This is an optimization exercise on Yosys and OpenROAD, whose aim is small area, not a production implementation.
Function was checked by simulation only, so behaviour that the tests miss may differ from the original.
The series may have gaps, and a smaller design here may also do less where the tests do not look.
Power and IR-drop figures of this design are not reliable: the tool's default activity estimate is inflated in some of its runs.

## flow/design.v

```verilog
module FFT(
input clk,
input rst_n,
input in_valid,
input signed [11:0] din_r,
input signed [11:0] din_i,
output out_valid,
output signed [15:0] dout_r,
output signed [15:0] dout_i
);
reg [31:0] R [0:31];       
reg [7:0]  t;              
reg        ov;
wire run = in_valid | (t != 8'd0);
always @(posedge clk or negedge rst_n) begin
	if (!rst_n) begin
		t  <= 8'd0;
		ov <= 1'b0;
	end else begin
		if (run && t != 8'd150) t <= t + 8'd1;
		ov <= (t >= 8'd111) && (t <= 8'd142);
	end
end
assign out_valid = ov;
assign dout_r = R[15][31:16];
assign dout_i = R[15][15:0];
function [31:0] cadd(input [31:0] a, input [31:0] b);
	cadd = {a[31:16] + b[31:16], a[15:0] + b[15:0]};
endfunction
function [31:0] csub(input [31:0] a, input [31:0] b);
	csub = {a[31:16] - b[31:16], a[15:0] - b[15:0]};
endfunction
wire [31:0] din = {{4{din_r[11]}}, din_r, {4{din_i[11]}}, din_i};
wire [7:0] t2 = t - 8'd23;
wire [7:0] t3 = t - 8'd46;
wire [7:0] t3f = t - 8'd50;
wire [7:0] t4 = t - 8'd50;
wire [7:0] t4f = t - 8'd52;
wire [7:0] t5 = t - 8'd52;
wire [7:0] tB = t - 8'd84;
wire [7:0] tA = t - 8'd110;
wire s1_in = (t < 8'd16);
wire s1_bf = (t >= 8'd16) && (t < 8'd32);
wire bf2  = (t2 < 8'd32) && t2[3];
wire tw2  = bf2 && (t2[2:0] != 3'd0);
wire bf3  = (t3 < 8'd32) && t3[2];
wire tw3  = (t3f < 8'd32) && t3f[2] && (t3f[1:0] != 2'd0);
wire bf4  = (t4 < 8'd32) && t4[1];
wire w84  = (t4f < 8'd32) && t4f[1] && t4f[0];
wire bf5  = (t5 < 8'd32) && t5[0];
wire exB  = (tB < 8'd32) && tB[1] && !tB[3];
wire exA  = (tA < 8'd32) && tA[0] && !tA[4];
reg  [31:0] mz;
reg  [3:0]  mk;
always @(*) begin
	if (t < 8'd32) begin
		mz = csub(R[15], din);
		mk = t[3:0];
	end else if (t < 8'd55) begin
		mz = csub(R[30], R[22]);
		mk = {t2[2:0], 1'b0};
	end else begin
		mz = R[17];
		mk = {t3f[1:0], 2'b00};
	end
end
wire [31:0] mo;
Twiddle TW(.k(mk), .z(mz), .o(mo));
wire [31:0] c1 = cadd(R[15], din);
wire [31:0] d2 = csub(R[30], R[22]);
wire [31:0] c2 = cadd(R[30], R[22]);
wire [31:0] d3 = csub(R[17], R[13]);
wire [31:0] c3 = cadd(R[17], R[13]);
wire [31:0] fw3 = bf3 ? c3 : (tw3 ? mo : R[17]);
wire [31:0] d4 = csub(R[19], fw3);
wire [31:0] c4 = cadd(R[19], fw3);
wire [31:0] fw4 = bf4 ? c4 : (w84 ? {R[19][15:0], 16'd0 - R[19][31:16]} : R[19]);
wire [31:0] d5 = csub(R[20], fw4);
wire [31:0] c5 = cadd(R[20], fw4);
integer i;
always @(posedge clk) begin
	for (i = 1; i < 32; i = i + 1) R[i] <= R[i-1];
	R[0]  <= s1_in ? din : (s1_bf ? mo : R[31]);
	R[16] <= s1_bf ? c1 : R[15];
	R[23] <= bf2 ? (tw2 ? mo : d2) : R[22];
	R[31] <= bf2 ? c2 : (exA ? R[13] : R[30]);
	R[14] <= bf3 ? d3 : (exB ? R[19] : (exA ? R[30] : R[13]));
	R[18] <= bf4 ? d4 : fw3;
	R[20] <= bf5 ? d5 : (exB ? R[13] : fw4);
	R[21] <= bf5 ? c5 : R[20];
end
endmodule
module Twiddle(
	input  [3:0]  k,
	input  [31:0] z,
	output [31:0] o
);
	reg signed [7:0] wr, wi;
	always @(*) begin
		case (k)
			4'd1:  begin wr = 8'sd125;  wi = -8'sd25;  end
			4'd2:  begin wr = 8'sd118;  wi = -8'sd49;  end
			4'd3:  begin wr = 8'sd106;  wi = -8'sd72;  end
			4'd4:  begin wr = 8'sd90;   wi = -8'sd91;  end
			4'd5:  begin wr = 8'sd71;   wi = -8'sd107; end
			4'd6:  begin wr = 8'sd48;   wi = -8'sd119; end
			4'd7:  begin wr = 8'sd24;   wi = -8'sd126; end
			4'd8:  begin wr = 8'sd0;    wi = -8'sd128; end
			4'd9:  begin wr = -8'sd25;  wi = -8'sd126; end
			4'd10: begin wr = -8'sd49;  wi = -8'sd119; end
			4'd11: begin wr = -8'sd72;  wi = -8'sd107; end
			4'd12: begin wr = -8'sd91;  wi = -8'sd91;  end
			4'd13: begin wr = -8'sd107; wi = -8'sd72;  end
			4'd14: begin wr = -8'sd119; wi = -8'sd49;  end
			4'd15: begin wr = -8'sd126; wi = -8'sd25;  end
			default: begin wr = 8'sd0; wi = 8'sd0; end
		endcase
	end
	wire signed [15:0] a = z[31:16];
	wire signed [15:0] b = z[15:0];
	wire signed [23:0] pr = a * wr - b * wi;
	wire signed [23:0] pi = a * wi + b * wr;
	assign o = (k == 4'd0) ? z : {pr[22:7], pi[22:7]};
endmodule
```

## flow/run.sh

```bash
#!/bin/bash
# synth_recipe.tcl (not shown) runs the flow's synth.tcl, then flattens the netlist and writes it again
# the make line also repeats each setting of config.mk as NAME=value (left out here)
make -C /OpenROAD-flow-scripts/flow DESIGN_CONFIG=/design/flow/config.mk WORK_HOME=/design/flow/orfs CLKGATE_MAP_FILE= SYNTH_SCRIPT=/design/flow/synth_recipe.tcl finish
```

## flow/config.mk

```make
export PLATFORM = sky130hd
export DESIGN_NAME = FFT
export DESIGN_NICKNAME = FFT
export VERILOG_FILES = /design/flow/design.v
export SDC_FILE = /design/flow/constraint.sdc
export NUM_CORES = 4
export LEC_CHECK = 0
export ABC_AREA = 1
export CAP_MARGIN = 20
export CORE_MARGIN = 2
export CORE_UTILIZATION = 40
export SLEW_MARGIN = 20
```

## flow/constraint.sdc

```tcl
create_clock -name core_clock -period 36.0 [get_ports {clk}]
set_input_delay 7.2000 -clock core_clock [delete_from_list [all_inputs] [get_ports {clk}]]
set_output_delay 7.2000 -clock core_clock [all_outputs]
set_load 0.01 [all_outputs]
```

==> flow_metrics.env, run 1 <==
export IMPL_critPathMaxFanout=11
export IMPL_hold_viol_final=0
export IMPL_io_buffers=59
export IMPL_cpMostUsedCell="nand2_1"
export IMPL_multi_input_area_um2=32500
export IMPL_grt_pass1_wl_mm=265
export IMPL_cp_slowest_cell="o21ai_0"
export IMPL_final_nets=7725
export IMPL_post_cts_resized=0
export IMPL_clockBufferDepth=3
export IMPL_cts_buffers=105
export IMPL_synth_edf_count=0
export IMPL_min_path_type="reg2reg"
export IMPL_final_common_cell="nand2_1"
export IMPL_cp_arrival_ps=20460
export IMPL_start_util_pct=40.2
export IMPL_synthDistinctLibCells=69
export IMPL_grt_max_degree=81
export IMPL_period_needed_ps=19830
export IMPL_syn_to_final_growth_pct=11.3
export IMPL_dp_hpwl_mm=134
export IMPL_min_period_over_period_pct=55.1
export IMPL_ctsHtreeMaxLevel=3
export IMPL_drv_cap=0
export IMPL_hold_depth=0
export IMPL_r2r_cells=61
export IMPL_postLayoutCoreUtil_pct=44.7
export IMPL_end_kind="flip-flop"
export IMPL_setup_violations=0
export IMPL_worstSetupPathType="in2reg"
export IMPL_seq_area_frac_synth_pct=35.5
export IMPL_gp_congestion=0.940
export IMPL_synth_warnings=3
export IMPL_fp_row_count=140
export IMPL_synth_seq_cells=1033
export IMPL_status="timing/DRC/antenna clean"
export IMPL_ctsHoldBuffers=0
export IMPL_rsz0062_at_grt="false"
export IMPL_grt_pass1_vias=43800
export IMPL_drt_pass1_iter_count=8
export IMPL_slew_violations=0
export IMPL_clkSinkCount=1033
export IMPL_nFillCells=14000
export IMPL_required_ps=36620
export IMPL_die_w_um=386
export IMPL_max_freq_ghz=0.0504
export IMPL_syn_area_per_cell_um2=8.69
export IMPL_final_cell_mix="1121 x nand2_1, 1119 x inv_1, 1024 x dfxtp_1, 561 x nor2_1, 489 x fa_1"
## run 1: worst max-delay path, delay by kind of cell
family / cells / cell delay, ps
xor+xnor: 1 / 140
compound gates: 17 / 3950
fa+ha+maj: 11 / 4800
buf+inv: 12 / 1680
simple gates: 25 / 2650
## run 1: metal layers
layer | track usage [%] | wire length (um) | share of wire (%)
met1 | 32.6 | 77500 | 44
met2 | 36.5 | 76800 | 44
met3 | 3.87 | 13400 | 7.7
met4 | 9.66 | 7220 | 4.1
met5 | 0 | 13 | 0.0074
## run 1: area by class of cell
type,instances,area share (%)
clock buffers,135,4.48
diodes,1,0.00385
clock inverters,64,1.37
inverters,1164,6.73
multi-input cells,4313,50.1
well taps,1917,3.69
repair buffers,128,1.71
flip-flops and latches,1033,31.9
## run 1: metrics by stage
stage,setup WS [ps],instance area (um2),hold WS (ps),instances
finish,16170,65000,295,8755
global route,15300,64900,278,8754
CTS,16120,64900,278,8752
detailed placement,15400,61100,312,8553
global placement,15660,61100,310,8553
floorplan,18920,58400,310,6714
## run 1: sequential cells by signal, indices dropped and copies added, names as in the netlist
name / cells
R: 1024
ov: 1
t: 8
## run 1: final timing paths
path / from / end / slack [ps]
worst max-delay path: din_r[0] / R[21][15] / 16170
worst min-delay path: R[21][15] / R[22][15] / 290
worst max register to register: t[7] / R[20][14] / 22300
worst min register to register: R[21][15] / R[22][15] / 290
max in group asynchronous: rst_n / t[7] / 28880
min in group asynchronous: rst_n / ov / 6780
## run 1: logic make-up (layout without fill, tap and decap cells)
logic type	Yosys count	in the layout	share of synthesized area, %
adders and majority gates	953	953	26.7
xor gates and xnor gates	222	222	3.33
and+or+nand+nor	1991	1991	14.0
other	0	1	0
DFF	1033	1033	35.5
buffers and inverters	1368	1491	8.88
AOI/OAI and AO/OA	1147	1147	11.6
### Static IR drop, run 1

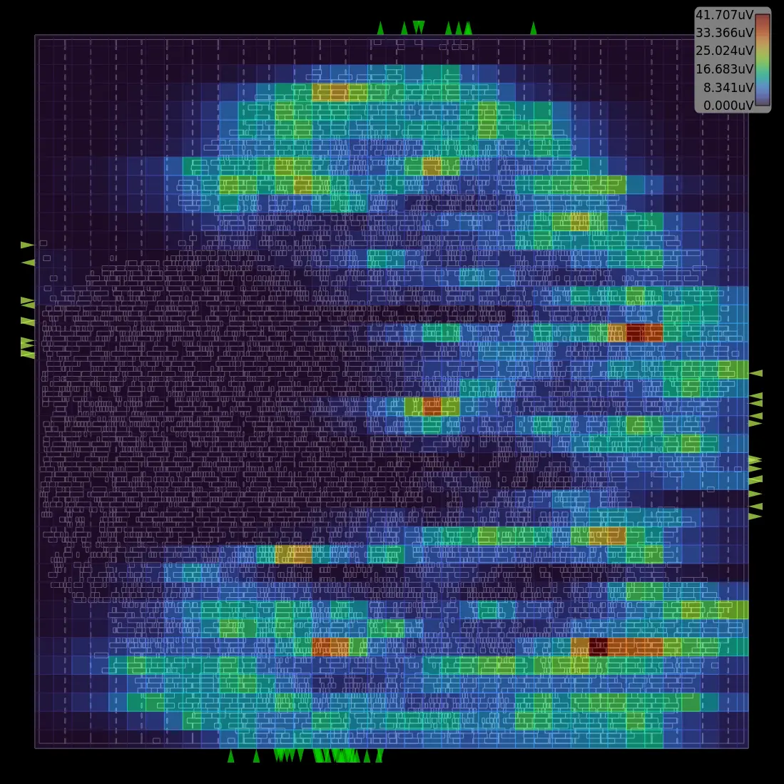

### Wire density map, run 1

Scale: 1 px per um. 39 x 39 tiles, from dark blue (low) to red (high), scaled to the fullest tile. Values are wire area over tile area, all layers added.
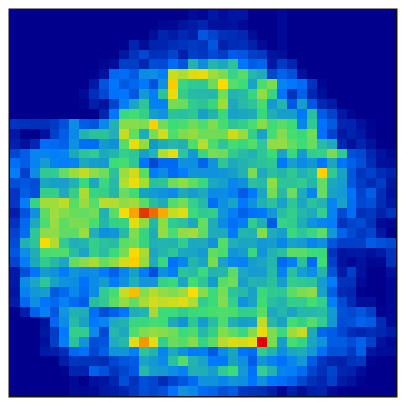
fullest tile: 0.73
tiles over half the peak: 16%
nearly empty tiles: 21%
via count: 44700
drt total wl: 175 mm
mean routed wirelength per cell: 20.0 um

### Signal wires by layer, run 1

Scale: 1.5 px per um.
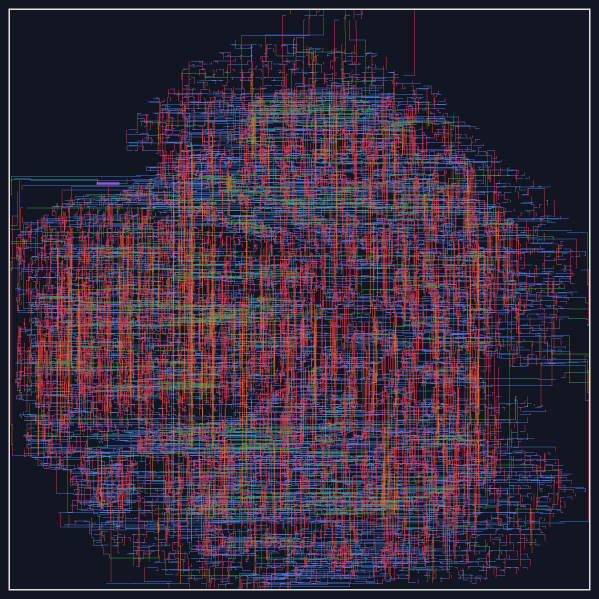
legend:
  met4:
    color: orange
    wire_length: 7220 um
  met1:
    color: blue
    wire_length: 77.5 mm
  met2:
    color: red
    wire_length: 76.8 mm
  met3:
    color: green
    wire_length: 13400 um
  met5:
    color: purple
    wire_length: 13.8 um
All-Layer GR Usage: 23.5%

### M1 wires, run 1

Scale: 1.5 px per um.
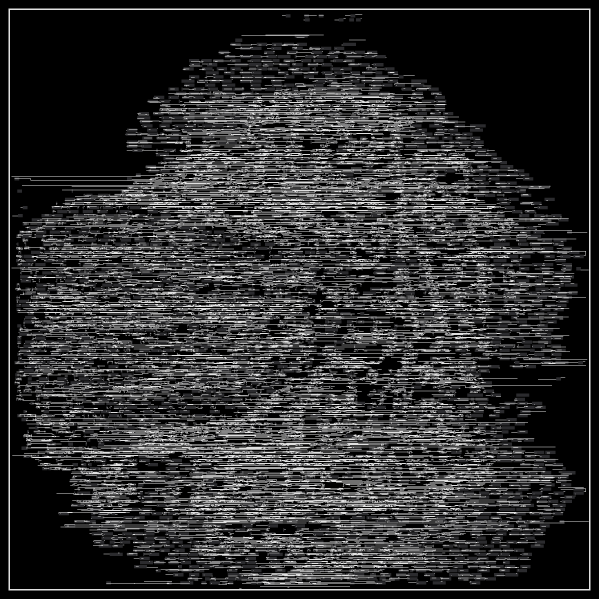
longest straight run: 148 um
wire length on this layer: 77.5 mm
met1 usage: 32.6%

--- run 2: outline of the changes from run 1 ---
flow/design.v: 124 -> 1039 lines; modules unchanged: 0
  FFT: edited, 92 -> 106 lines
  Twiddle: edited, 32 -> 933 lines
==> module FFT as of run 2 <==
module FFT(
input clk,
input rst_n,
input in_valid,
input signed [11:0] din_r,
input signed [11:0] din_i,
output out_valid,
output signed [15:0] dout_r,
output signed [15:0] dout_i
);
reg [31:0] R [0:31];       
reg [7:0]  t;              
reg        ov;             
reg        osel;           
wire run = in_valid | (t != 8'd0);
wire [7:0] tn = t + 8'd1;
wire [7:0] on1 = tn - 8'd103;
wire [7:0] on2 = tn - 8'd120;
always @(posedge clk or negedge rst_n) begin
	if (!rst_n) begin
		t    <= 8'd0;
		ov   <= 1'b0;
		osel <= 1'b0;
	end else begin
		if (run && t != 8'd160) t <= tn;
		ov   <= (on1 < 8'd16) || (on2 >= 8'd16 && on2 < 8'd32);
		osel <= (on1 < 8'd16) ? on1[0] : on2[0];
	end
end
assign out_valid = ov;
assign dout_r = osel ? R[23][31:16] : R[6][31:16];
assign dout_i = osel ? R[23][15:0]  : R[6][15:0];
function [15:0] radd(input [15:0] a, input [15:0] b, input ci);
	integer j;
	reg c;
	begin
		c = ci;
		for (j = 0; j < 16; j = j + 1) begin
			radd[j] = a[j] ^ b[j] ^ c;
			c = (a[j] & b[j]) | (a[j] & c) | (b[j] & c);
		end
	end
endfunction
function [31:0] cadd(input [31:0] a, input [31:0] b);
	cadd = {radd(a[31:16], b[31:16], 1'b0), radd(a[15:0], b[15:0], 1'b0)};
endfunction
function [31:0] csub(input [31:0] a, input [31:0] b);
	csub = {radd(a[31:16], ~b[31:16], 1'b1), radd(a[15:0], ~b[15:0], 1'b1)};
endfunction
wire [31:0] din = {{4{din_r[11]}}, din_r, {4{din_i[11]}}, din_i};
wire [7:0] t2  = t - 8'd24;
wire [7:0] t3  = t - 8'd47;
wire [7:0] t3f = t - 8'd51;
wire [7:0] t4  = t - 8'd51;
wire [7:0] t4f = t - 8'd53;
wire [7:0] t5  = t - 8'd53;
wire [7:0] tB  = t - 8'd85;
wire s1_in = (t < 8'd16);
wire s1_bf = (t >= 8'd16) && (t < 8'd32);
wire bf2  = (t2 < 8'd32) && t2[3];
wire bf3  = (t3 < 8'd32) && t3[2];
wire tw3  = (t3f < 8'd32) && t3f[2] && (t3f[1:0] != 2'd0);
wire bf4  = (t4 < 8'd32) && t4[1];
wire w84  = (t4f < 8'd32) && t4f[1] && t4f[0];
wire bf5  = (t5 < 8'd32) && t5[0];
wire exB  = (tB < 8'd32) && tB[1] && !tB[3];
wire [31:0] d1 = csub(R[15], din);
wire [31:0] d2 = csub(R[31], R[23]);
reg  [31:0] mz;
reg  [3:0]  mk;
always @(*) begin
	if (t < 8'd32) begin
		mz = d1;
		mk = t[3:0];
	end else if (t < 8'd56) begin
		mz = d2;
		mk = {t2[2:0], 1'b0};
	end else begin
		mz = R[18];
		mk = {t3f[1:0], 2'b00};
	end
end
wire [31:0] mo;
Twiddle TW(.k(mk), .z(mz), .o(mo));
wire [31:0] c1 = cadd(R[15], din);
wire [31:0] c2 = cadd(R[31], R[23]);
wire [31:0] d3 = csub(R[18], R[14]);
wire [31:0] c3 = cadd(R[18], R[14]);
wire [31:0] fw3 = bf3 ? c3 : (tw3 ? mo : R[18]);
wire [31:0] d4 = csub(R[20], fw3);
wire [31:0] c4 = cadd(R[20], fw3);
wire [31:0] fw4 = bf4 ? c4 : (w84 ? {R[20][15:0], radd(~R[20][31:16], 16'd0, 1'b1)} : R[20]);
wire [31:0] d5 = csub(R[21], fw4);
wire [31:0] c5 = cadd(R[21], fw4);
integer i;
always @(posedge clk) begin
	for (i = 1; i < 32; i = i + 1) R[i] <= R[i-1];
	R[0]  <= s1_in ? din : (s1_bf ? mo : (bf2 ? c2 : R[31]));
	R[16] <= s1_bf ? c1 : R[15];
	R[24] <= bf2 ? mo : R[23];
	R[15] <= bf3 ? d3 : (exB ? R[20] : R[14]);
	R[19] <= bf4 ? d4 : fw3;
	R[21] <= bf5 ? d5 : (exB ? R[14] : fw4);
	R[22] <= bf5 ? c5 : R[21];
end
endmodule
==> run 2 against run 1 <==
  * Non-clock buffer count up 17
  * Critical endpoint is now R[22][14]
  * Worst hold slack better by 26 ps
  * Register-to-register slack got worse by 2000 ps
  * Critical path depth down 17
  * Synthesized area shrank 21%
  * Worst setup slack got worse by 2100 ps
  * Wire length is 31% lower
  * Synthesized cell count fell by 32%
  * Maximum frequency down 9.5%
  * Clock-buffer cell count decreased by 4
  * Via count decreased by 30%
==> flow_metrics.env, run 2 <==
export IMPL_status="timing/DRC/antenna clean"
export IMPL_max_freq_ghz=0.0456
export IMPL_gp_congestion=0.952
export IMPL_ctsHtreeMaxLevel=3
export IMPL_synthDistinctLibCells=49
export IMPL_hold_start="R[5][14]"
export IMPL_drt_pass1_iter_count=8
export IMPL_stdcell_count=6182
export IMPL_grt_pass1_wl_mm=185
export IMPL_fp_row_count=124
export IMPL_dp_hpwl_mm=87.9
export IMPL_hold_end="R[6][14]"
export IMPL_critPathMaxFanout=16
export IMPL_synth_seq_cells=1034
export IMPL_wl_met1_mm=52.5
export IMPL_largest_reg_flops=1024
export IMPL_dp_cells=5999
export IMPL_final_nets=5173
export IMPL_r2r_end="R[22][14]"
export IMPL_wl_met2_mm=53.8
export IMPL_ctsHoldBuffers=0
export IMPL_syn_area_per_cell_um2=10.1
export IMPL_critical_path_top_delay_family="adder cells"
export IMPL_rsz0062_at_grt="false"
export IMPL_grt_pass1_vias=30500
export IMPL_wl_per_cell_um=19.5
export IMPL_min_path_type="reg2reg"
export IMPL_syn_to_final_growth_pct=12.6
export IMPL_insertedDiodeCount=0
export IMPL_slew_violations=0
export IMPL_cts_buffers=100
export IMPL_post_cts_resized=0
export IMPL_top_layer="met5"
export IMPL_hold_depth=0
export IMPL_grt_max_degree=94
export IMPL_hold_viol_final=0
export IMPL_period_needed_ps=21920
export IMPL_clkSinkCount=1034
export IMPL_synth_warnings=2
export IMPL_cpMostUsedCell="fa_1"
export IMPL_synth_edf_count=0
export IMPL_met3_length_mm=8.93
export IMPL_min_period_over_period_pct=60.9
export IMPL_startpoint_type="primary input"
export IMPL_cp_arrival_ps=22450
export IMPL_seq_area_frac_synth_pct=45.1
export IMPL_setup_violations=0
export IMPL_drv_cap=0
export IMPL_worstSetupPathType="in2reg"
export IMPL_end_kind="flip-flop"
run 2: cell types whose count changed in the layout (fill, tap and decap cells not counted), sizes merged, moves of 178 or more:
cell	change
a21oi	-178
ha	-352
inv	-504
nand2	-536
nor2	-426
o22ai	+205
run 2: per-stage QoR:
stage / setup slack [ps] / cell area [um2] / hold slack (ps)
detailed placement: 13540 / 48400 / 312
CTS: 14260 / 51800 / 318
finish: 14080 / 51800 / 321
global placement: 13650 / 48400 / 310
global route: 13590 / 51800 / 315
floorplan: 15040 / 46000 / 310
run 2: layout make-up:
class / instances / area (um2) / share of cell area, %
Clock inverter: 52 / 588 / 1.14
Multi-Input combinational cell: 2651 / 22000 / 42.6
Timing Repair Buffer: 145 / 1250 / 2.41
Clock buffer: 131 / 2780 / 5.37
Sequential cell: 1034 / 20800 / 40.1
Inverter: 657 / 2470 / 4.76
Tap cell: 1512 / 1890 / 3.65
run 2: routing by layer:
metal / track usage (%) / vias up
li1: - / 14600
met1: 28.7 / 15100
met2: 32.1 / 1237
met3: 3.56 / 223
met4: 8.55 / 2
met5: 0 / -
run 2: worst max path at each step:
stage | start | endpoint | slack [ps] | depth (start not counted)
6_report | din_i[0] | R[22][14] | 14080 | 49
5_1_grt | din_i[0] | R[22][14] | 13590 | 49
4_1_cts | din_i[0] | R[22][30] | 14260 | 46
3_5_place_dp | din_i[0] | R[22][30] | 13540 | 46
3_3_place_gp | din_i[0] | R[22][14] | 13650 | 46
2_1_floorplan | din_i[0] | R[22][14] | 15040 | 45
run 2: cell families (layout without fill, tap and decap cells):
family,Yosys count,after routing,share of synthesized area (%)
AO/OA/AOI/OAI,878,878,11.3
XOR/XNOR,284,284,5.46
adder cells (fa/ha/maj),558,558,22.4
buffers and inverters,872,985,7.20
flip-flops,1034,1034,45.1
multiplexers,4,4,0.0979
AND/OR/NAND/NOR,927,927,8.40
### Where the registers sit, run 2

Scale: 2 px per um. Other sequential cells in the stronger gray, the rest of the logic in the fainter gray.
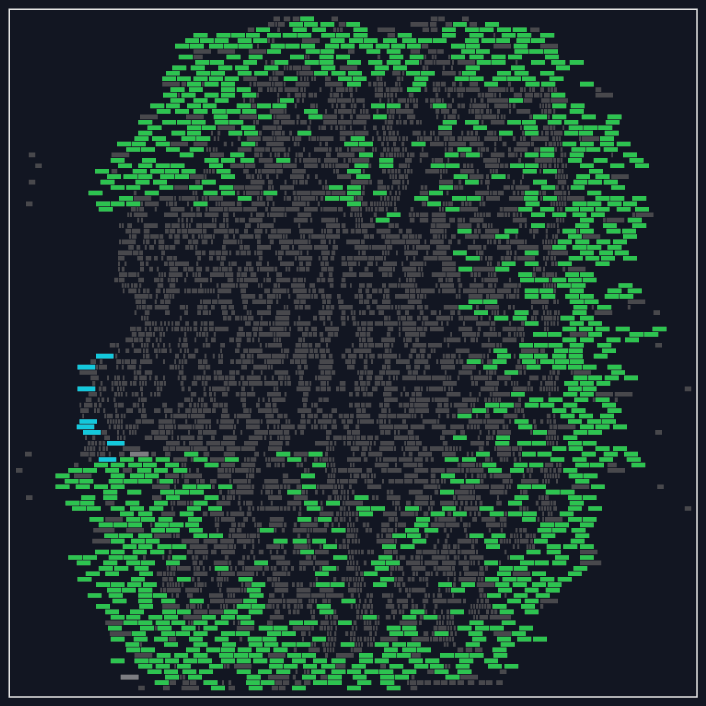
legend:
  `t`:
    color: cyan
    flops: 8
    where: left middle
  `R`:
    color: green
    flops: 1024
    where: widely spread
Register Area: 20800 um2
sequential cell area share: 40.1%
Final Core Density: 45.3%

### Wire density map, run 2

Scale: 1 px per um. 34 x 34 tiles, from dark blue (low) to red (high), scaled to the fullest tile. Values are wire area over tile area, all layers added.
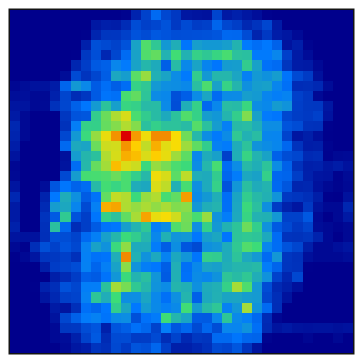
nearly empty tiles: 23%
mean over tiles: 0.17
tiles over half the peak: 9.9%
drt total wl: 120 mm
All-Layer GR Usage: 20.7%

### Static IR drop, run 2

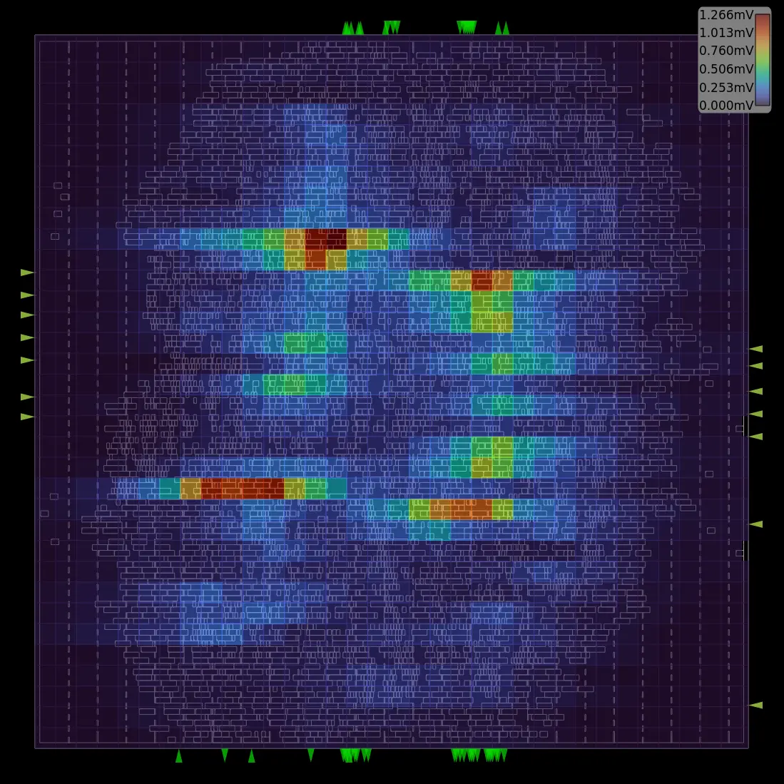

==> run 3, diff against run 2 <==
--- a/flow/design.v
+++ b/flow/design.v
@@ -47,6 +47,26 @@
 function [31:0] csub(input [31:0] a, input [31:0] b);
 	csub = {radd(a[31:16], ~b[31:16], 1'b1), radd(a[15:0], ~b[15:0], 1'b1)};
 endfunction
+function [15:0] nadd(input [15:0] a, input [15:0] b, input ci, input [4:0] w);
+	integer j;
+	reg c;
+	begin
+		c = ci;
+		for (j = 0; j < 16; j = j + 1) begin
+			if (j < w) begin
+				nadd[j] = a[j] ^ b[j] ^ c;
+				c = (a[j] & b[j]) | (a[j] & c) | (b[j] & c);
+			end else
+				nadd[j] = nadd[w - 1];
+		end
+	end
+endfunction
+function [31:0] nsum(input [31:0] a, input [31:0] b, input [4:0] w);
+	nsum = {nadd(a[31:16], b[31:16], 1'b0, w), nadd(a[15:0], b[15:0], 1'b0, w)};
+endfunction
+function [31:0] ndif(input [31:0] a, input [31:0] b, input [4:0] w);
+	ndif = {nadd(a[31:16], ~b[31:16], 1'b1, w), nadd(a[15:0], ~b[15:0], 1'b1, w)};
+endfunction
 wire [31:0] din = {{4{din_r[11]}}, din_r, {4{din_i[11]}}, din_i};
 wire [7:0] t2  = t - 8'd24;
 wire [7:0] t3  = t - 8'd47;
@@ -64,43 +84,41 @@
 wire w84  = (t4f < 8'd32) && t4f[1] && t4f[0];
 wire bf5  = (t5 < 8'd32) && t5[0];
 wire exB  = (tB < 8'd32) && tB[1] && !tB[3];
-wire [31:0] d1 = csub(R[15], din);
-wire [31:0] d2 = csub(R[31], R[23]);
-reg  [31:0] mz;
-reg  [3:0]  mk;
-always @(*) begin
-	if (t < 8'd32) begin
-		mz = d1;
-		mk = t[3:0];
-	end else if (t < 8'd56) begin
-		mz = d2;
-		mk = {t2[2:0], 1'b0};
-	end else begin
-		mz = R[18];
-		mk = {t3f[1:0], 2'b00};
-	end
-end
+wire [31:0] d1 = ndif(R[15], din, 5'd13);
+wire [31:0] d2 = ndif(R[31], R[23], 5'd15);
+wire m1 = (t < 8'd32);
+wire m2 = !m1 && (t < 8'd56);
+wire m3 = !m1 && !m2;
+wire [31:0] mz = ({32{m1}} & d1) | ({32{m2}} & d2) | ({32{m3}} & R[18]);
+wire [3:0]  mk = m1 ? t[3:0] : (m2 ? {t2[2:0], 1'b0} : {t3f[1:0], 2'b00});
 wire [31:0] mo;
 Twiddle TW(.k(mk), .z(mz), .o(mo));
-wire [31:0] c1 = cadd(R[15], din);
-wire [31:0] c2 = cadd(R[31], R[23]);
+wire [31:0] c1 = nsum(R[15], din, 5'd13);
+wire [31:0] c2 = nsum(R[31], R[23], 5'd15);
 wire [31:0] d3 = csub(R[18], R[14]);
 wire [31:0] c3 = cadd(R[18], R[14]);
-wire [31:0] fw3 = bf3 ? c3 : (tw3 ? mo : R[18]);
+wire p3 = !bf3 && !tw3;
+wire [31:0] fw3 = ({32{bf3}} & c3) | ({32{tw3}} & mo) | ({32{p3}} & R[18]);
 wire [31:0] d4 = csub(R[20], fw3);
 wire [31:0] c4 = cadd(R[20], fw3);
-wire [31:0] fw4 = bf4 ? c4 : (w84 ? {R[20][15:0], radd(~R[20][31:16], 16'd0, 1'b1)} : R[20]);
+wire p4 = !bf4 && !w84;
+wire [31:0] fw4 = ({32{bf4}} & c4) | ({32{w84}} & {R[20][15:0], radd(~R[20][31:16], 16'd0, 1'b1)}) | ({32{p4}} & R[20]);
 wire [31:0] d5 = csub(R[21], fw4);
 wire [31:0] c5 = cadd(R[21], fw4);
+wire s0_mo = s1_bf;
+wire s0_c2 = !s1_in && !s1_bf && bf2;
+wire s0_p  = !s1_in && !s1_bf && !bf2;
+wire s15_p = !bf3 && !exB;
+wire s21_p = !bf5 && !exB;
 integer i;
 always @(posedge clk) begin
 	for (i = 1; i < 32; i = i + 1) R[i] <= R[i-1];
-	R[0]  <= s1_in ? din : (s1_bf ? mo : (bf2 ? c2 : R[31]));
+	R[0]  <= ({32{s1_in}} & din) | ({32{s0_mo}} & mo) | ({32{s0_c2}} & c2) | ({32{s0_p}} & R[31]);
 	R[16] <= s1_bf ? c1 : R[15];
 	R[24] <= bf2 ? mo : R[23];
-	R[15] <= bf3 ? d3 : (exB ? R[20] : R[14]);
+	R[15] <= ({32{bf3}} & d3) | ({32{exB}} & R[20]) | ({32{s15_p}} & R[14]);
 	R[19] <= bf4 ? d4 : fw3;
-	R[21] <= bf5 ? d5 : (exB ? R[14] : fw4);
+	R[21] <= ({32{bf5}} & d5) | ({32{exB}} & R[14]) | ({32{s21_p}} & fw4);
 	R[22] <= bf5 ? c5 : R[21];
 end
 endmodule
--- a/flow/config.mk
+++ b/flow/config.mk
@@ -6,7 +6,10 @@
 export NUM_CORES = 4
 export LEC_CHECK = 0
 export ABC_AREA = 1
-export CAP_MARGIN = 20
+export CAP_MARGIN = 10
 export CORE_MARGIN = 2
 export CORE_UTILIZATION = 40
-export SLEW_MARGIN = 20
+export CTS_BUF_LIST = sky130_fd_sc_hd__clkbuf_16
+export CTS_CLUSTER_DIAMETER = 100
+export CTS_CLUSTER_SIZE = 22
+export SLEW_MARGIN = 10
==> run 3 against run 2 <==
  * Maximum frequency decreased by 2.3%
  * Register-to-register slack improved by 30 ps
  * Clock-buffer cell count is 77 lower
  * Highest routed layer unchanged
==> flow_metrics.env, run 3 <==
export IMPL_cp_arrival_ps=22930
export IMPL_hold_depth=0
export IMPL_slew_violations=0
export IMPL_largest_reg_flops=1024
export IMPL_whs_ps=308
export IMPL_dpl_cell_area_um2=47000
export IMPL_seq_area_um2=20800
export IMPL_setup_violations=0
export IMPL_post_cts_resized=0
export IMPL_max_freq_ghz=0.0446
export IMPL_ctsHtreeMaxLevel=2
export IMPL_seq_area_frac_synth_pct=46.6
export IMPL_grt_pass1_wl_mm=183
export IMPL_cpMostUsedCell="fa_1"
export IMPL_end_kind="flip-flop"
export IMPL_min_period_over_period_pct=62.3
export IMPL_ctsHoldBuffers=0
export IMPL_dp_hpwl_mm=89.0
export IMPL_status="timing/DRC/antenna clean"
export IMPL_drt_pass1_iter_count=5
export IMPL_synth_edf_count=0
export IMPL_period_needed_ps=22430
export IMPL_worstSetupPathType="in2reg"
export IMPL_hold_viol_final=0
export IMPL_final_nets=4767
export IMPL_fp_row_count=122
export IMPL_drv_cap=0
export IMPL_grt_pass1_vias=29000
-- run 3: final timing paths --
kind	slack, ps	start	end
max	13580	din_i[0]	R[21][14]
min	310	R[16][13]	R[17][13]
max reg2reg	20350	R[23][0]	R[21][14]
min reg2reg	310	R[16][13]	R[17][13]
max in group asynchronous	28750	rst_n	osel
min in group asynchronous	6880	rst_n	t[5]
-- run 3: stage by stage --
step	setup WS, ps	cells	utilization [%]
final	13580	5662	43.8
after global routing	12930	5662	43.8
after CTS	13700	5662	43.8
after detailed placement	12990	5601	42.6
after global placement	13160	5601	42.6
after floorplan	14800	4153	-
-- run 3: layout make-up --
cell class / instances / area share, %
sequential: 1034 / 42.8
multi-input combinational: 2259 / 42.6
inverter: 680 / 5.28
tap: 1488 / 3.84
clock buffer: 54 / 2.79
timing repair buffer: 140 / 2.47
clock inverter: 7 / 0.155
-- run 3: cells by family (layout without fill, tap and decap cells) --
family | Yosys count | count (layout) | share of synthesized area, %
flops | 1034 | 1034 | 46.6
buf+inv | 860 | 881 | 7.37
simple gates | 771 | 771 | 7.30
compound gates | 673 | 673 | 9.72
fa+ha+maj | 572 | 572 | 24.2
xor+xnor | 237 | 237 | 4.66
mux | 6 | 6 | 0.152
-- run 3: metal layers --
layer | vias to the layer above | global-route usage (%) | part of all wire (%)
met2 | 1192 | 33.4 | 44
met3 | 276 | 3.99 | 8.2
li1 | 13100 | - | -
met1 | 14300 | 29.4 | 42
met5 | - | 0 | 0.0066
met4 | 2 | 10.3 | 5.4
-- run 3: critical path: cells and delay by family --
family | cells | cell delay, ps
AO/OA/AOI/OAI | 9 | 1670
adder cells (fa/ha/maj) | 28 | 12210
AND/OR/NAND/NOR | 2 | 140
XOR/XNOR | 1 | 180
buffers and inverters | 9 | 1500
### Signal wires by layer, run 3

Scale: 2 px per um.
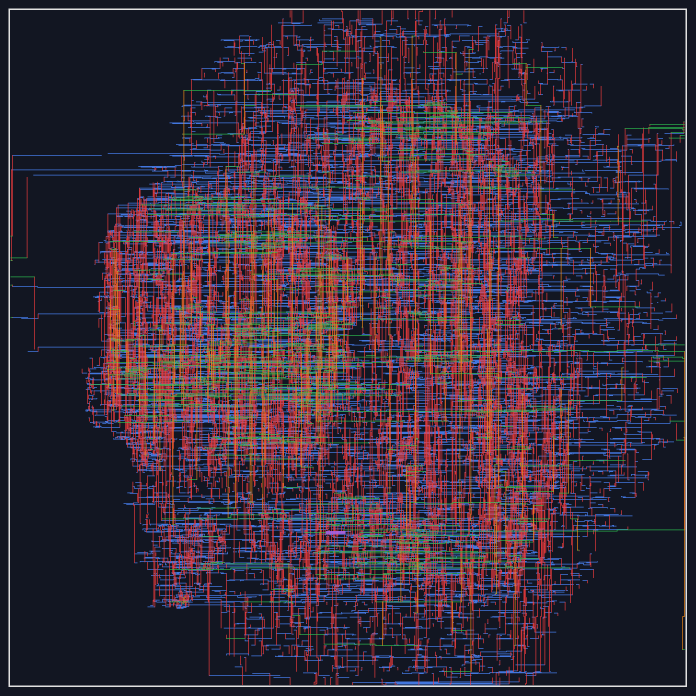
via count: 28900
All-Layer GR Usage: 21.6%
drt total wl: 121 mm
mean routed wirelength per cell: 21.5 um

### M1 wires, run 3

Scale: 1.5 px per um.
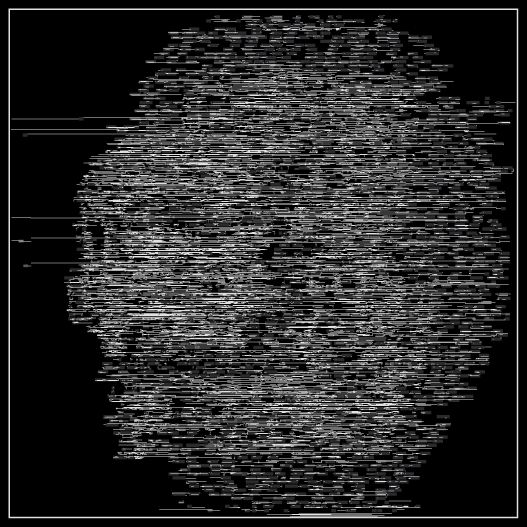
longest straight run: 79.1 um
nets with wire on the layer: 4560
wire length on this layer: 51.4 mm
main direction: horizontal
share of all routed wire: 42%
met1 usage: 29.4%

### Routing congestion, run 3

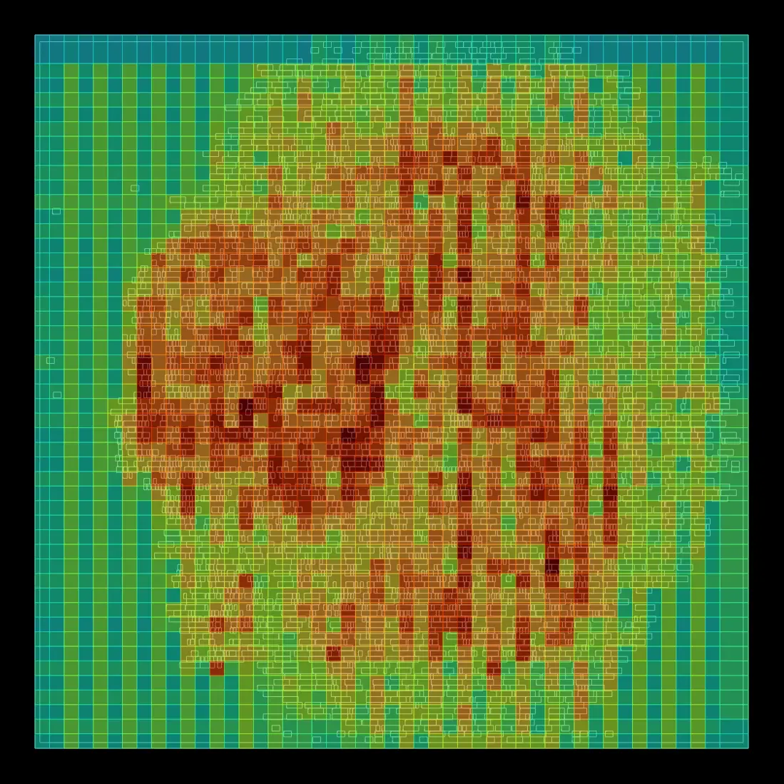
routing usage on met3: 3.99%
Final Core Density: 43.8%
layer with the highest usage: met2
met2 usage: 33.4%

==> run 4, diff against run 3 <==
==> flow/config.mk (replaced) <==
export PLATFORM = sky130hd
export DESIGN_NAME = FFT
export DESIGN_NICKNAME = FFT
export VERILOG_FILES = /design/flow/design.v
export SDC_FILE = /design/flow/constraint.sdc
export NUM_CORES = 4
export LEC_CHECK = 0
export ABC_AREA = 1
export CAP_MARGIN = 20
export CORE_MARGIN = 2
export CORE_UTILIZATION = 40
export SLEW_MARGIN = 20
==> run 4 against run 3 <==
  * Sequential share of layout area shrank 1.7 points
  * Clock-buffer cell count grew 74
  * Highest routed layer is now met4
  * Global-route usage grew 0.37 points
  * Non-clock buffer count is the same
  * Clock skew shrank 7.2 ps
==> flow_metrics.env, run 4 <==
export IMPL_drt_pass1_iter_count=8
export IMPL_wl_met1_mm=51.4
export IMPL_drv_cap=0
export IMPL_dp_slack_ps=12990
export IMPL_max_freq_ghz=0.0446
export IMPL_hold_viol_final=0
export IMPL_grt_pass1_wl_mm=187
export IMPL_path_depth=49
export IMPL_dp_cells=5601
export IMPL_slew_violations=0
export IMPL_post_cts_resized=0
export IMPL_largest_reg_flops=1024
export IMPL_grt_met2_usage_pct=33.6
export IMPL_period_needed_ps=22450
export IMPL_wl_met2_mm=54.1
export IMPL_cpMostUsedCell="fa_1"
export IMPL_worstSetupPathType="in2reg"
export IMPL_ctsHtreeMaxLevel=3
export IMPL_hold_depth=0
export IMPL_crit_buf_inv=9
export IMPL_top_layer="met4"
export IMPL_synth_edf_count=0
export IMPL_dp_hpwl_mm=89.0
export IMPL_grt_use_met3_pct=4.46
export IMPL_seq_area_um2=20800
export IMPL_status="timing/DRC/antenna clean"
export IMPL_final_nets=4810
export IMPL_critical_path_top_delay_family="adder cells"
==> run 4: changes by cell type in the layout (fill, tap and decap cells not counted), sizes merged <==
cell      previous run  this run
clkinvlp             0        11
clkinv              12        34
bufinv               0        11
inv                675       676
clkbuf              54       128
diode                0         3
==> run 4: cells by family (layout without fill, tap and decap cells) <==
kind of cell	count (synthesis)	after routing	share of synthesized area, %
buffers and inverters	860	1000	7.37
DFF	1034	1034	46.6
and+or+nand+nor	771	771	7.30
xor gates and xnor gates	237	237	4.66
muxes	6	6	0.152
other	0	3	0
adders and majority gates	572	572	24.2
AOI/OAI and AO/OA	673	673	9.72
==> run 4: layout make-up <==
| class | count | area share (%) |
|---|---|---|
| antenna | 3 | 0.0149 |
| clock buffer | 128 | 5.40 |
| clock inverter | 52 | 1.41 |
| inverter | 680 | 5.07 |
| multi-input combinational | 2259 | 40.9 |
| sequential | 1034 | 41.1 |
| tap | 1488 | 3.69 |
| timing repair buffer | 140 | 2.37 |
==> run 4: worst paths after layout <==
check / slack (ps) / end
worst max-delay path: 13550 / R[21][14]
worst min-delay path: 310 / R[9][20]
worst max register to register: 20310 / R[21][31]
worst min register to register: 310 / R[9][20]
max in group asynchronous: 28780 / osel
min in group asynchronous: 6850 / t[7]
==> run 4: stage by stage <==
| step | util, % | hold WS (ps) | instance area (um2) |
|---|---|---|---|
| 6_report | 45.7 | 306 | 50500 |
| 5_1_grt | 45.7 | 307 | 50500 |
| 4_1_cts | 45.7 | 302 | 50500 |
| 3_5_place_dp | 42.6 | 312 | 47000 |
| 3_3_place_gp | 42.6 | 310 | 47000 |
| 2_1_floorplan | - | 310 | 44600 |
### M1 wires, run 4

Scale: 1.5 px per um.
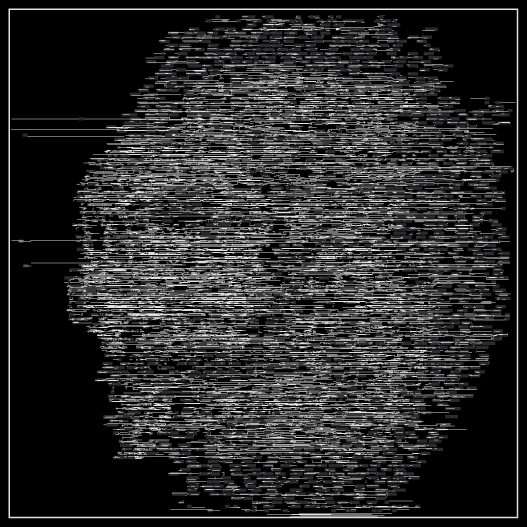
share of all routed wire: 42%
longest straight run: 72.2 um
nets with wire on the layer: 4605
main direction: horizontal
wire length on this layer: 51.4 mm
via count: 29400
drt total wl: 123 mm
met1 usage: 29.7%

### Routing congestion, run 4

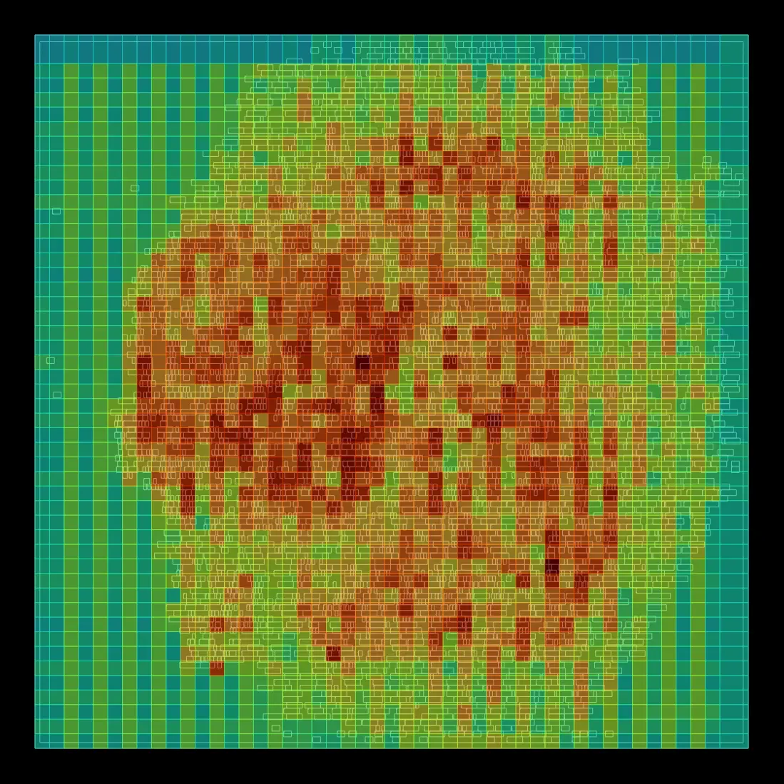
All-Layer GR Usage: 22.0%
mean routed wirelength per cell: 21.3 um
Final Core Density: 45.7%

### Wire density map, run 4

Scale: 1 px per um. 34 x 34 tiles, from dark blue (low) to red (high), scaled to the fullest tile. Values are wire area over tile area, all layers added.
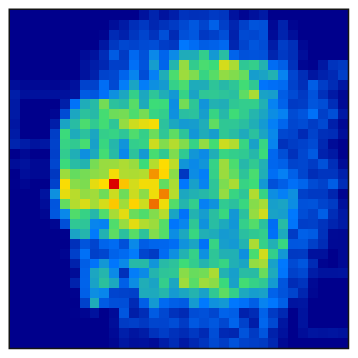
tiles over half the peak: 13%
densest ninth of the die: middle
mean over tiles: 0.18
fullest tile: 0.78
nearly empty tiles: 24%

==> run 5, diff against run 4 <==
--- a/flow/design.v
+++ b/flow/design.v
@@ -14,8 +14,6 @@
 reg        osel;           
 wire run = in_valid | (t != 8'd0);
 wire [7:0] tn = t + 8'd1;
-wire [7:0] on1 = tn - 8'd103;
-wire [7:0] on2 = tn - 8'd120;
 always @(posedge clk or negedge rst_n) begin
 	if (!rst_n) begin
 		t    <= 8'd0;
@@ -23,8 +21,8 @@
 		osel <= 1'b0;
 	end else begin
 		if (run && t != 8'd160) t <= tn;
-		ov   <= (on1 < 8'd16) || (on2 >= 8'd16 && on2 < 8'd32);
-		osel <= (on1 < 8'd16) ? on1[0] : on2[0];
+		ov   <= (t >= 8'd102 && t < 8'd118) || (t >= 8'd135 && t < 8'd151);
+		osel <= (t < 8'd118) ? t[0] : !t[0];
 	end
 end
 assign out_valid = ov;
@@ -68,29 +66,31 @@
 	ndif = {nadd(a[31:16], ~b[31:16], 1'b1, w), nadd(a[15:0], ~b[15:0], 1'b1, w)};
 endfunction
 wire [31:0] din = {{4{din_r[11]}}, din_r, {4{din_i[11]}}, din_i};
-wire [7:0] t2  = t - 8'd24;
-wire [7:0] t3  = t - 8'd47;
-wire [7:0] t3f = t - 8'd51;
-wire [7:0] t4  = t - 8'd51;
-wire [7:0] t4f = t - 8'd53;
-wire [7:0] t5  = t - 8'd53;
-wire [7:0] tB  = t - 8'd85;
+wire w_s1  = (t < 8'd32);
+wire w2    = (t >= 8'd24) && (t < 8'd56);
+wire w3    = (t >= 8'd47) && (t < 8'd79);
+wire w3f   = (t >= 8'd51) && (t < 8'd83);
+wire w5    = (t >= 8'd53) && (t < 8'd85);
+wire wB    = (t >= 8'd85) && (t < 8'd117);
+wire [2:0] u47 = t[2:0] + 3'd1;     
+wire [2:0] u51 = t[2:0] + 3'd5;     
+wire [3:0] u85 = t[3:0] + 4'd11;    
 wire s1_in = (t < 8'd16);
-wire s1_bf = (t >= 8'd16) && (t < 8'd32);
-wire bf2  = (t2 < 8'd32) && t2[3];
-wire bf3  = (t3 < 8'd32) && t3[2];
-wire tw3  = (t3f < 8'd32) && t3f[2] && (t3f[1:0] != 2'd0);
-wire bf4  = (t4 < 8'd32) && t4[1];
-wire w84  = (t4f < 8'd32) && t4f[1] && t4f[0];
-wire bf5  = (t5 < 8'd32) && t5[0];
-wire exB  = (tB < 8'd32) && tB[1] && !tB[3];
+wire s1_bf = w_s1 && t[4];
+wire bf2  = w2 && !t[3];
+wire bf3  = w3 && u47[2];
+wire tw3  = w3f && u51[2] && (u51[1:0] != 2'd0);
+wire bf4  = w3f && u51[1];
+wire w84  = w5 && (t[1:0] == 2'd0);
+wire bf5  = w5 && !t[0];
+wire exB  = wB && u85[1] && !u85[3];
 wire [31:0] d1 = ndif(R[15], din, 5'd13);
 wire [31:0] d2 = ndif(R[31], R[23], 5'd15);
-wire m1 = (t < 8'd32);
+wire m1 = w_s1;
 wire m2 = !m1 && (t < 8'd56);
 wire m3 = !m1 && !m2;
 wire [31:0] mz = ({32{m1}} & d1) | ({32{m2}} & d2) | ({32{m3}} & R[18]);
-wire [3:0]  mk = m1 ? t[3:0] : (m2 ? {t2[2:0], 1'b0} : {t3f[1:0], 2'b00});
+wire [3:0]  mk = m1 ? t[3:0] : (m2 ? {t[2:0], 1'b0} : {u51[1:0], 2'b00});
 wire [31:0] mo;
 Twiddle TW(.k(mk), .z(mz), .o(mo));
 wire [31:0] c1 = nsum(R[15], din, 5'd13);
--- a/flow/config.mk
+++ b/flow/config.mk
@@ -6,7 +6,11 @@
 export NUM_CORES = 4
 export LEC_CHECK = 0
 export ABC_AREA = 1
-export CAP_MARGIN = 20
+export CAP_MARGIN = 10
 export CORE_MARGIN = 2
-export CORE_UTILIZATION = 40
-export SLEW_MARGIN = 20
+export CORE_UTILIZATION = 60
+export CTS_BUF_LIST = sky130_fd_sc_hd__clkbuf_16
+export CTS_CLUSTER_DIAMETER = 100
+export CTS_CLUSTER_SIZE = 22
+export PLACE_DENSITY = 0.75
+export SLEW_MARGIN = 10
==> run 5 against run 4 <==
  * Clock-buffer cell count shrank 72
  * Non-clock buffer count down 5
  * First-iteration DRC count increased by 3.7%
  * Wire length fell by 14%
  * Global-route usage rose by 6.7 points
  * Critical path type unchanged
==> flow_metrics.env, run 5 <==
export IMPL_final_nets=4651
export IMPL_yosys_area_top_type="dfxtp_1"
export IMPL_ctsHtreeMaxLevel=2
export IMPL_worstSetupPathType="in2reg"
export IMPL_yosys_area_share_xor_xnor_pct=4.79
export IMPL_period_needed_ps=21760
export IMPL_hold_viol_final=0
export IMPL_cpMostUsedCell="fa_1"
export IMPL_synth_compound_area_share_pct=10.0
export IMPL_synth_edf_count=0
export IMPL_status="timing/DRC/antenna clean"
export IMPL_largest_reg_flops=1024
export IMPL_drt_pass1_iter_count=8
export IMPL_dp_slack_ps=13590
export IMPL_yosys_area_share_simple_pct=6.78
export IMPL_track_usage_pct=28.7
export IMPL_max_freq_ghz=0.0460
export IMPL_hold_depth=0
export IMPL_totalWireLength_mm=106
export IMPL_insertedDiodeCount=0
export IMPL_dp_hpwl_mm=77.1
export IMPL_muxShareOfSynthArea_pct=0.153
export IMPL_drv_cap=0
export IMPL_slew_violations=0
export IMPL_synthAdderAreaFrac_pct=24.4
export IMPL_synth_top_family_by_area="adder cells"
run 5: per-layer routing:
layer,global-route usage (%),wire [um]
met3,5.89,8790
met1,38.4,43600
met2,44.5,47300
met4,14.7,6140
met5,0,19
run 5: kinds of logic (layout without fill, tap and decap cells):
kind of cell,Yosys count,count (layout)
simple gates,708,708
fa+ha+maj,570,570
xor+xnor,241,241
flops,1034,1034
compound gates,687,687
mux,6,6
buf+inv,804,819
run 5: worst max-delay path, delay by kind of cell:
kind	cells	cell delay, ps
AOI/OAI and AO/OA	6	1260
xor gates and xnor gates	1	190
adders and majority gates	29	12100
buffers and inverters	9	1290
and+or+nand+nor	3	210
run 5: metrics by stage:
stage	cell area, um2	utilization, %	hold slack, ps
finish	47400	65.0	319
global route	47400	65.0	323
CTS	47400	65.0	322
detailed placement	45900	62.9	312
global placement	45900	62.9	309
floorplan	44200	-	310
run 5: final timing paths:
kind | from | to | slack (ps)
setup / recovery | din_i[0] | R[21][15] | 14240
hold / removal | R[19][27] | R[20][27] | 320
setup reg to reg | R[23][0] | R[21][15] | 20750
hold reg to reg | R[19][27] | R[20][27] | 320
max in group asynchronous | rst_n | osel | 28790
min in group asynchronous | rst_n | t[0] | 6870
run 5: cell type report:
| type | count | area (um2) |
|---|---|---|
| Clock inverter | 12 | 159 |
| Multi-Input combinational cell | 2212 | 20500 |
| Clock buffer | 56 | 1400 |
| Timing Repair Buffer | 135 | 1160 |
| Fill cell | 5567 | 25500 |
| Inverter | 616 | 2310 |
| Sequential cell | 1034 | 20800 |
| Tap cell | 959 | 1200 |
### Where the registers sit, run 5

Scale: 3 px per um. Other sequential cells in the stronger gray, the rest of the logic in the fainter gray.
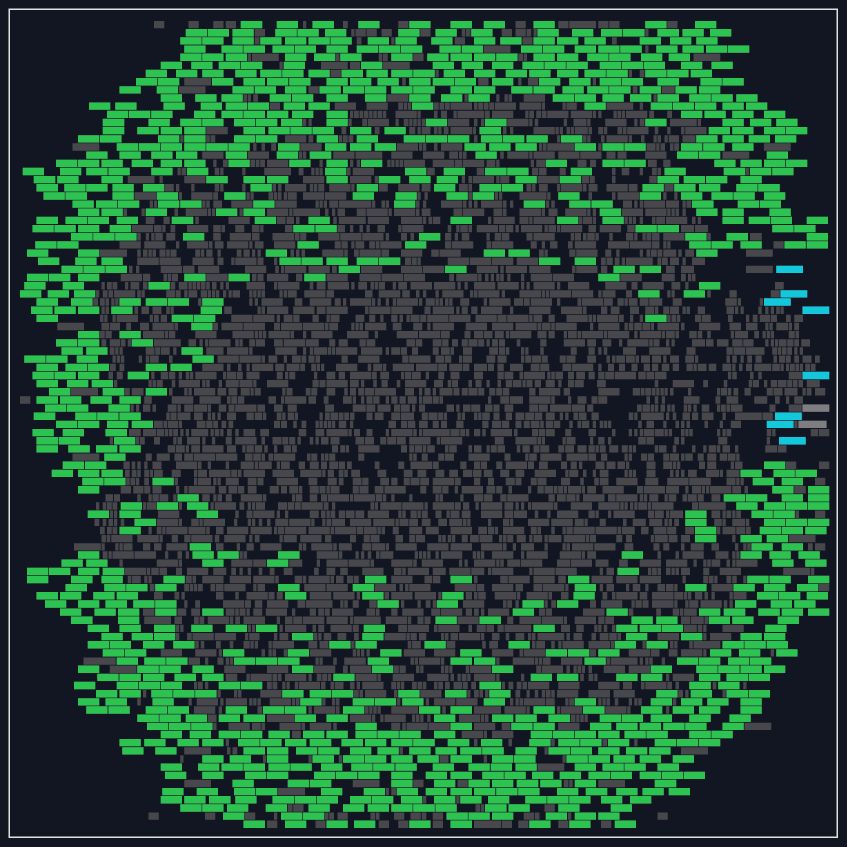
sequential cell area share: 43.7%
Final Core Density: 65.0%

### Static IR drop, run 5

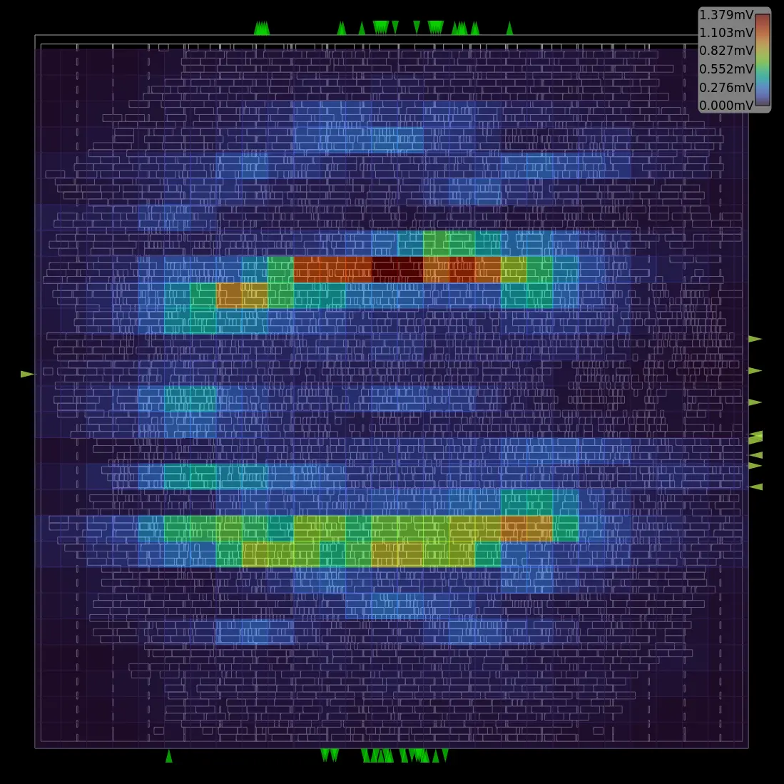

### Wire density map, run 5

Scale: 1.5 px per um. 28 x 28 tiles, from dark blue (low) to red (high), scaled to the fullest tile. Values are wire area over tile area, all layers added.
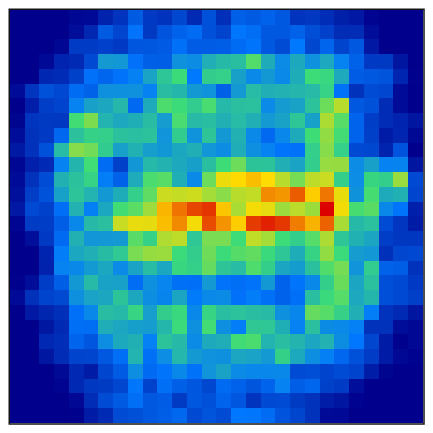
emptiest ninth of the die: bottom left
densest ninth of the die: middle
fullest tile: 0.83
mean routed wirelength per cell: 21.1 um
via count: 28400

==> run 6, diff against run 5 <==
--- a/flow/config.mk
+++ b/flow/config.mk
@@ -8,9 +8,8 @@
 export ABC_AREA = 1
 export CAP_MARGIN = 10
 export CORE_MARGIN = 2
-export CORE_UTILIZATION = 60
+export CORE_UTILIZATION = 40
 export CTS_BUF_LIST = sky130_fd_sc_hd__clkbuf_16
 export CTS_CLUSTER_DIAMETER = 100
 export CTS_CLUSTER_SIZE = 22
-export PLACE_DENSITY = 0.75
 export SLEW_MARGIN = 10
==> run 6 against run 5 <==
  * Critical endpoint unchanged
  * Clock-buffer cell count increased by 1
  * Final cell count grew 10%
  * Still clean on timing, DRC and antenna
  * Worst hold slack got worse by 4.8 ps
==> flow_metrics.env, run 6 <==
export IMPL_status="timing/DRC/antenna clean"
export IMPL_yosys_area_top_type="dfxtp_1"
export IMPL_largest_reg_flops=1024
export IMPL_gr_max_usage_layer="met2"
export IMPL_worstSetupPathType="in2reg"
export IMPL_drt_pass1_iter_count=5
export IMPL_fin_setup_tns_ps=0
export IMPL_synthAdderAreaFrac_pct=24.4
export IMPL_r2r_start="R[23][0]"
export IMPL_grt_use_met3_pct=4.22
export IMPL_final_nets=4656
export IMPL_crit_buf_inv=9
export IMPL_grt_ovfl_total=0
export IMPL_top_register="R"
export IMPL_dpl_cell_area_um2=46600
export IMPL_max_freq_ghz=0.0460
export IMPL_final_common_cell="dfxtp_1"
export IMPL_slew_violations=0
export IMPL_hold_viol_final=0
export IMPL_cts_buffers=56
export IMPL_ctsHtreeMaxLevel=2
export IMPL_final_cell_mix="1024 x dfxtp_1, 596 x inv_1, 485 x fa_1, 449 x nand2_1, 246 x o22ai_1"
export IMPL_drv_cap=0
export IMPL_grt_met2_usage_pct=31.2
export IMPL_synth_seq_cells=1034
export IMPL_critical_path_top_delay_family="adder cells"
export IMPL_cpMostUsedCell="fa_1"
export IMPL_synth_compound_area_share_pct=10.0
export IMPL_yosys_area_share_simple_pct=6.78
export IMPL_nFillCells=10300
export IMPL_track_usage_pct=19.8
export IMPL_synth_edf_count=0
export IMPL_crit_start="din_i[0]"
export IMPL_io_buffers=59
export IMPL_period_needed_ps=21760
export IMPL_start_util_pct=40.5
export IMPL_dp_hpwl_mm=80.7
export IMPL_synth_top_family_by_area="adder cells"
export IMPL_hold_start="R[17][1]"
export IMPL_async_flop_share_pct=0.967
export IMPL_final_cell_area_um2=48200
export IMPL_finClkSkew_ps=27.5
export IMPL_syn_nets=4647
export IMPL_yosys_area_share_xor_xnor_pct=4.79
export IMPL_cp_slowest_cell="fa_1"
export IMPL_muxShareOfSynthArea_pct=0.153
-- run 6: per-layer routing --
| metal | routed length (um) | up-vias | part of all wire, % |
|---|---|---|---|
| li1 | - | 12900 | - |
| met1 | 47400 | 13800 | 43 |
| met2 | 49500 | 937 | 45 |
| met3 | 8010 | 178 | 7.3 |
| met4 | 4310 | 10 | 3.9 |
| met5 | 63 | - | 0.058 |
-- run 6: cell families after synthesis --
| family | after synthesis |
|---|---|
| DFF | 1034 |
| buffers and inverters | 804 |
| and+or+nand+nor | 708 |
| AOI/OAI and AO/OA | 687 |
| adders and majority gates | 570 |
| xor gates and xnor gates | 241 |
| muxes | 6 |
-- run 6: metrics by stage --
stage                     std cells  hold WS (ps)  setup slack (ps)
final                          5548           314             14240
after global routing           5547           316             13620
after CTS                      5547           316             14170
after detailed placement       5477           312             13450
after global placement         5477           310             13640
after floorplan                4050           310             14690
-- run 6: worst paths after layout --
| kind | end | slack, ps | cells past startpoint |
|---|---|---|---|
| setup / recovery | R[21][15] | 14240 | 48 |
| hold / removal | R[18][1] | 310 | 0 |
| setup reg to reg | R[21][15] | 20770 | 47 |
| hold reg to reg | R[18][1] | 310 | 0 |
| max in group asynchronous | osel | 28800 | 1 |
| min in group asynchronous | ov | 6850 | 1 |
-- run 6: layout make-up --
class	count	area, um2	share of cell area, %
diodes	1	2.50	0.00520
clock buffers	57	1430	2.96
clock inverters	13	135	0.281
inverters	616	2310	4.80
multi-input cells	2212	20500	42.5
flip-flops and latches	1034	20800	43.1
well taps	1476	1850	3.84
repair buffers	139	1190	2.47
### Wire density map, run 6

Scale: 1 px per um. 34 x 34 tiles, from dark blue (low) to red (high), scaled to the fullest tile. Values are wire area over tile area, all layers added.
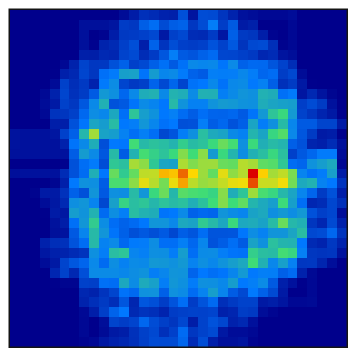
densest ninth of the die: middle
emptiest ninth of the die: top left
nearly empty tiles: 25%
fullest tile: 0.84
tiles over half the peak: 6.1%
mean over tiles: 0.16
mean routed wirelength per cell: 19.7 um
drt total wl: 109 mm

### M1 wires, run 6

Scale: 1.5 px per um.
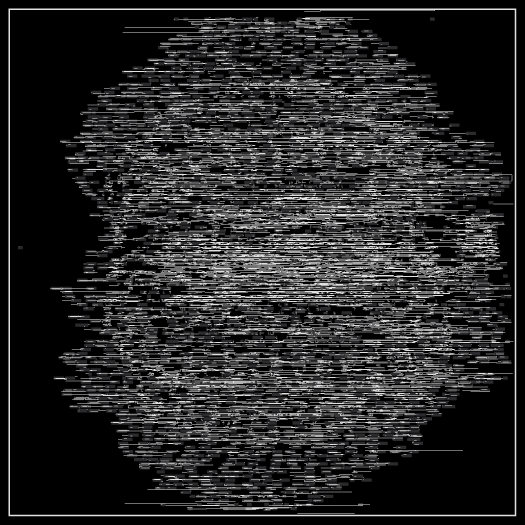
main direction: horizontal
longest straight run: 98.0 um
wire length on this layer: 47.4 mm
met1 usage: 26.7%
via count: 27800

### Where the registers sit, run 6

Scale: 2 px per um. Other sequential cells in the stronger gray, the rest of the logic in the fainter gray.
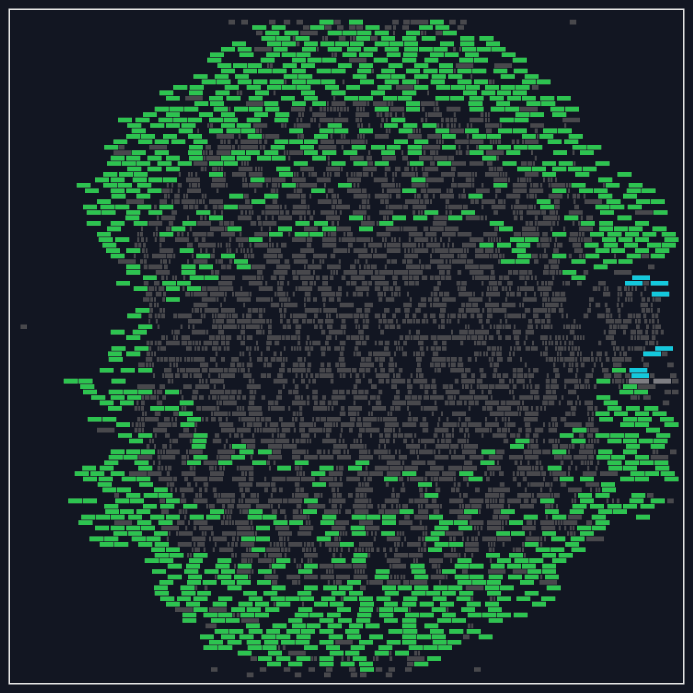
legend:
  `t`:
    color: cyan
    flops: 8
    where: right middle
  `R`:
    color: green
    flops: 1024
    where: widely spread
Register Area: 20800 um2
Final Core Density: 44.1%

==> run 7, diff against run 6 <==
==> flow/flow/run.sh (new file) <==
#!/bin/bash
# The standard layout, with Yosys's early ABC pass (in synth's "fine" step) skipped, so that
# the full adders written in the RTL reach extract_fa in their own polarity. The final ABC
# mapping, the registers and their names are as in the standard synthesis.
set -euo pipefail
bash standard.sh SYNTH_ARGS=-noabc finish > flow_make.log 2>&1
==> flow/standard.sh (new file) <==
#!/bin/bash
# synth_recipe.tcl (not shown) runs the flow's synth.tcl, then flattens the netlist and writes it again
# the make line also repeats each setting of config.mk as NAME=value (left out here)
make -C /OpenROAD-flow-scripts/flow DESIGN_CONFIG=/design/flow/config.mk WORK_HOME=/design/flow/orfs CLKGATE_MAP_FILE= SYNTH_SCRIPT=/design/flow/synth_recipe.tcl "${@:-finish}"
removed: flow/run.sh
==> run 7 against run 6 <==
  * Still clean on timing, DRC and antenna
  * Core utilization decreased by 0.14 points
  * Cell area decreased by 2.2%
  * Flip-flop and latch count unchanged
  * Final cell count decreased by 7.5%
==> flow_metrics.env, run 7 <==
export IMPL_status="timing/DRC/antenna clean"
export IMPL_async_flop_share_pct=0.967
export IMPL_final_nets=4352
export IMPL_io_buffers=59
export IMPL_hold_depth=0
export IMPL_multi_input_area_um2=20700
export IMPL_period_needed_ps=22360
export IMPL_largestClassByArea="flip-flops and latches"
export IMPL_slew_violations=0
export IMPL_seq_cells=1034
export IMPL_insertedDiodeCount=1
export IMPL_r2r_end="R[22][15]"
export IMPL_dp_hpwl_mm=80.1
export IMPL_final_cell_mix="1024 x dfxtp_1, 493 x fa_1, 410 x nand2_1, 291 x inv_1, 252 x o22ai_1"
export IMPL_drt_pass1_iter_count=5
export IMPL_r2r_start="R[31][16]"
export IMPL_top_register="R"
export IMPL_nClkBuffers=54
export IMPL_ctsHtreeMaxLevel=2
export IMPL_worstSetupPathType="in2reg"
export IMPL_hold_end="R[13][30]"
export IMPL_cts_buffers=54
export IMPL_multi_input_gates=2169
export IMPL_r2r_slack_ps=20100
export IMPL_final_common_cell="dfxtp_1"
export IMPL_start_util_pct=40.4
export IMPL_largest_reg_flops=1024
export IMPL_nFillCells=9975
export IMPL_syn_nets=4331
-- run 7: cell types whose count changed after synthesis, moves of 28 or more --
| cell | delta |
|---|---|
| inv_1 | -303 |
| o21ai_0 | +76 |
| nor2_1 | -55 |
| nand2_1 | -41 |
| o21a_1 | -33 |
| a31oi_1 | -28 |
-- run 7: layer usage --
layer,track usage (%),share of wire (%),up-vias
met2,31.8,45,1094
met1,28.0,43,13400
li1,-,-,12100
met4,7.19,3.6,4
met3,4.26,7.8,215
met5,0,0.021,-
-- run 7: worst max-delay path by stage --
stage,startpoint,endpoint,slack (ps),cells after the start
finish,din_i[0],R[21][31],13640,43
global route,din_i[0],R[22][15],12950,43
CTS,din_i[0],R[21][31],13620,43
detailed placement,din_i[0],R[22][31],12940,43
global placement,din_i[0],R[22][31],13080,43
floorplan,din_i[0],R[22][15],14270,41
-- run 7: cell families (layout without fill, tap and decap cells) --
| family | Yosys count | in the layout | share of synthesized area, % |
|---|---|---|---|
| flip-flops | 1034 | 1034 | 47.9 |
| AO/OA/AOI/OAI | 709 | 709 | 10.2 |
| adder cells (fa/ha/maj) | 603 | 603 | 26.0 |
| AND/OR/NAND/NOR | 595 | 595 | 5.95 |
| buffers and inverters | 498 | 525 | 4.46 |
| XOR/XNOR | 232 | 232 | 4.73 |
| multiplexers | 30 | 30 | 0.780 |
| other | 0 | 1 | 0 |
-- run 7: worst max-delay path: cells and delay by family --
| family | cells | cell delay, ps |
|---|---|---|
| compound gates | 6 | 1130 |
| xor+xnor | 1 | 190 |
| fa+ha+maj | 29 | 13280 |
| buf+inv | 4 | 850 |
| simple gates | 3 | 220 |
-- run 7: through the flow --
step | hold WS, ps | cells | worst slack [ps] | cell area, um2
after floorplan | 310 | 3701 | 14270 | 43300
after global placement | 310 | 5069 | 13080 | 45600
after detailed placement | 312 | 5069 | 12940 | 45600
after CTS | 316 | 5131 | 13620 | 47100
after global routing | 319 | 5131 | 12950 | 47100
final | 313 | 5132 | 13640 | 47100
### Routing congestion, run 7

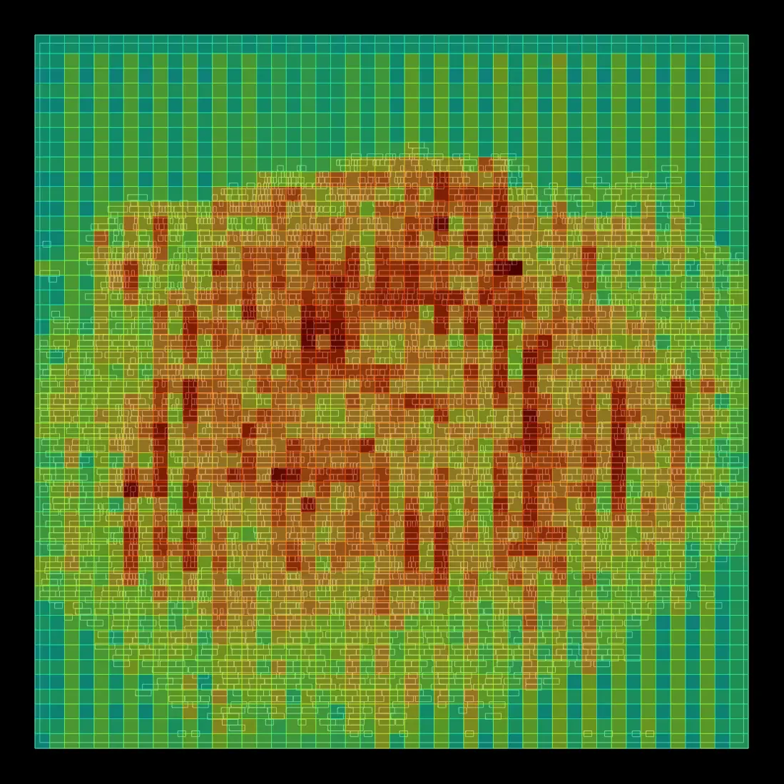
mean routed wirelength per cell: 21.8 um
routing usage on met3: 4.26%
Final Core Density: 43.9%

### M1 wires, run 7

Scale: 1.5 px per um.
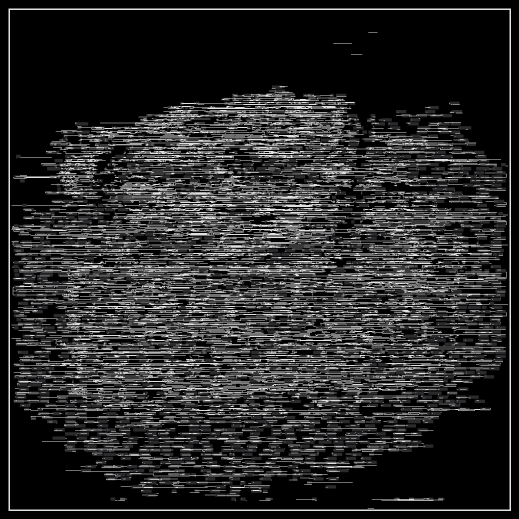
share of all routed wire: 43%
wire length on this layer: 48.6 mm
longest straight run: 101 um
main direction: horizontal
nets with wire on the layer: 4072
met1 usage: 28.0%
via count: 26800
drt total wl: 112 mm

### Where the registers sit, run 7

Scale: 2 px per um. Other sequential cells in the stronger gray, the rest of the logic in the fainter gray.
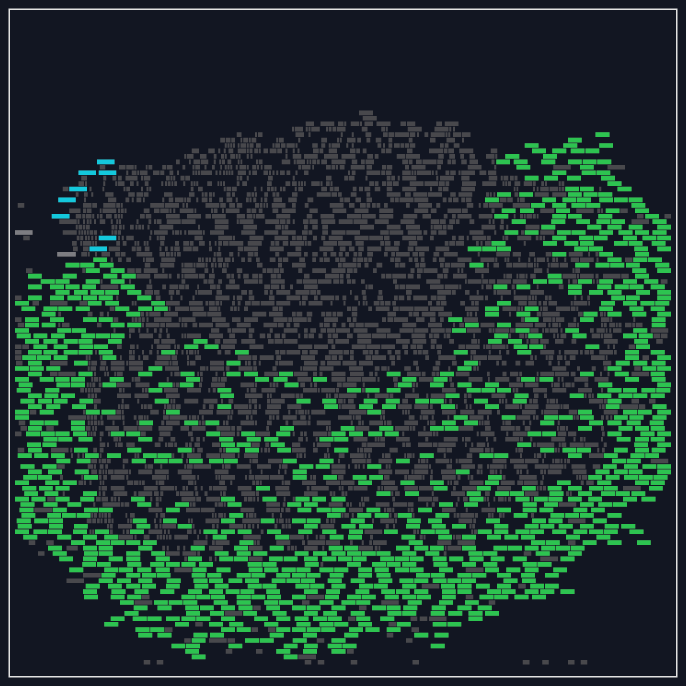
legend:
  `R`:
    color: green
    flops: 1024
  `t`:
    color: cyan
    flops: 8
    where: top left
not colored: 2
sequential cell area share: 44.1%
Register Area: 20800 um2

==> run 8, diff against run 7 <==
--- a/flow/config.mk
+++ b/flow/config.mk
@@ -11,5 +11,5 @@
 export CORE_UTILIZATION = 40
 export CTS_BUF_LIST = sky130_fd_sc_hd__clkbuf_16
 export CTS_CLUSTER_DIAMETER = 100
-export CTS_CLUSTER_SIZE = 22
+export CTS_CLUSTER_SIZE = 27
 export SLEW_MARGIN = 10
==> run 8 against run 7 <==
  * Clock-buffer cell count decreased by 9
  * Cell area decreased by 0.59%
  * Die area unchanged
  * Still clean on timing, DRC and antenna
  * Core utilization decreased by 0.26 points
  * Sequential share of layout area increased by 0.26 points
  * Register-to-register slack got worse by 20 ps
==> flow_metrics.env, run 8 <==
export IMPL_status="timing/DRC/antenna clean"
export IMPL_final_cell_mix="1024 x dfxtp_1, 493 x fa_1, 410 x nand2_1, 290 x inv_1, 252 x o22ai_1"
export IMPL_period_needed_ps=22380
export IMPL_final_nets=4342
export IMPL_insertedDiodeCount=0
export IMPL_crit_start="din_i[0]"
export IMPL_setup_violations=0
export IMPL_largest_reg_flops=1024
export IMPL_dp_hpwl_mm=80.1
export IMPL_layout_drive_gt1_share_pct=6.86
export IMPL_syn_to_final_growth_pct=8.12
export IMPL_ctsHtreeMaxLevel=2
export IMPL_cts_buffers=44
export IMPL_worstSetupPathType="in2reg"
export IMPL_drc_errors=0
export IMPL_slew_violations=0
export IMPL_path_clk_slew_ps=100
export IMPL_final_cell_area_um2=46800
export IMPL_ctsHoldBuffers=0
export IMPL_first_iter_violations=2253
export IMPL_whs_ps=315
export IMPL_critPathMaxFanout=16
export IMPL_final_common_cell="dfxtp_1"
export IMPL_r2r_end="R[22][15]"
export IMPL_syn_nets=4331
export IMPL_hold_end="R[12][11]"
export IMPL_r2r_slack_ps=20080
export IMPL_hold_depth=0
export IMPL_hold_viol_final=0
export IMPL_clk_latency_ps=650
export IMPL_start_util_pct=40.4
export IMPL_slew_headroom_pct=30.4
export IMPL_root_buffer="clkbuf_16"
export IMPL_synth_top_area_share_pct=47.4
export IMPL_gp_congestion=0.876
export IMPL_dpl_cell_area_um2=45600
export IMPL_reg_top3="R (1024), t (8)"
export IMPL_synth_seq_cells=1034
export IMPL_fin_setup_tns_ps=0
export IMPL_ant_nets=0
export IMPL_drt_pass1_iter_count=5
export IMPL_top_register="R"
export IMPL_r2r_start="R[31][16]"
export IMPL_ys_top_cells_by_count="1024 x dfxtp_1, 493 x fa_1, 410 x nand2_1, 292 x inv_1, 252 x o22ai_1"
export IMPL_io_buffers=59
export IMPL_async_flop_share_pct=0.967
export IMPL_synth_warnings=2
## run 8: cell type report
class / count / area (um2)
Multi-Input combinational cell: 2169 / 20700
Clock buffer: 45 / 1130
Tap cell: 1403 / 1760
Timing Repair Buffer: 146 / 1240
Clock inverter: 5 / 45.0
Sequential cell: 1034 / 20800
Inverter: 317 / 1190
Fill cell: 9997 / 60400
## run 8: logic make-up (layout without fill, tap and decap cells)
logic type | count (synthesis) | count (layout) | share of synthesized area [%]
compound gates | 709 | 709 | 10.2
xor+xnor | 232 | 232 | 4.73
fa+ha+maj | 603 | 603 | 26.0
buf+inv | 498 | 513 | 4.46
flops | 1034 | 1034 | 47.9
mux | 30 | 30 | 0.780
simple gates | 595 | 595 | 5.95
## run 8: worst max-delay path by stage
stage | endpoint | slack [ps] | cells after the start
floorplan | R[22][15] | 14270 | 41
global placement | R[22][31] | 13080 | 43
detailed placement | R[22][31] | 12940 | 43
CTS | R[21][31] | 13600 | 43
global route | R[22][15] | 12940 | 43
finish | R[22][15] | 13630 | 43
## run 8: metrics by stage
stage / std cells / setup slack, ps / util [%]
after detailed placement: 5069 / 12940 / 42.6
final: 5119 / 13630 / 43.7
after CTS: 5119 / 13600 / 43.7
after global routing: 5119 / 12940 / 43.7
after global placement: 5069 / 13080 / 42.6
after floorplan: 3701 / 14270 / -
## run 8: critical path: cells and delay by family
| family | cells | cell delay [ps] |
|---|---|---|
| compound gates | 6 | 1160 |
| fa+ha+maj | 29 | 13250 |
| buf+inv | 4 | 880 |
| xor+xnor | 1 | 180 |
| simple gates | 3 | 200 |
## run 8: metal layers
metal	global-route usage [%]	wire (um)	up-vias
li1	-	-	12100
met1	28.0	48600	13300
met2	31.9	50300	1100
met3	4.06	8610	225
met4	7.07	4160	6
met5	0	37	-
### Where the registers sit, run 8

Scale: 2 px per um. Other sequential cells in the stronger gray, the rest of the logic in the fainter gray.
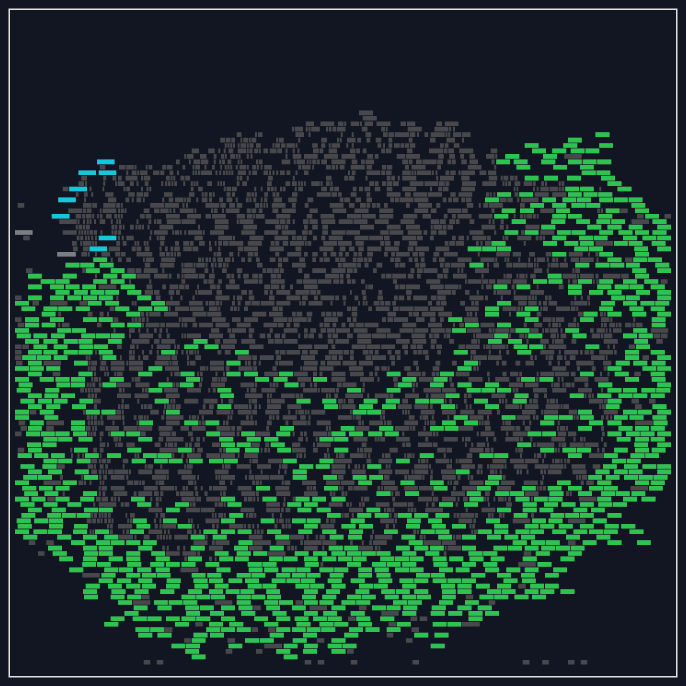
Final Core Density: 43.7%
sequential cell area share: 44.3%

### M1 wires, run 8

Scale: 1.5 px per um.
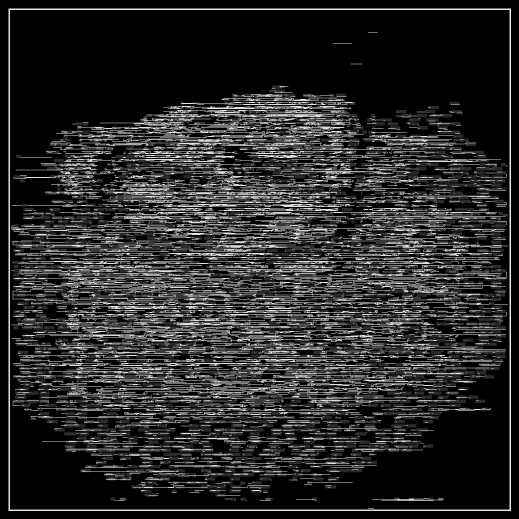
met1 usage: 28.0%
via count: 26700
drt total wl: 112 mm

### Signal wires by layer, run 8

Scale: 2 px per um.
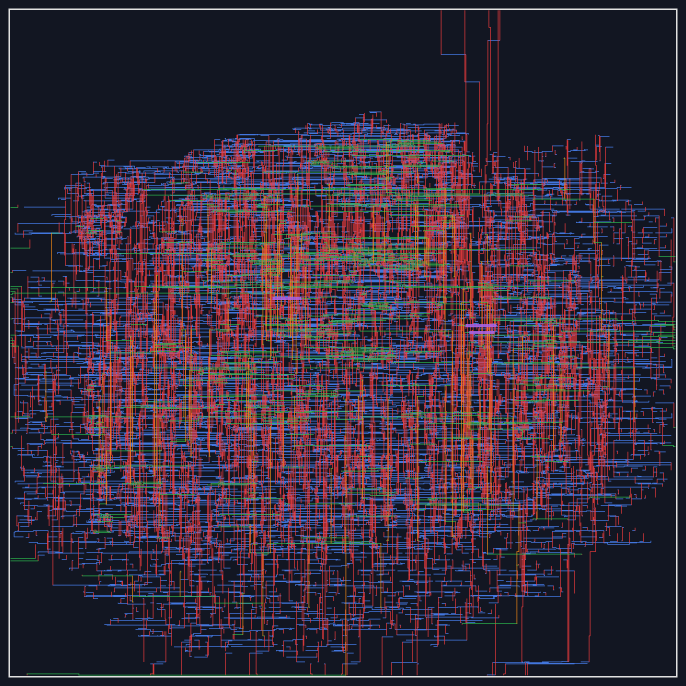
legend:
  met3:
    color: green
    wire_length: 8610 um
  met2:
    color: red
    wire_length: 50.3 mm
  met1:
    color: blue
    wire_length: 48.6 mm
  met4:
    color: orange
    wire_length: 4160 um
  met5:
    color: purple
    wire_length: 37.7 um
All-Layer GR Usage: 20.3%
mean routed wirelength per cell: 21.8 um

==> run 9, diff against run 8 <==
==> flow/flow/run.sh (replaced) <==
#!/bin/bash
# The standard layout, with two changes:
# - Yosys's early ABC pass (in synth's "fine" step) is skipped, so that the full adders written
#   in the RTL reach extract_fa in their own polarity. The final ABC mapping, the registers and
#   their names are as in the standard synthesis.
# - every port still gets its own buffer, but the smallest one (buf_1).
set -euo pipefail
bash standard.sh SYNTH_ARGS=-noabc "BUFFER_PORTS_ARGS=-buffer_cell sky130_fd_sc_hd__buf_1" finish > flow_make.log 2>&1
--- a/flow/config.mk
+++ b/flow/config.mk
@@ -8,8 +8,9 @@
 export ABC_AREA = 1
 export CAP_MARGIN = 10
 export CORE_MARGIN = 2
-export CORE_UTILIZATION = 40
+export CORE_UTILIZATION = 55
 export CTS_BUF_LIST = sky130_fd_sc_hd__clkbuf_16
 export CTS_CLUSTER_DIAMETER = 100
 export CTS_CLUSTER_SIZE = 27
+export PLACE_DENSITY = 0.7
 export SLEW_MARGIN = 10
==> run 9 against run 8 <==
  * Still clean on timing, DRC and antenna
  * Die area decreased by 27%
  * Worst setup slack improved by 340 ps
  * Clock skew decreased by 5.8 ps
  * Clock-buffer cell count increased by 1
  * Core utilization increased by 16 points
  * Sequential share of layout area increased by 0.74 points
  * Critical path depth increased by 1
  * Synthesized area unchanged
  * Flip-flop and latch count unchanged
  * Critical path type unchanged
  * Critical endpoint unchanged
  * Largest cell class unchanged
  * Highest routed layer unchanged
==> flow_metrics.env, run 9 <==
export IMPL_synth_seq_cells=1034
export IMPL_status="timing/DRC/antenna clean"
export IMPL_root_buffer="clkbuf_16"
export IMPL_clk_latency_ps=640
export IMPL_ys_top_cells_by_count="1024 x dfxtp_1, 493 x fa_1, 410 x nand2_1, 292 x inv_1, 252 x o22ai_1"
export IMPL_final_nets=4336
export IMPL_ctsHoldBuffers=0
export IMPL_seq_area_um2=20800
export IMPL_period_needed_ps=22030
export IMPL_synth_warnings=2
export IMPL_multi_input_area_um2=20700
export IMPL_first_iter_violations=2823
export IMPL_start_util_pct=55.7
export IMPL_top_register="R"
export IMPL_path_clk_slew_ps=100
export IMPL_setup_violations=0
export IMPL_cts_buffers=45
export IMPL_ctsHtreeMaxLevel=2
export IMPL_dp_hpwl_mm=75.8
export IMPL_worst_slack_ps=13970
export IMPL_hold_viol_final=0
export IMPL_slew_headroom_pct=19.5
export IMPL_worstSetupPathType="in2reg"
export IMPL_syn_nets=4331
[run 9: cell counts after synthesis]
Identical to the previous run, type by type.
[run 9: cell type report]
| type | count | area share [%] |
|---|---|---|
| Timing Repair Buffer | 139 | 1.79 |
| Clock buffer | 46 | 2.50 |
| Tap cell | 1040 | 2.83 |
| Clock inverter | 7 | 0.223 |
| Multi-Input combinational cell | 2169 | 45.0 |
| Sequential cell | 1034 | 45.1 |
| Inverter | 317 | 2.59 |
| Antenna cell | 5 | 0.0272 |
[run 9: kinds of logic after synthesis]
logic type | synth area share [%]
buffers and inverters | 4.46
adder cells (fa/ha/maj) | 26.0
flip-flops | 47.9
AO/OA/AOI/OAI | 10.2
AND/OR/NAND/NOR | 5.95
multiplexers | 0.780
XOR/XNOR | 4.73
[run 9: stage by stage]
step / area (um2) / instances / utilization [%]
6_report: 46000 / 4757 / 59.2
5_1_grt: 46000 / 4752 / 59.2
4_1_cts: 46000 / 4752 / 59.2
3_5_place_dp: 44800 / 4699 / 57.6
3_3_place_gp: 44800 / 4699 / 57.6
2_1_floorplan: 43300 / 3701 / -
[run 9: routing by layer]
| layer | wire length [um] | vias up | track usage [%] | share of wire (%) |
|---|---|---|---|---|
| met5 | 13 | - | 0 | 0.012 |
| met4 | 4740 | 2 | 10.7 | 4.4 |
| met3 | 10100 | 310 | 5.61 | 9.3 |
| met2 | 49700 | 1377 | 42.8 | 46 |
| met1 | 43500 | 13400 | 36.7 | 40 |
| li1 | - | 12100 | - | - |
[run 9: path summary, 6_finish.rpt]
| kind | cells past startpoint | to | startpoint |
|---|---|---|---|
| setup / recovery | 44 | R[22][15] | din_i[0] |
| hold / removal | 0 | R[13][8] | R[12][8] |
| setup reg to reg | 44 | R[22][15] | R[31][0] |
| hold reg to reg | 0 | R[13][8] | R[12][8] |
| max in group asynchronous | 1 | osel | rst_n |
| min in group asynchronous | 1 | osel | rst_n |
[run 9: worst max-delay path: cells and delay by family]
kind,cells,cell delay [ps]
compound gates,7,1370
simple gates,4,330
xor+xnor,1,220
fa+ha+maj,28,12850
buf+inv,4,520
### Signal wires by layer, run 9

Scale: 2 px per um.
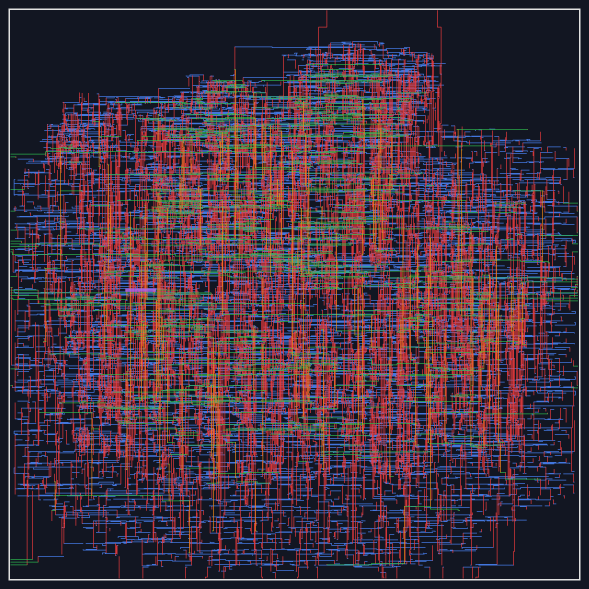
legend:
  met5:
    color: purple
    wire_length: 13.8 um
  met2:
    color: red
    wire_length: 49.7 mm
  met3:
    color: green
    wire_length: 10100 um
  met4:
    color: orange
    wire_length: 4740 um
  met1:
    color: blue
    wire_length: 43.5 mm
drt total wl: 108 mm
All-Layer GR Usage: 27.1%
via count: 27200
mean routed wirelength per cell: 22.7 um

### Routing congestion, run 9

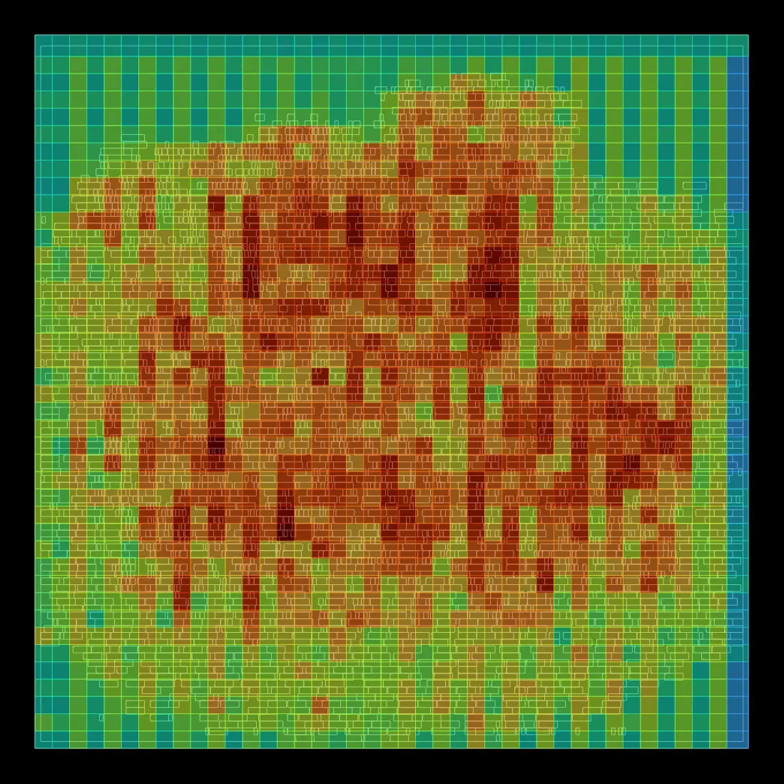
met2 usage: 42.8%
met1 usage: 36.7%
routing usage on met3: 5.61%

### Wire density map, run 9

Scale: 1.5 px per um. 28 x 28 tiles, from dark blue (low) to red (high), scaled to the fullest tile. Values are wire area over tile area, all layers added.
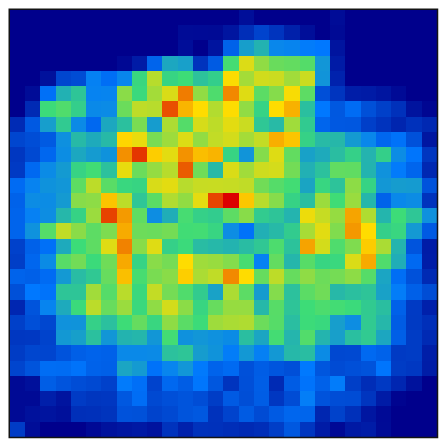
mean over tiles: 0.22
fullest tile: 0.68
emptiest ninth of the die: top right

==> run 10, diff against run 9 <==
--- a/flow/config.mk
+++ b/flow/config.mk
@@ -8,9 +8,8 @@
 export ABC_AREA = 1
 export CAP_MARGIN = 10
 export CORE_MARGIN = 2
-export CORE_UTILIZATION = 55
+export CORE_UTILIZATION = 40
 export CTS_BUF_LIST = sky130_fd_sc_hd__clkbuf_16
 export CTS_CLUSTER_DIAMETER = 100
 export CTS_CLUSTER_SIZE = 27
-export PLACE_DENSITY = 0.7
 export SLEW_MARGIN = 10
==> run 10 against run 9 <==
  * Synthesized cell count unchanged
  * Worst setup slack lost 56 ps
  * Flip-flop and latch count unchanged
  * Critical path depth decreased by 1
  * Maximum frequency down 0.26%
==> flow_metrics.env, run 10 <==
export IMPL_ctsHoldBuffers=0
export IMPL_seq_area_um2=20800
export IMPL_gr_max_usage_layer="met2"
export IMPL_yosys_area_share_simple_pct=5.95
export IMPL_start_util_pct=40.4
export IMPL_r2r_end="R[21][31]"
export IMPL_ys_flop_type="dfxtp_1"
export IMPL_required_ps=36500
export IMPL_rsz0062_at_grt="false"
export IMPL_crit_start="din_i[0]"
export IMPL_status="timing/DRC/antenna clean"
export IMPL_worst_slack_ps=13910
export IMPL_post_cts_buffers=0
export IMPL_drt_vias_per_instance=5.25
export IMPL_yosys_area_share_xor_xnor_pct=4.73
export IMPL_synth_seq_cells=1034
export IMPL_first_iter_violations=2237
export IMPL_final_nets=4343
export IMPL_ys_top_cells_by_count="1024 x dfxtp_1, 493 x fa_1, 410 x nand2_1, 292 x inv_1, 252 x o22ai_1"
export IMPL_top_register="R"
export IMPL_synth_warnings=2
export IMPL_hold_viol_final=0
export IMPL_track_usage_pct=20.6
export IMPL_synthAdderAreaFrac_pct=26.0
export IMPL_clk_latency_ps=640
export IMPL_crit_end="R[21][31]"
export IMPL_synth_top_family_by_area="adder cells"
export IMPL_muxShareOfSynthArea_pct=0.780
export IMPL_root_buffer="clkbuf_16"
export IMPL_cts_buffers=44
export IMPL_synth_compound_area_share_pct=10.2
export IMPL_final_cell_area_um2=46500
export IMPL_period_needed_ps=22090
export IMPL_ctsHtreeMaxLevel=2
export IMPL_dpl_cell_area_um2=45300
export IMPL_slew_headroom_pct=30.6
export IMPL_min_period_over_period_pct=61.4
export IMPL_cp_arrival_ps=22590
export IMPL_worstSetupPathType="in2reg"
export IMPL_syn_nets=4331
export IMPL_r2r_cells=43
export IMPL_dp_hpwl_mm=81.1
export IMPL_path_clk_slew_ps=100
export IMPL_hold_depth=0
export IMPL_r2r_start="R[31][0]"
export IMPL_multi_input_area_um2=20700
export IMPL_setup_violations=0
-- run 10: cell counts after synthesis --
Identical to the previous run, type by type.
-- run 10: layer usage --
metal	vias to the layer above	share of wire (%)
met4	28	3.8
met1	13500	43
li1	12100	-
met5	-	0.16
met3	245	7.5
met2	1053	45
-- run 10: logic make-up after synthesis --
logic type | count (synthesis)
AOI/OAI and AO/OA | 709
adders and majority gates | 603
muxes | 30
and+or+nand+nor | 595
buffers and inverters | 498
DFF | 1034
xor gates and xnor gates | 232
-- run 10: critical path: cells and delay by family --
kind / cells / cell delay (ps)
and+or+nand+nor: 3 / 230
buffers and inverters: 4 / 540
xor gates and xnor gates: 1 / 190
adders and majority gates: 29 / 13320
AOI/OAI and AO/OA: 6 / 1130
-- run 10: final cells by class --
cell class | instances | share of cell area (%)
Clock buffer | 45 | 2.42
Timing Repair Buffer | 147 | 1.90
Clock inverter | 3 | 0.108
Multi-Input combinational cell | 2169 | 44.5
Antenna cell | 5 | 0.0269
Inverter | 317 | 2.57
Sequential cell | 1034 | 44.7
Tap cell | 1403 | 3.78
-- run 10: how the worst min path moves through the flow --
stage | from | to
floorplan | R[9][0] | R[10][0]
global placement | R[10][30] | R[11][30]
detailed placement | R[7][9] | R[8][9]
CTS | R[28][2] | R[29][2]
global route | R[28][2] | R[29][2]
finish | R[28][2] | R[29][2]
-- run 10: through the flow --
stage,std cells,hold WS [ps],util [%]
6_report,5123,299,43.3
4_1_cts,5118,304,43.3
5_1_grt,5119,327,43.3
3_5_place_dp,5070,312,42.2
3_3_place_gp,5070,310,42.2
2_1_floorplan,3701,310,-
### Routing congestion, run 10

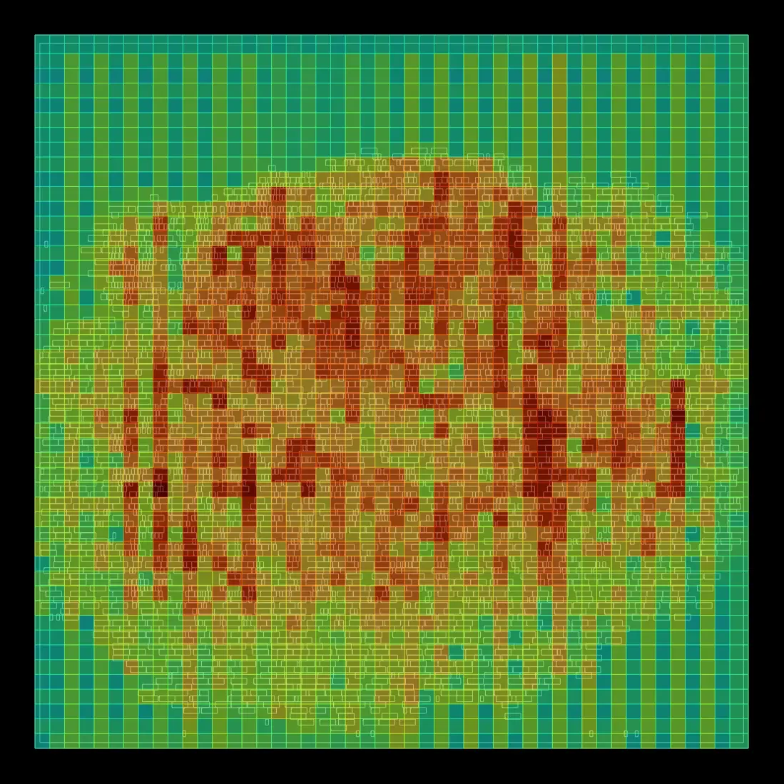
met2 usage: 32.2%
met1 usage: 28.1%
routing usage on met3: 4.33%
mean routed wirelength per cell: 22.1 um
Final Core Density: 43.3%

### Static IR drop, run 10

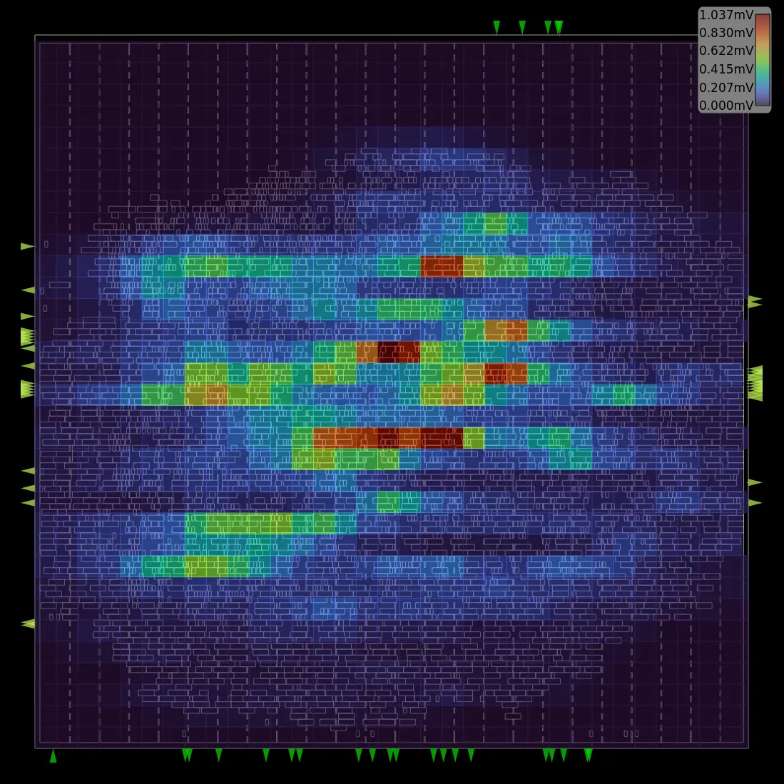

### M1 wires, run 10

Scale: 1.5 px per um.
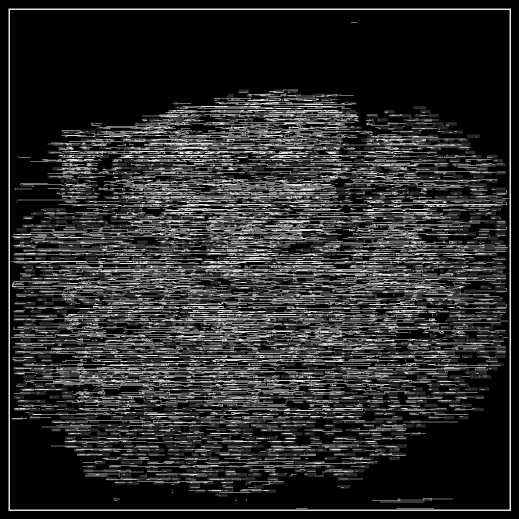
nets with wire on the layer: 4061
longest straight run: 74.5 um
wire length on this layer: 49.0 mm
share of all routed wire: 43%
drt total wl: 113 mm
via count: 26900

==> run 11, diff against run 10 <==
==> flow/flow/run.sh (replaced) <==
#!/bin/bash
# The standard layout, with three changes:
# - Yosys's early ABC pass (in synth's "fine" step) is skipped, so that the full adders written
#   in the RTL reach extract_fa in their own polarity. The final ABC mapping, the registers and
#   their names are as in the standard synthesis.
# - every port still gets its own buffer, but the smallest one (buf_1).
# - after global routing, gates with timing slack are sized down (ORFS's RECOVER_POWER step).
set -euo pipefail
bash standard.sh SYNTH_ARGS=-noabc "BUFFER_PORTS_ARGS=-buffer_cell sky130_fd_sc_hd__buf_1" RECOVER_POWER=100 finish > flow_make.log 2>&1
==> run 11 against run 10 <==
  * The layout now fails its checks (capacitance limit, slew limit)
  * Core utilization about the same
  * Worst hold slack got worse by 2.2 ps
  * Cell area about the same
  * First-iteration DRC count increased by 3.4%
==> flow_metrics.env, run 11 <==
export IMPL_crit_start="din_i[0]"
export IMPL_path_clk_slew_ps=100
export IMPL_period_needed_ps=22630
export IMPL_check_faults="capacitance limit, slew limit"
export IMPL_ctsHtreeMaxLevel=2
export IMPL_multi_input_area_um2=20700
export IMPL_rsz0062_at_grt="false"
export IMPL_synth_seq_cells=1034
export IMPL_post_cts_buffers=0
export IMPL_status="failed layout checks"
export IMPL_drt_vias_per_instance=5.24
export IMPL_start_util_pct=40.4
export IMPL_required_ps=36500
export IMPL_ys_flop_type="dfxtp_1"
export IMPL_synth_warnings=2
export IMPL_stdcell_count=5123
export IMPL_top_register="R"
export IMPL_worstSetupPathType="in2reg"
export IMPL_slew_violations=98
export IMPL_setup_violations=0
export IMPL_worst_slack_ps=13370
export IMPL_drv_cap=3
export IMPL_ys_top_cells_by_count="1024 x dfxtp_1, 493 x fa_1, 410 x nand2_1, 292 x inv_1, 252 x o22ai_1"
export IMPL_cts_buffers=44
==> run 11: cell counts after synthesis <==
Identical to the previous run, type by type.
==> run 11: cell type report <==
cell class | instances | area share (%)
Multi-Input combinational cell | 2169 | 44.5
Antenna cell | 5 | 0.0269
Clock buffer | 45 | 2.43
Inverter | 317 | 2.57
Sequential cell | 1034 | 44.7
Tap cell | 1403 | 3.78
Clock inverter | 3 | 0.108
Timing Repair Buffer | 147 | 1.87
==> run 11: stage by stage <==
stage          cell area (um2)  hold WS (ps)  utilization [%]
2_1_floorplan            43300           310                -
3_3_place_gp             45300           310             42.2
3_5_place_dp             45300           312             42.2
4_1_cts                  46400           304             43.3
5_1_grt                  46400           327             43.3
6_report                 46400           296             43.3
==> run 11: per-layer routing <==
layer	vias up	wire length (um)	track usage (%)
met5	-	186	0
met4	28	4370	7.44
met3	253	9120	4.33
met2	1096	51200	32.2
met1	13400	48300	28.1
li1	12100	-	-
==> run 11: final timing paths <==
path                                  end  cells past startpoint
worst min-delay path             R[29][2]                      0
worst min register to register   R[29][2]                      0
worst max-delay path            R[21][31]                     44
worst max register to register  R[21][31]                     44
min in group asynchronous              ov                      1
max in group asynchronous            osel                      1
==> run 11: cells by family (layout without fill, tap and decap cells) <==
family	Yosys count	after routing	share of synthesized area [%]
AO/OA/AOI/OAI	709	709	10.2
XOR/XNOR	232	232	4.73
adder cells (fa/ha/maj)	603	603	26.0
buffers and inverters	498	512	4.46
flip-flops	1034	1034	47.9
multiplexers	30	30	0.780
other	0	5	0
AND/OR/NAND/NOR	595	595	5.95
==> run 11: critical path: cells and delay by family <==
family,cells,cell delay (ps)
and+or+nand+nor,4,340
adders and majority gates,28,12930
xor gates and xnor gates,1,200
AOI/OAI and AO/OA,7,1390
buffers and inverters,4,1040
### Wire density map, run 11

Scale: 1 px per um. 33 x 33 tiles, from dark blue (low) to red (high), scaled to the fullest tile. Values are wire area over tile area, all layers added.
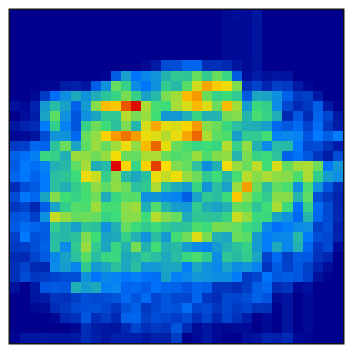
tiles over half the peak: 19%
densest ninth of the die: middle
fullest tile: 0.67
mean over tiles: 0.17
nearly empty tiles: 23%
via count: 26900
mean routed wirelength per cell: 22.1 um
All-Layer GR Usage: 20.6%
drt total wl: 113 mm

### Signal wires by layer, run 11

Scale: 2 px per um.
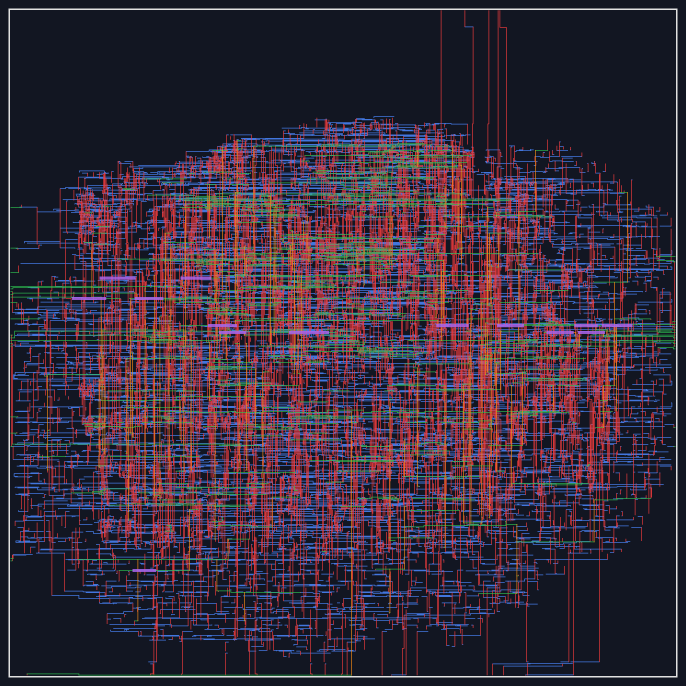

### Where the registers sit, run 11

Scale: 2 px per um. Other sequential cells in the stronger gray, the rest of the logic in the fainter gray.
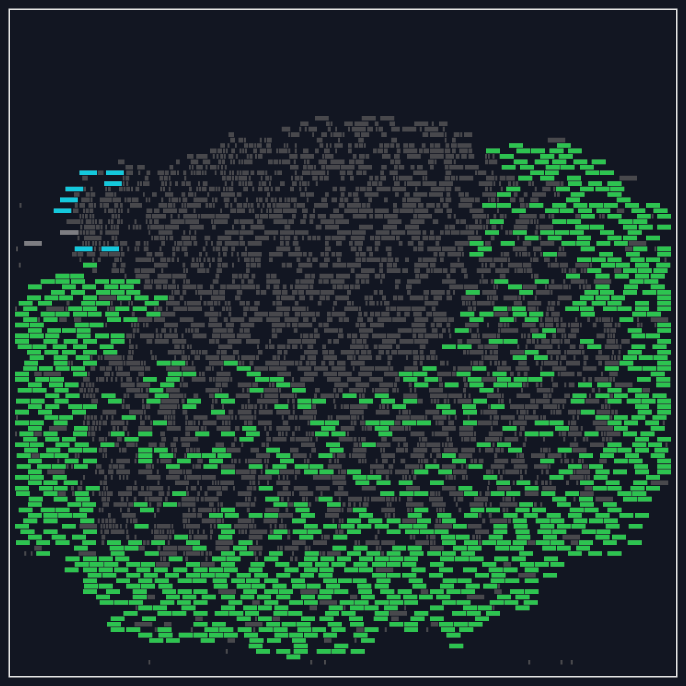
legend:
  `R`:
    color: green
    flops: 1024
  `t`:
    color: cyan
    flops: 8
    where: top left
sequential cell area share: 44.7%
Final Core Density: 43.3%

==> run 12, diff against run 11 <==
==> flow/flow/run.sh (replaced) <==
#!/bin/bash
# The standard layout (standard.sh), with these changes:
# - synthesis: Yosys's early ABC pass (in synth's "fine" step) is skipped (SYNTH_ARGS=-noabc), so
#   the full adders written in the RTL reach extract_fa in their own polarity; the final ABC
#   mapping uses flow/area.abc (area-only mapping) through flow/synth_wrap.tcl, which otherwise
#   runs synth_recipe.tcl unchanged, so the registers and their names are the standard ones.
# - every port still gets its own buffer, but the smallest one (buf_1).
set -euo pipefail
here=$(pwd)
bash standard.sh SYNTH_ARGS=-noabc \
  "BUFFER_PORTS_ARGS=-buffer_cell sky130_fd_sc_hd__buf_1" \
  SYNTH_SCRIPT="$here/flow/synth_wrap.tcl" \
  FLOW_SYNTH_TCL="$here/synth_recipe.tcl" \
  AREA_ABC_SCRIPT="$here/flow/area.abc" \
  finish > flow_make.log 2>&1
==> flow/flow/area.abc (new file) <==
strash
dch
map -a
strash
dch
map -a
topo
dnsize -c
==> flow/flow/synth_wrap.tcl (new file) <==
# The standard flow's synthesis script (synth_recipe.tcl, which sources ORFS's synth.tcl) with one change:
# the final ABC technology mapping runs flow/area.abc, an area-only mapping script, in place of
# ORFS's abc_area.script. Everything else (passes, flattening, renaming, registers) is unchanged.
proc abc {args} {
  set i [lsearch $args -script]
  if {$i >= 0} { set args [lreplace $args $i [expr {$i + 1}] -script $::env(AREA_ABC_SCRIPT)] }
  yosys abc {*}$args
}
source $::env(FLOW_SYNTH_TCL)
==> run 12 against run 11 <==
  * Now clean on timing, DRC and antenna
  * Clock-buffer cell count is 2 higher
  * Critical path depth fell by 2
  * Flip-flop and latch count did not move
  * Synthesized area decreased by 3.2%
  * Via count fell by 2.9%
  * Critical endpoint is now R[22][31]
  * Highest routed layer unchanged
==> flow_metrics.env, run 12 <==
export IMPL_worstSetupPathType="in2reg"
export IMPL_ctsHtreeMaxLevel=2
export IMPL_hold_depth=0
export IMPL_period_needed_ps=22310
export IMPL_yosys_area_share_simple_pct=3.64
export IMPL_hold_end="R[20][30]"
export IMPL_synth_compound_area_share_pct=11.3
export IMPL_top_register="R"
export IMPL_synth_top_family_by_area="adder cells"
export IMPL_rsz0062_at_grt="false"
export IMPL_slew_violations=0
export IMPL_start_util_pct=40.4
export IMPL_r2r_end="R[21][15]"
export IMPL_required_ps=36550
export IMPL_muxShareOfSynthArea_pct=0.806
export IMPL_multi_input_area_um2=20100
export IMPL_ys_flop_type="dfxtp_1"
export IMPL_synth_seq_cells=1034
export IMPL_drv_cap=0
export IMPL_synth_warnings=2
export IMPL_cts_buffers=46
export IMPL_ys_top_cells_by_count="1024 x dfxtp_1, 493 x fa_1, 311 x clkinv_1, 249 x o22ai_1, 226 x xor2_1"
export IMPL_r2r_cells=48
export IMPL_post_cts_buffers=0
export IMPL_cp_arrival_ps=22870
export IMPL_synthAdderAreaFrac_pct=26.8
export IMPL_r2r_start="t[5]"
export IMPL_insertedDiodeCount=0
export IMPL_antenna_found_initial=2
export IMPL_setup_violations=0
export IMPL_status="timing/DRC/antenna clean"
## run 12: changes by cell type after synthesis, sizes merged, moves of 37 or more
cell	before	now
a22oi	30	114
buf	48	4
clkbuf	133	0
clkinv	4	311
inv	313	0
nand2	432	218
nand3	55	10
nor2	85	151
xor2	189	226
## run 12: metrics by stage
step,hold slack (ps),cells,cell area (um2),util [%]
2_1_floorplan,310,3383,41900,-
3_3_place_gp,310,4908,44600,43.1
3_5_place_dp,312,4908,44600,43.1
4_1_cts,294,4965,45900,44.3
5_1_grt,300,4965,45900,44.3
6_report,294,4965,45900,44.3
## run 12: critical path, delay by kind of cell
kind	cells	cell delay [ps]
AOI/OAI and AO/OA	9	1830
xor gates and xnor gates	2	360
adders and majority gates	28	12960
buffers and inverters	3	490
## run 12: worst max-delay path by stage
stage               startpoint         to  depth (start not counted)
finish                din_i[0]  R[22][31]                         42
global route          din_i[0]  R[22][31]                         42
floorplan             din_i[0]  R[22][14]                         39
detailed placement    din_i[0]  R[22][31]                         42
CTS                   din_i[0]  R[22][31]                         42
global placement      din_i[0]  R[21][15]                         41
## run 12: cell families (layout without fill, tap and decap cells)
family                     Yosys count  count (layout)
DFF                               1034            1034
adders and majority gates          603             603
AOI/OAI and AO/OA                  765             765
muxes                               30              30
xor gates and xnor gates           241             241
and+or+nand+nor                    395             395
buffers and inverters              315             517
## run 12: per-layer routing
metal | global-route usage [%] | up-vias | wire [um]
li1 | - | 11800 | -
met1 | 28.6 | 13100 | 47000
met2 | 33.2 | 976 | 50200
met3 | 3.21 | 220 | 7540
met4 | 9.50 | 2 | 5800
met5 | 0 | - | 13
## run 12: layout make-up
cell class                 instances  area share (%)
tap                             1380            3.76
timing repair buffer             149            1.98
clock inverter                    10           0.237
sequential                      1034            45.2
inverter                         311            2.54
multi-input combinational       2034            43.7
clock buffer                      47            2.56
### Signal wires by layer, run 12

Scale: 2 px per um.
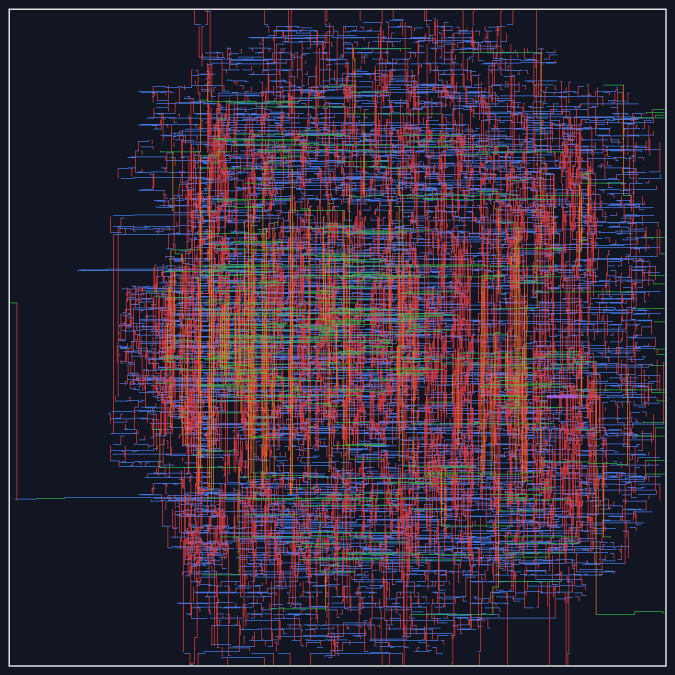
mean routed wirelength per cell: 22.3 um
All-Layer GR Usage: 21.0%
drt total wl: 111 mm
via count: 26100

### Static IR drop, run 12

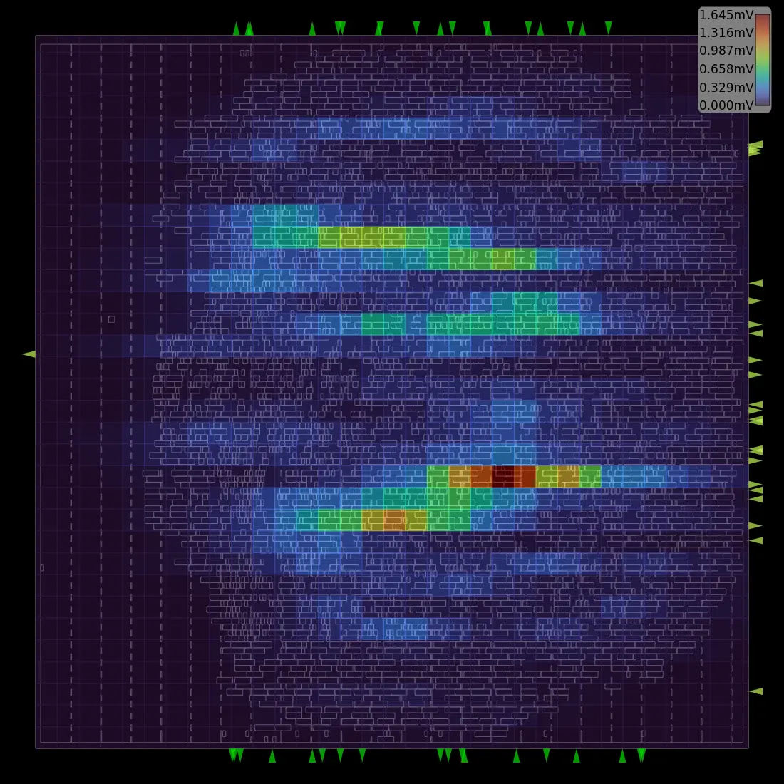

### Wire density map, run 12

Scale: 1 px per um. 33 x 33 tiles, from dark blue (low) to red (high), scaled to the fullest tile. Values are wire area over tile area, all layers added.
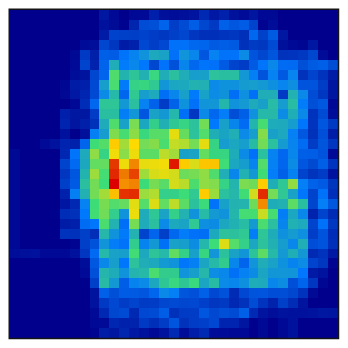
densest ninth of the die: middle
fullest tile: 0.76
tiles over half the peak: 11%
mean over tiles: 0.17
nearly empty tiles: 25%


==> screenshots <==
Routing congestion.
(a)
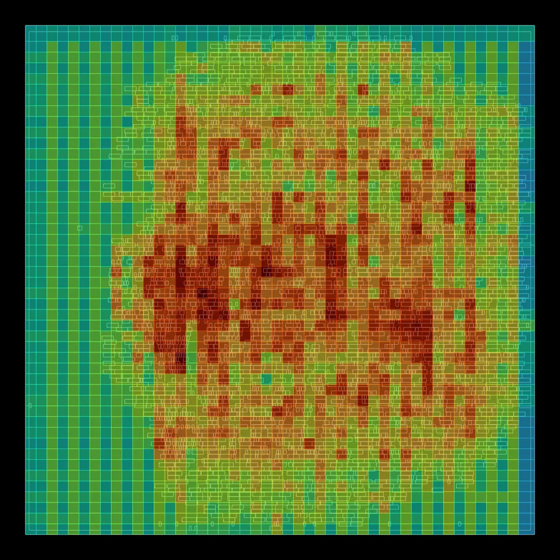
(b)
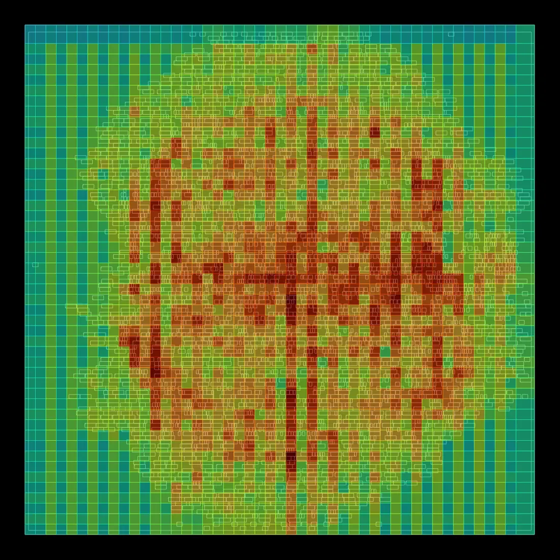
(c)
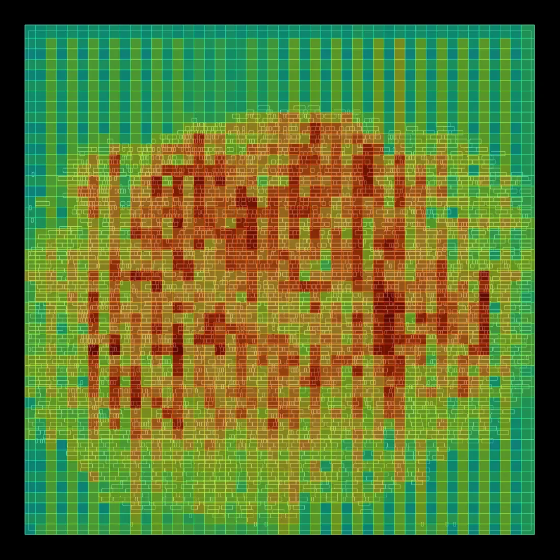
(d)
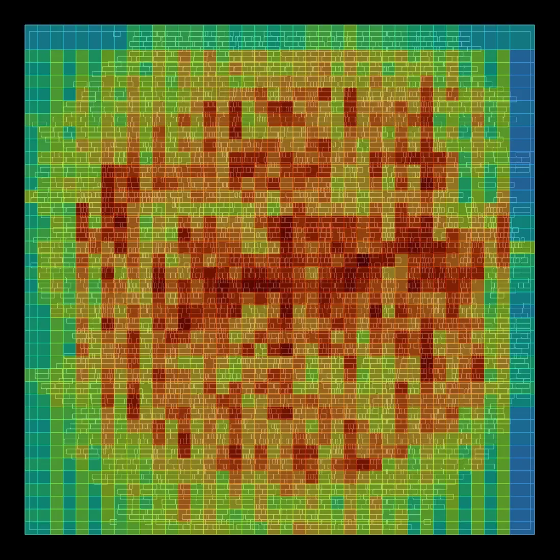
(e)
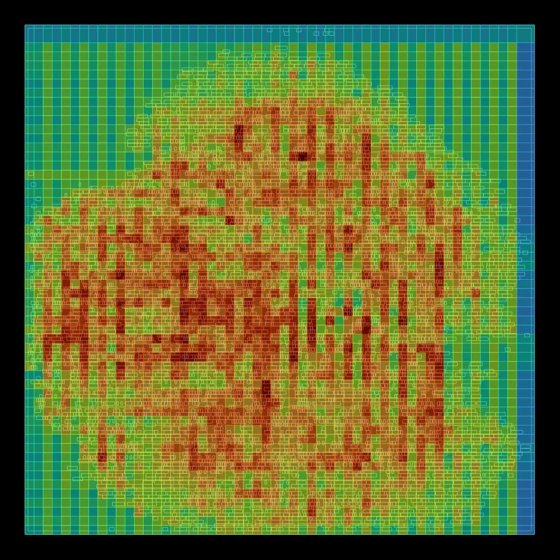
- highest track usage: (d)
(a): run 12
(e): run 1
(d): run 5
(b): run 6
(c): run 11


==> layout pictures side by side <==
Signal wires by layer.
Scale: 2 px per um.
Plate I
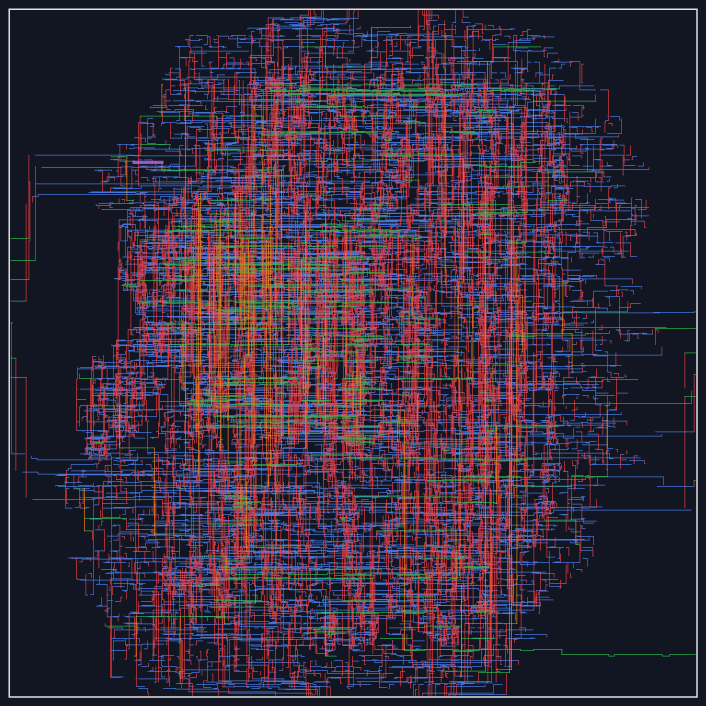
Plate II
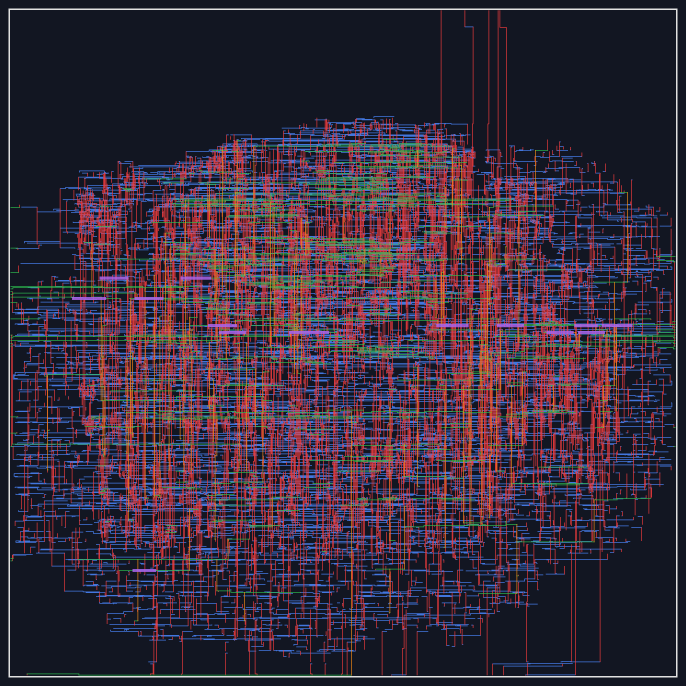
Plate III
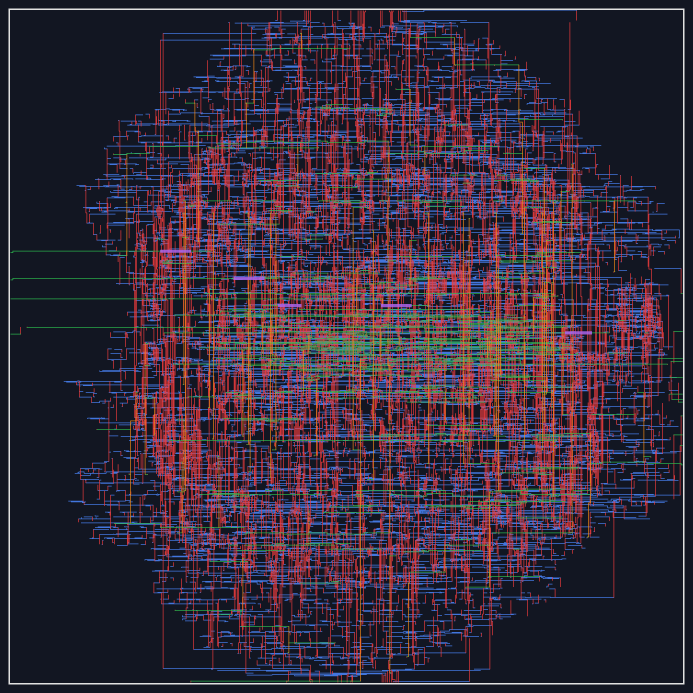
Plate IV
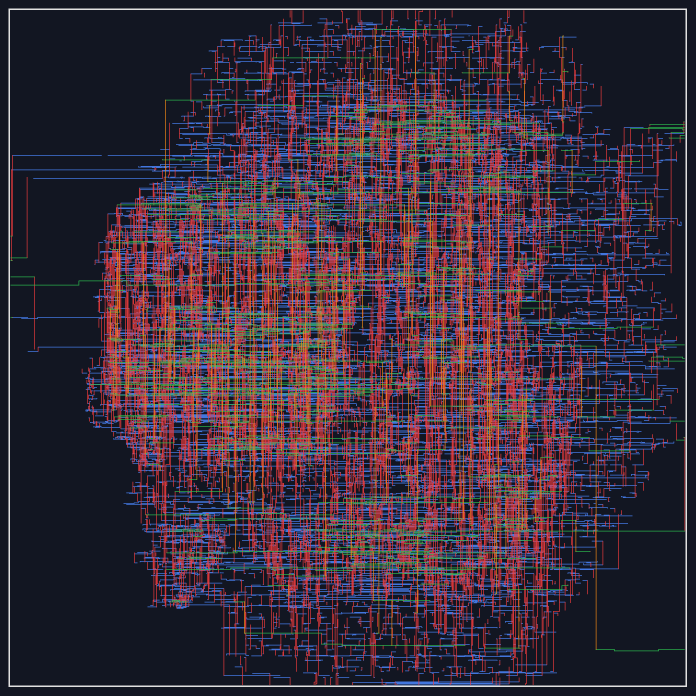
Plate V
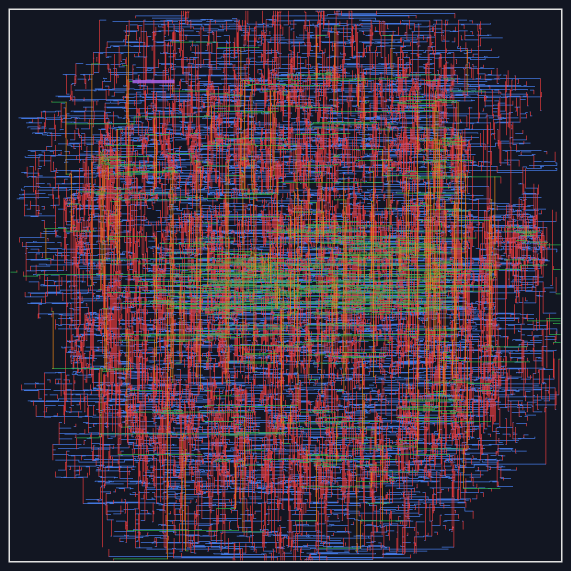
run 10 -> Plate II
run 5 -> Plate V
run 2 -> Plate I
run 6 -> Plate III
run 4 -> Plate IV
- smallest die: Plate V

## port drivers added, routing unchanged
Ports are ideal in the flow. The routed layouts listed here were re-timed in OpenROAD.
Step 1 assumes that a clkbuf_16 drives the clock port and a buf_2 every other input.
Step 2 also shifts input and output timing later by t, the mid clock arrival at the registers, as if the neighbouring blocks saw the same clock.
Slacks: ideal / step 1 / step 2; pairs: ideal / step 1.
| run | t (ns) | setup slack, ns | hold WS [ns] | cell pins on the clock port's net |
|---|---|---|---|---|
| run 1 | 0.794 | 16.169 / 16.169 / 15.375 | 0.295 / 0.295 / 0.295 | 1 |
| run 2 | 0.749 | 14.084 / 14.127 / 13.378 | 0.321 / 0.321 / 0.321 | 1 |
| run 3 | 0.714 | 13.575 / 13.599 / 12.885 | 0.308 / 0.308 / 0.308 | 1 |
| run 4 | 0.737 | 13.553 / 13.578 / 12.841 | 0.306 / 0.306 / 0.306 | 1 |
| run 5 | 0.697 | 14.238 / 14.228 / 13.531 | 0.319 / 0.319 / 0.319 | 1 |
| run 6 | 0.716 | 14.239 / 14.093 / 13.377 | 0.314 / 0.314 / 0.314 | 1 |
| run 7 | 0.696 | 13.643 / 13.668 / 12.973 | 0.313 / 0.313 / 0.313 | 1 |
| run 8 | 0.691 | 13.625 / 13.653 / 12.962 | 0.315 / 0.315 / 0.315 | 1 |
| run 9 | 0.687 | 13.965 / 14.000 / 13.313 | 0.319 / 0.319 / 0.319 | 1 |
| run 10 | 0.680 | 13.909 / 13.942 / 13.262 | 0.299 / 0.299 / 0.299 | 1 |
| run 11 | 0.682 | 13.374 / 13.407 / 12.725 | 0.296 / 0.296 / 0.296 | 1 |
| run 12 | 0.683 | 13.686 / 13.713 / 13.030 | 0.294 / 0.294 / 0.294 | 1 |
The setup slack of run 6, which loses most, moves by -0.146 ns with the drivers and by -0.862 ns with both steps.
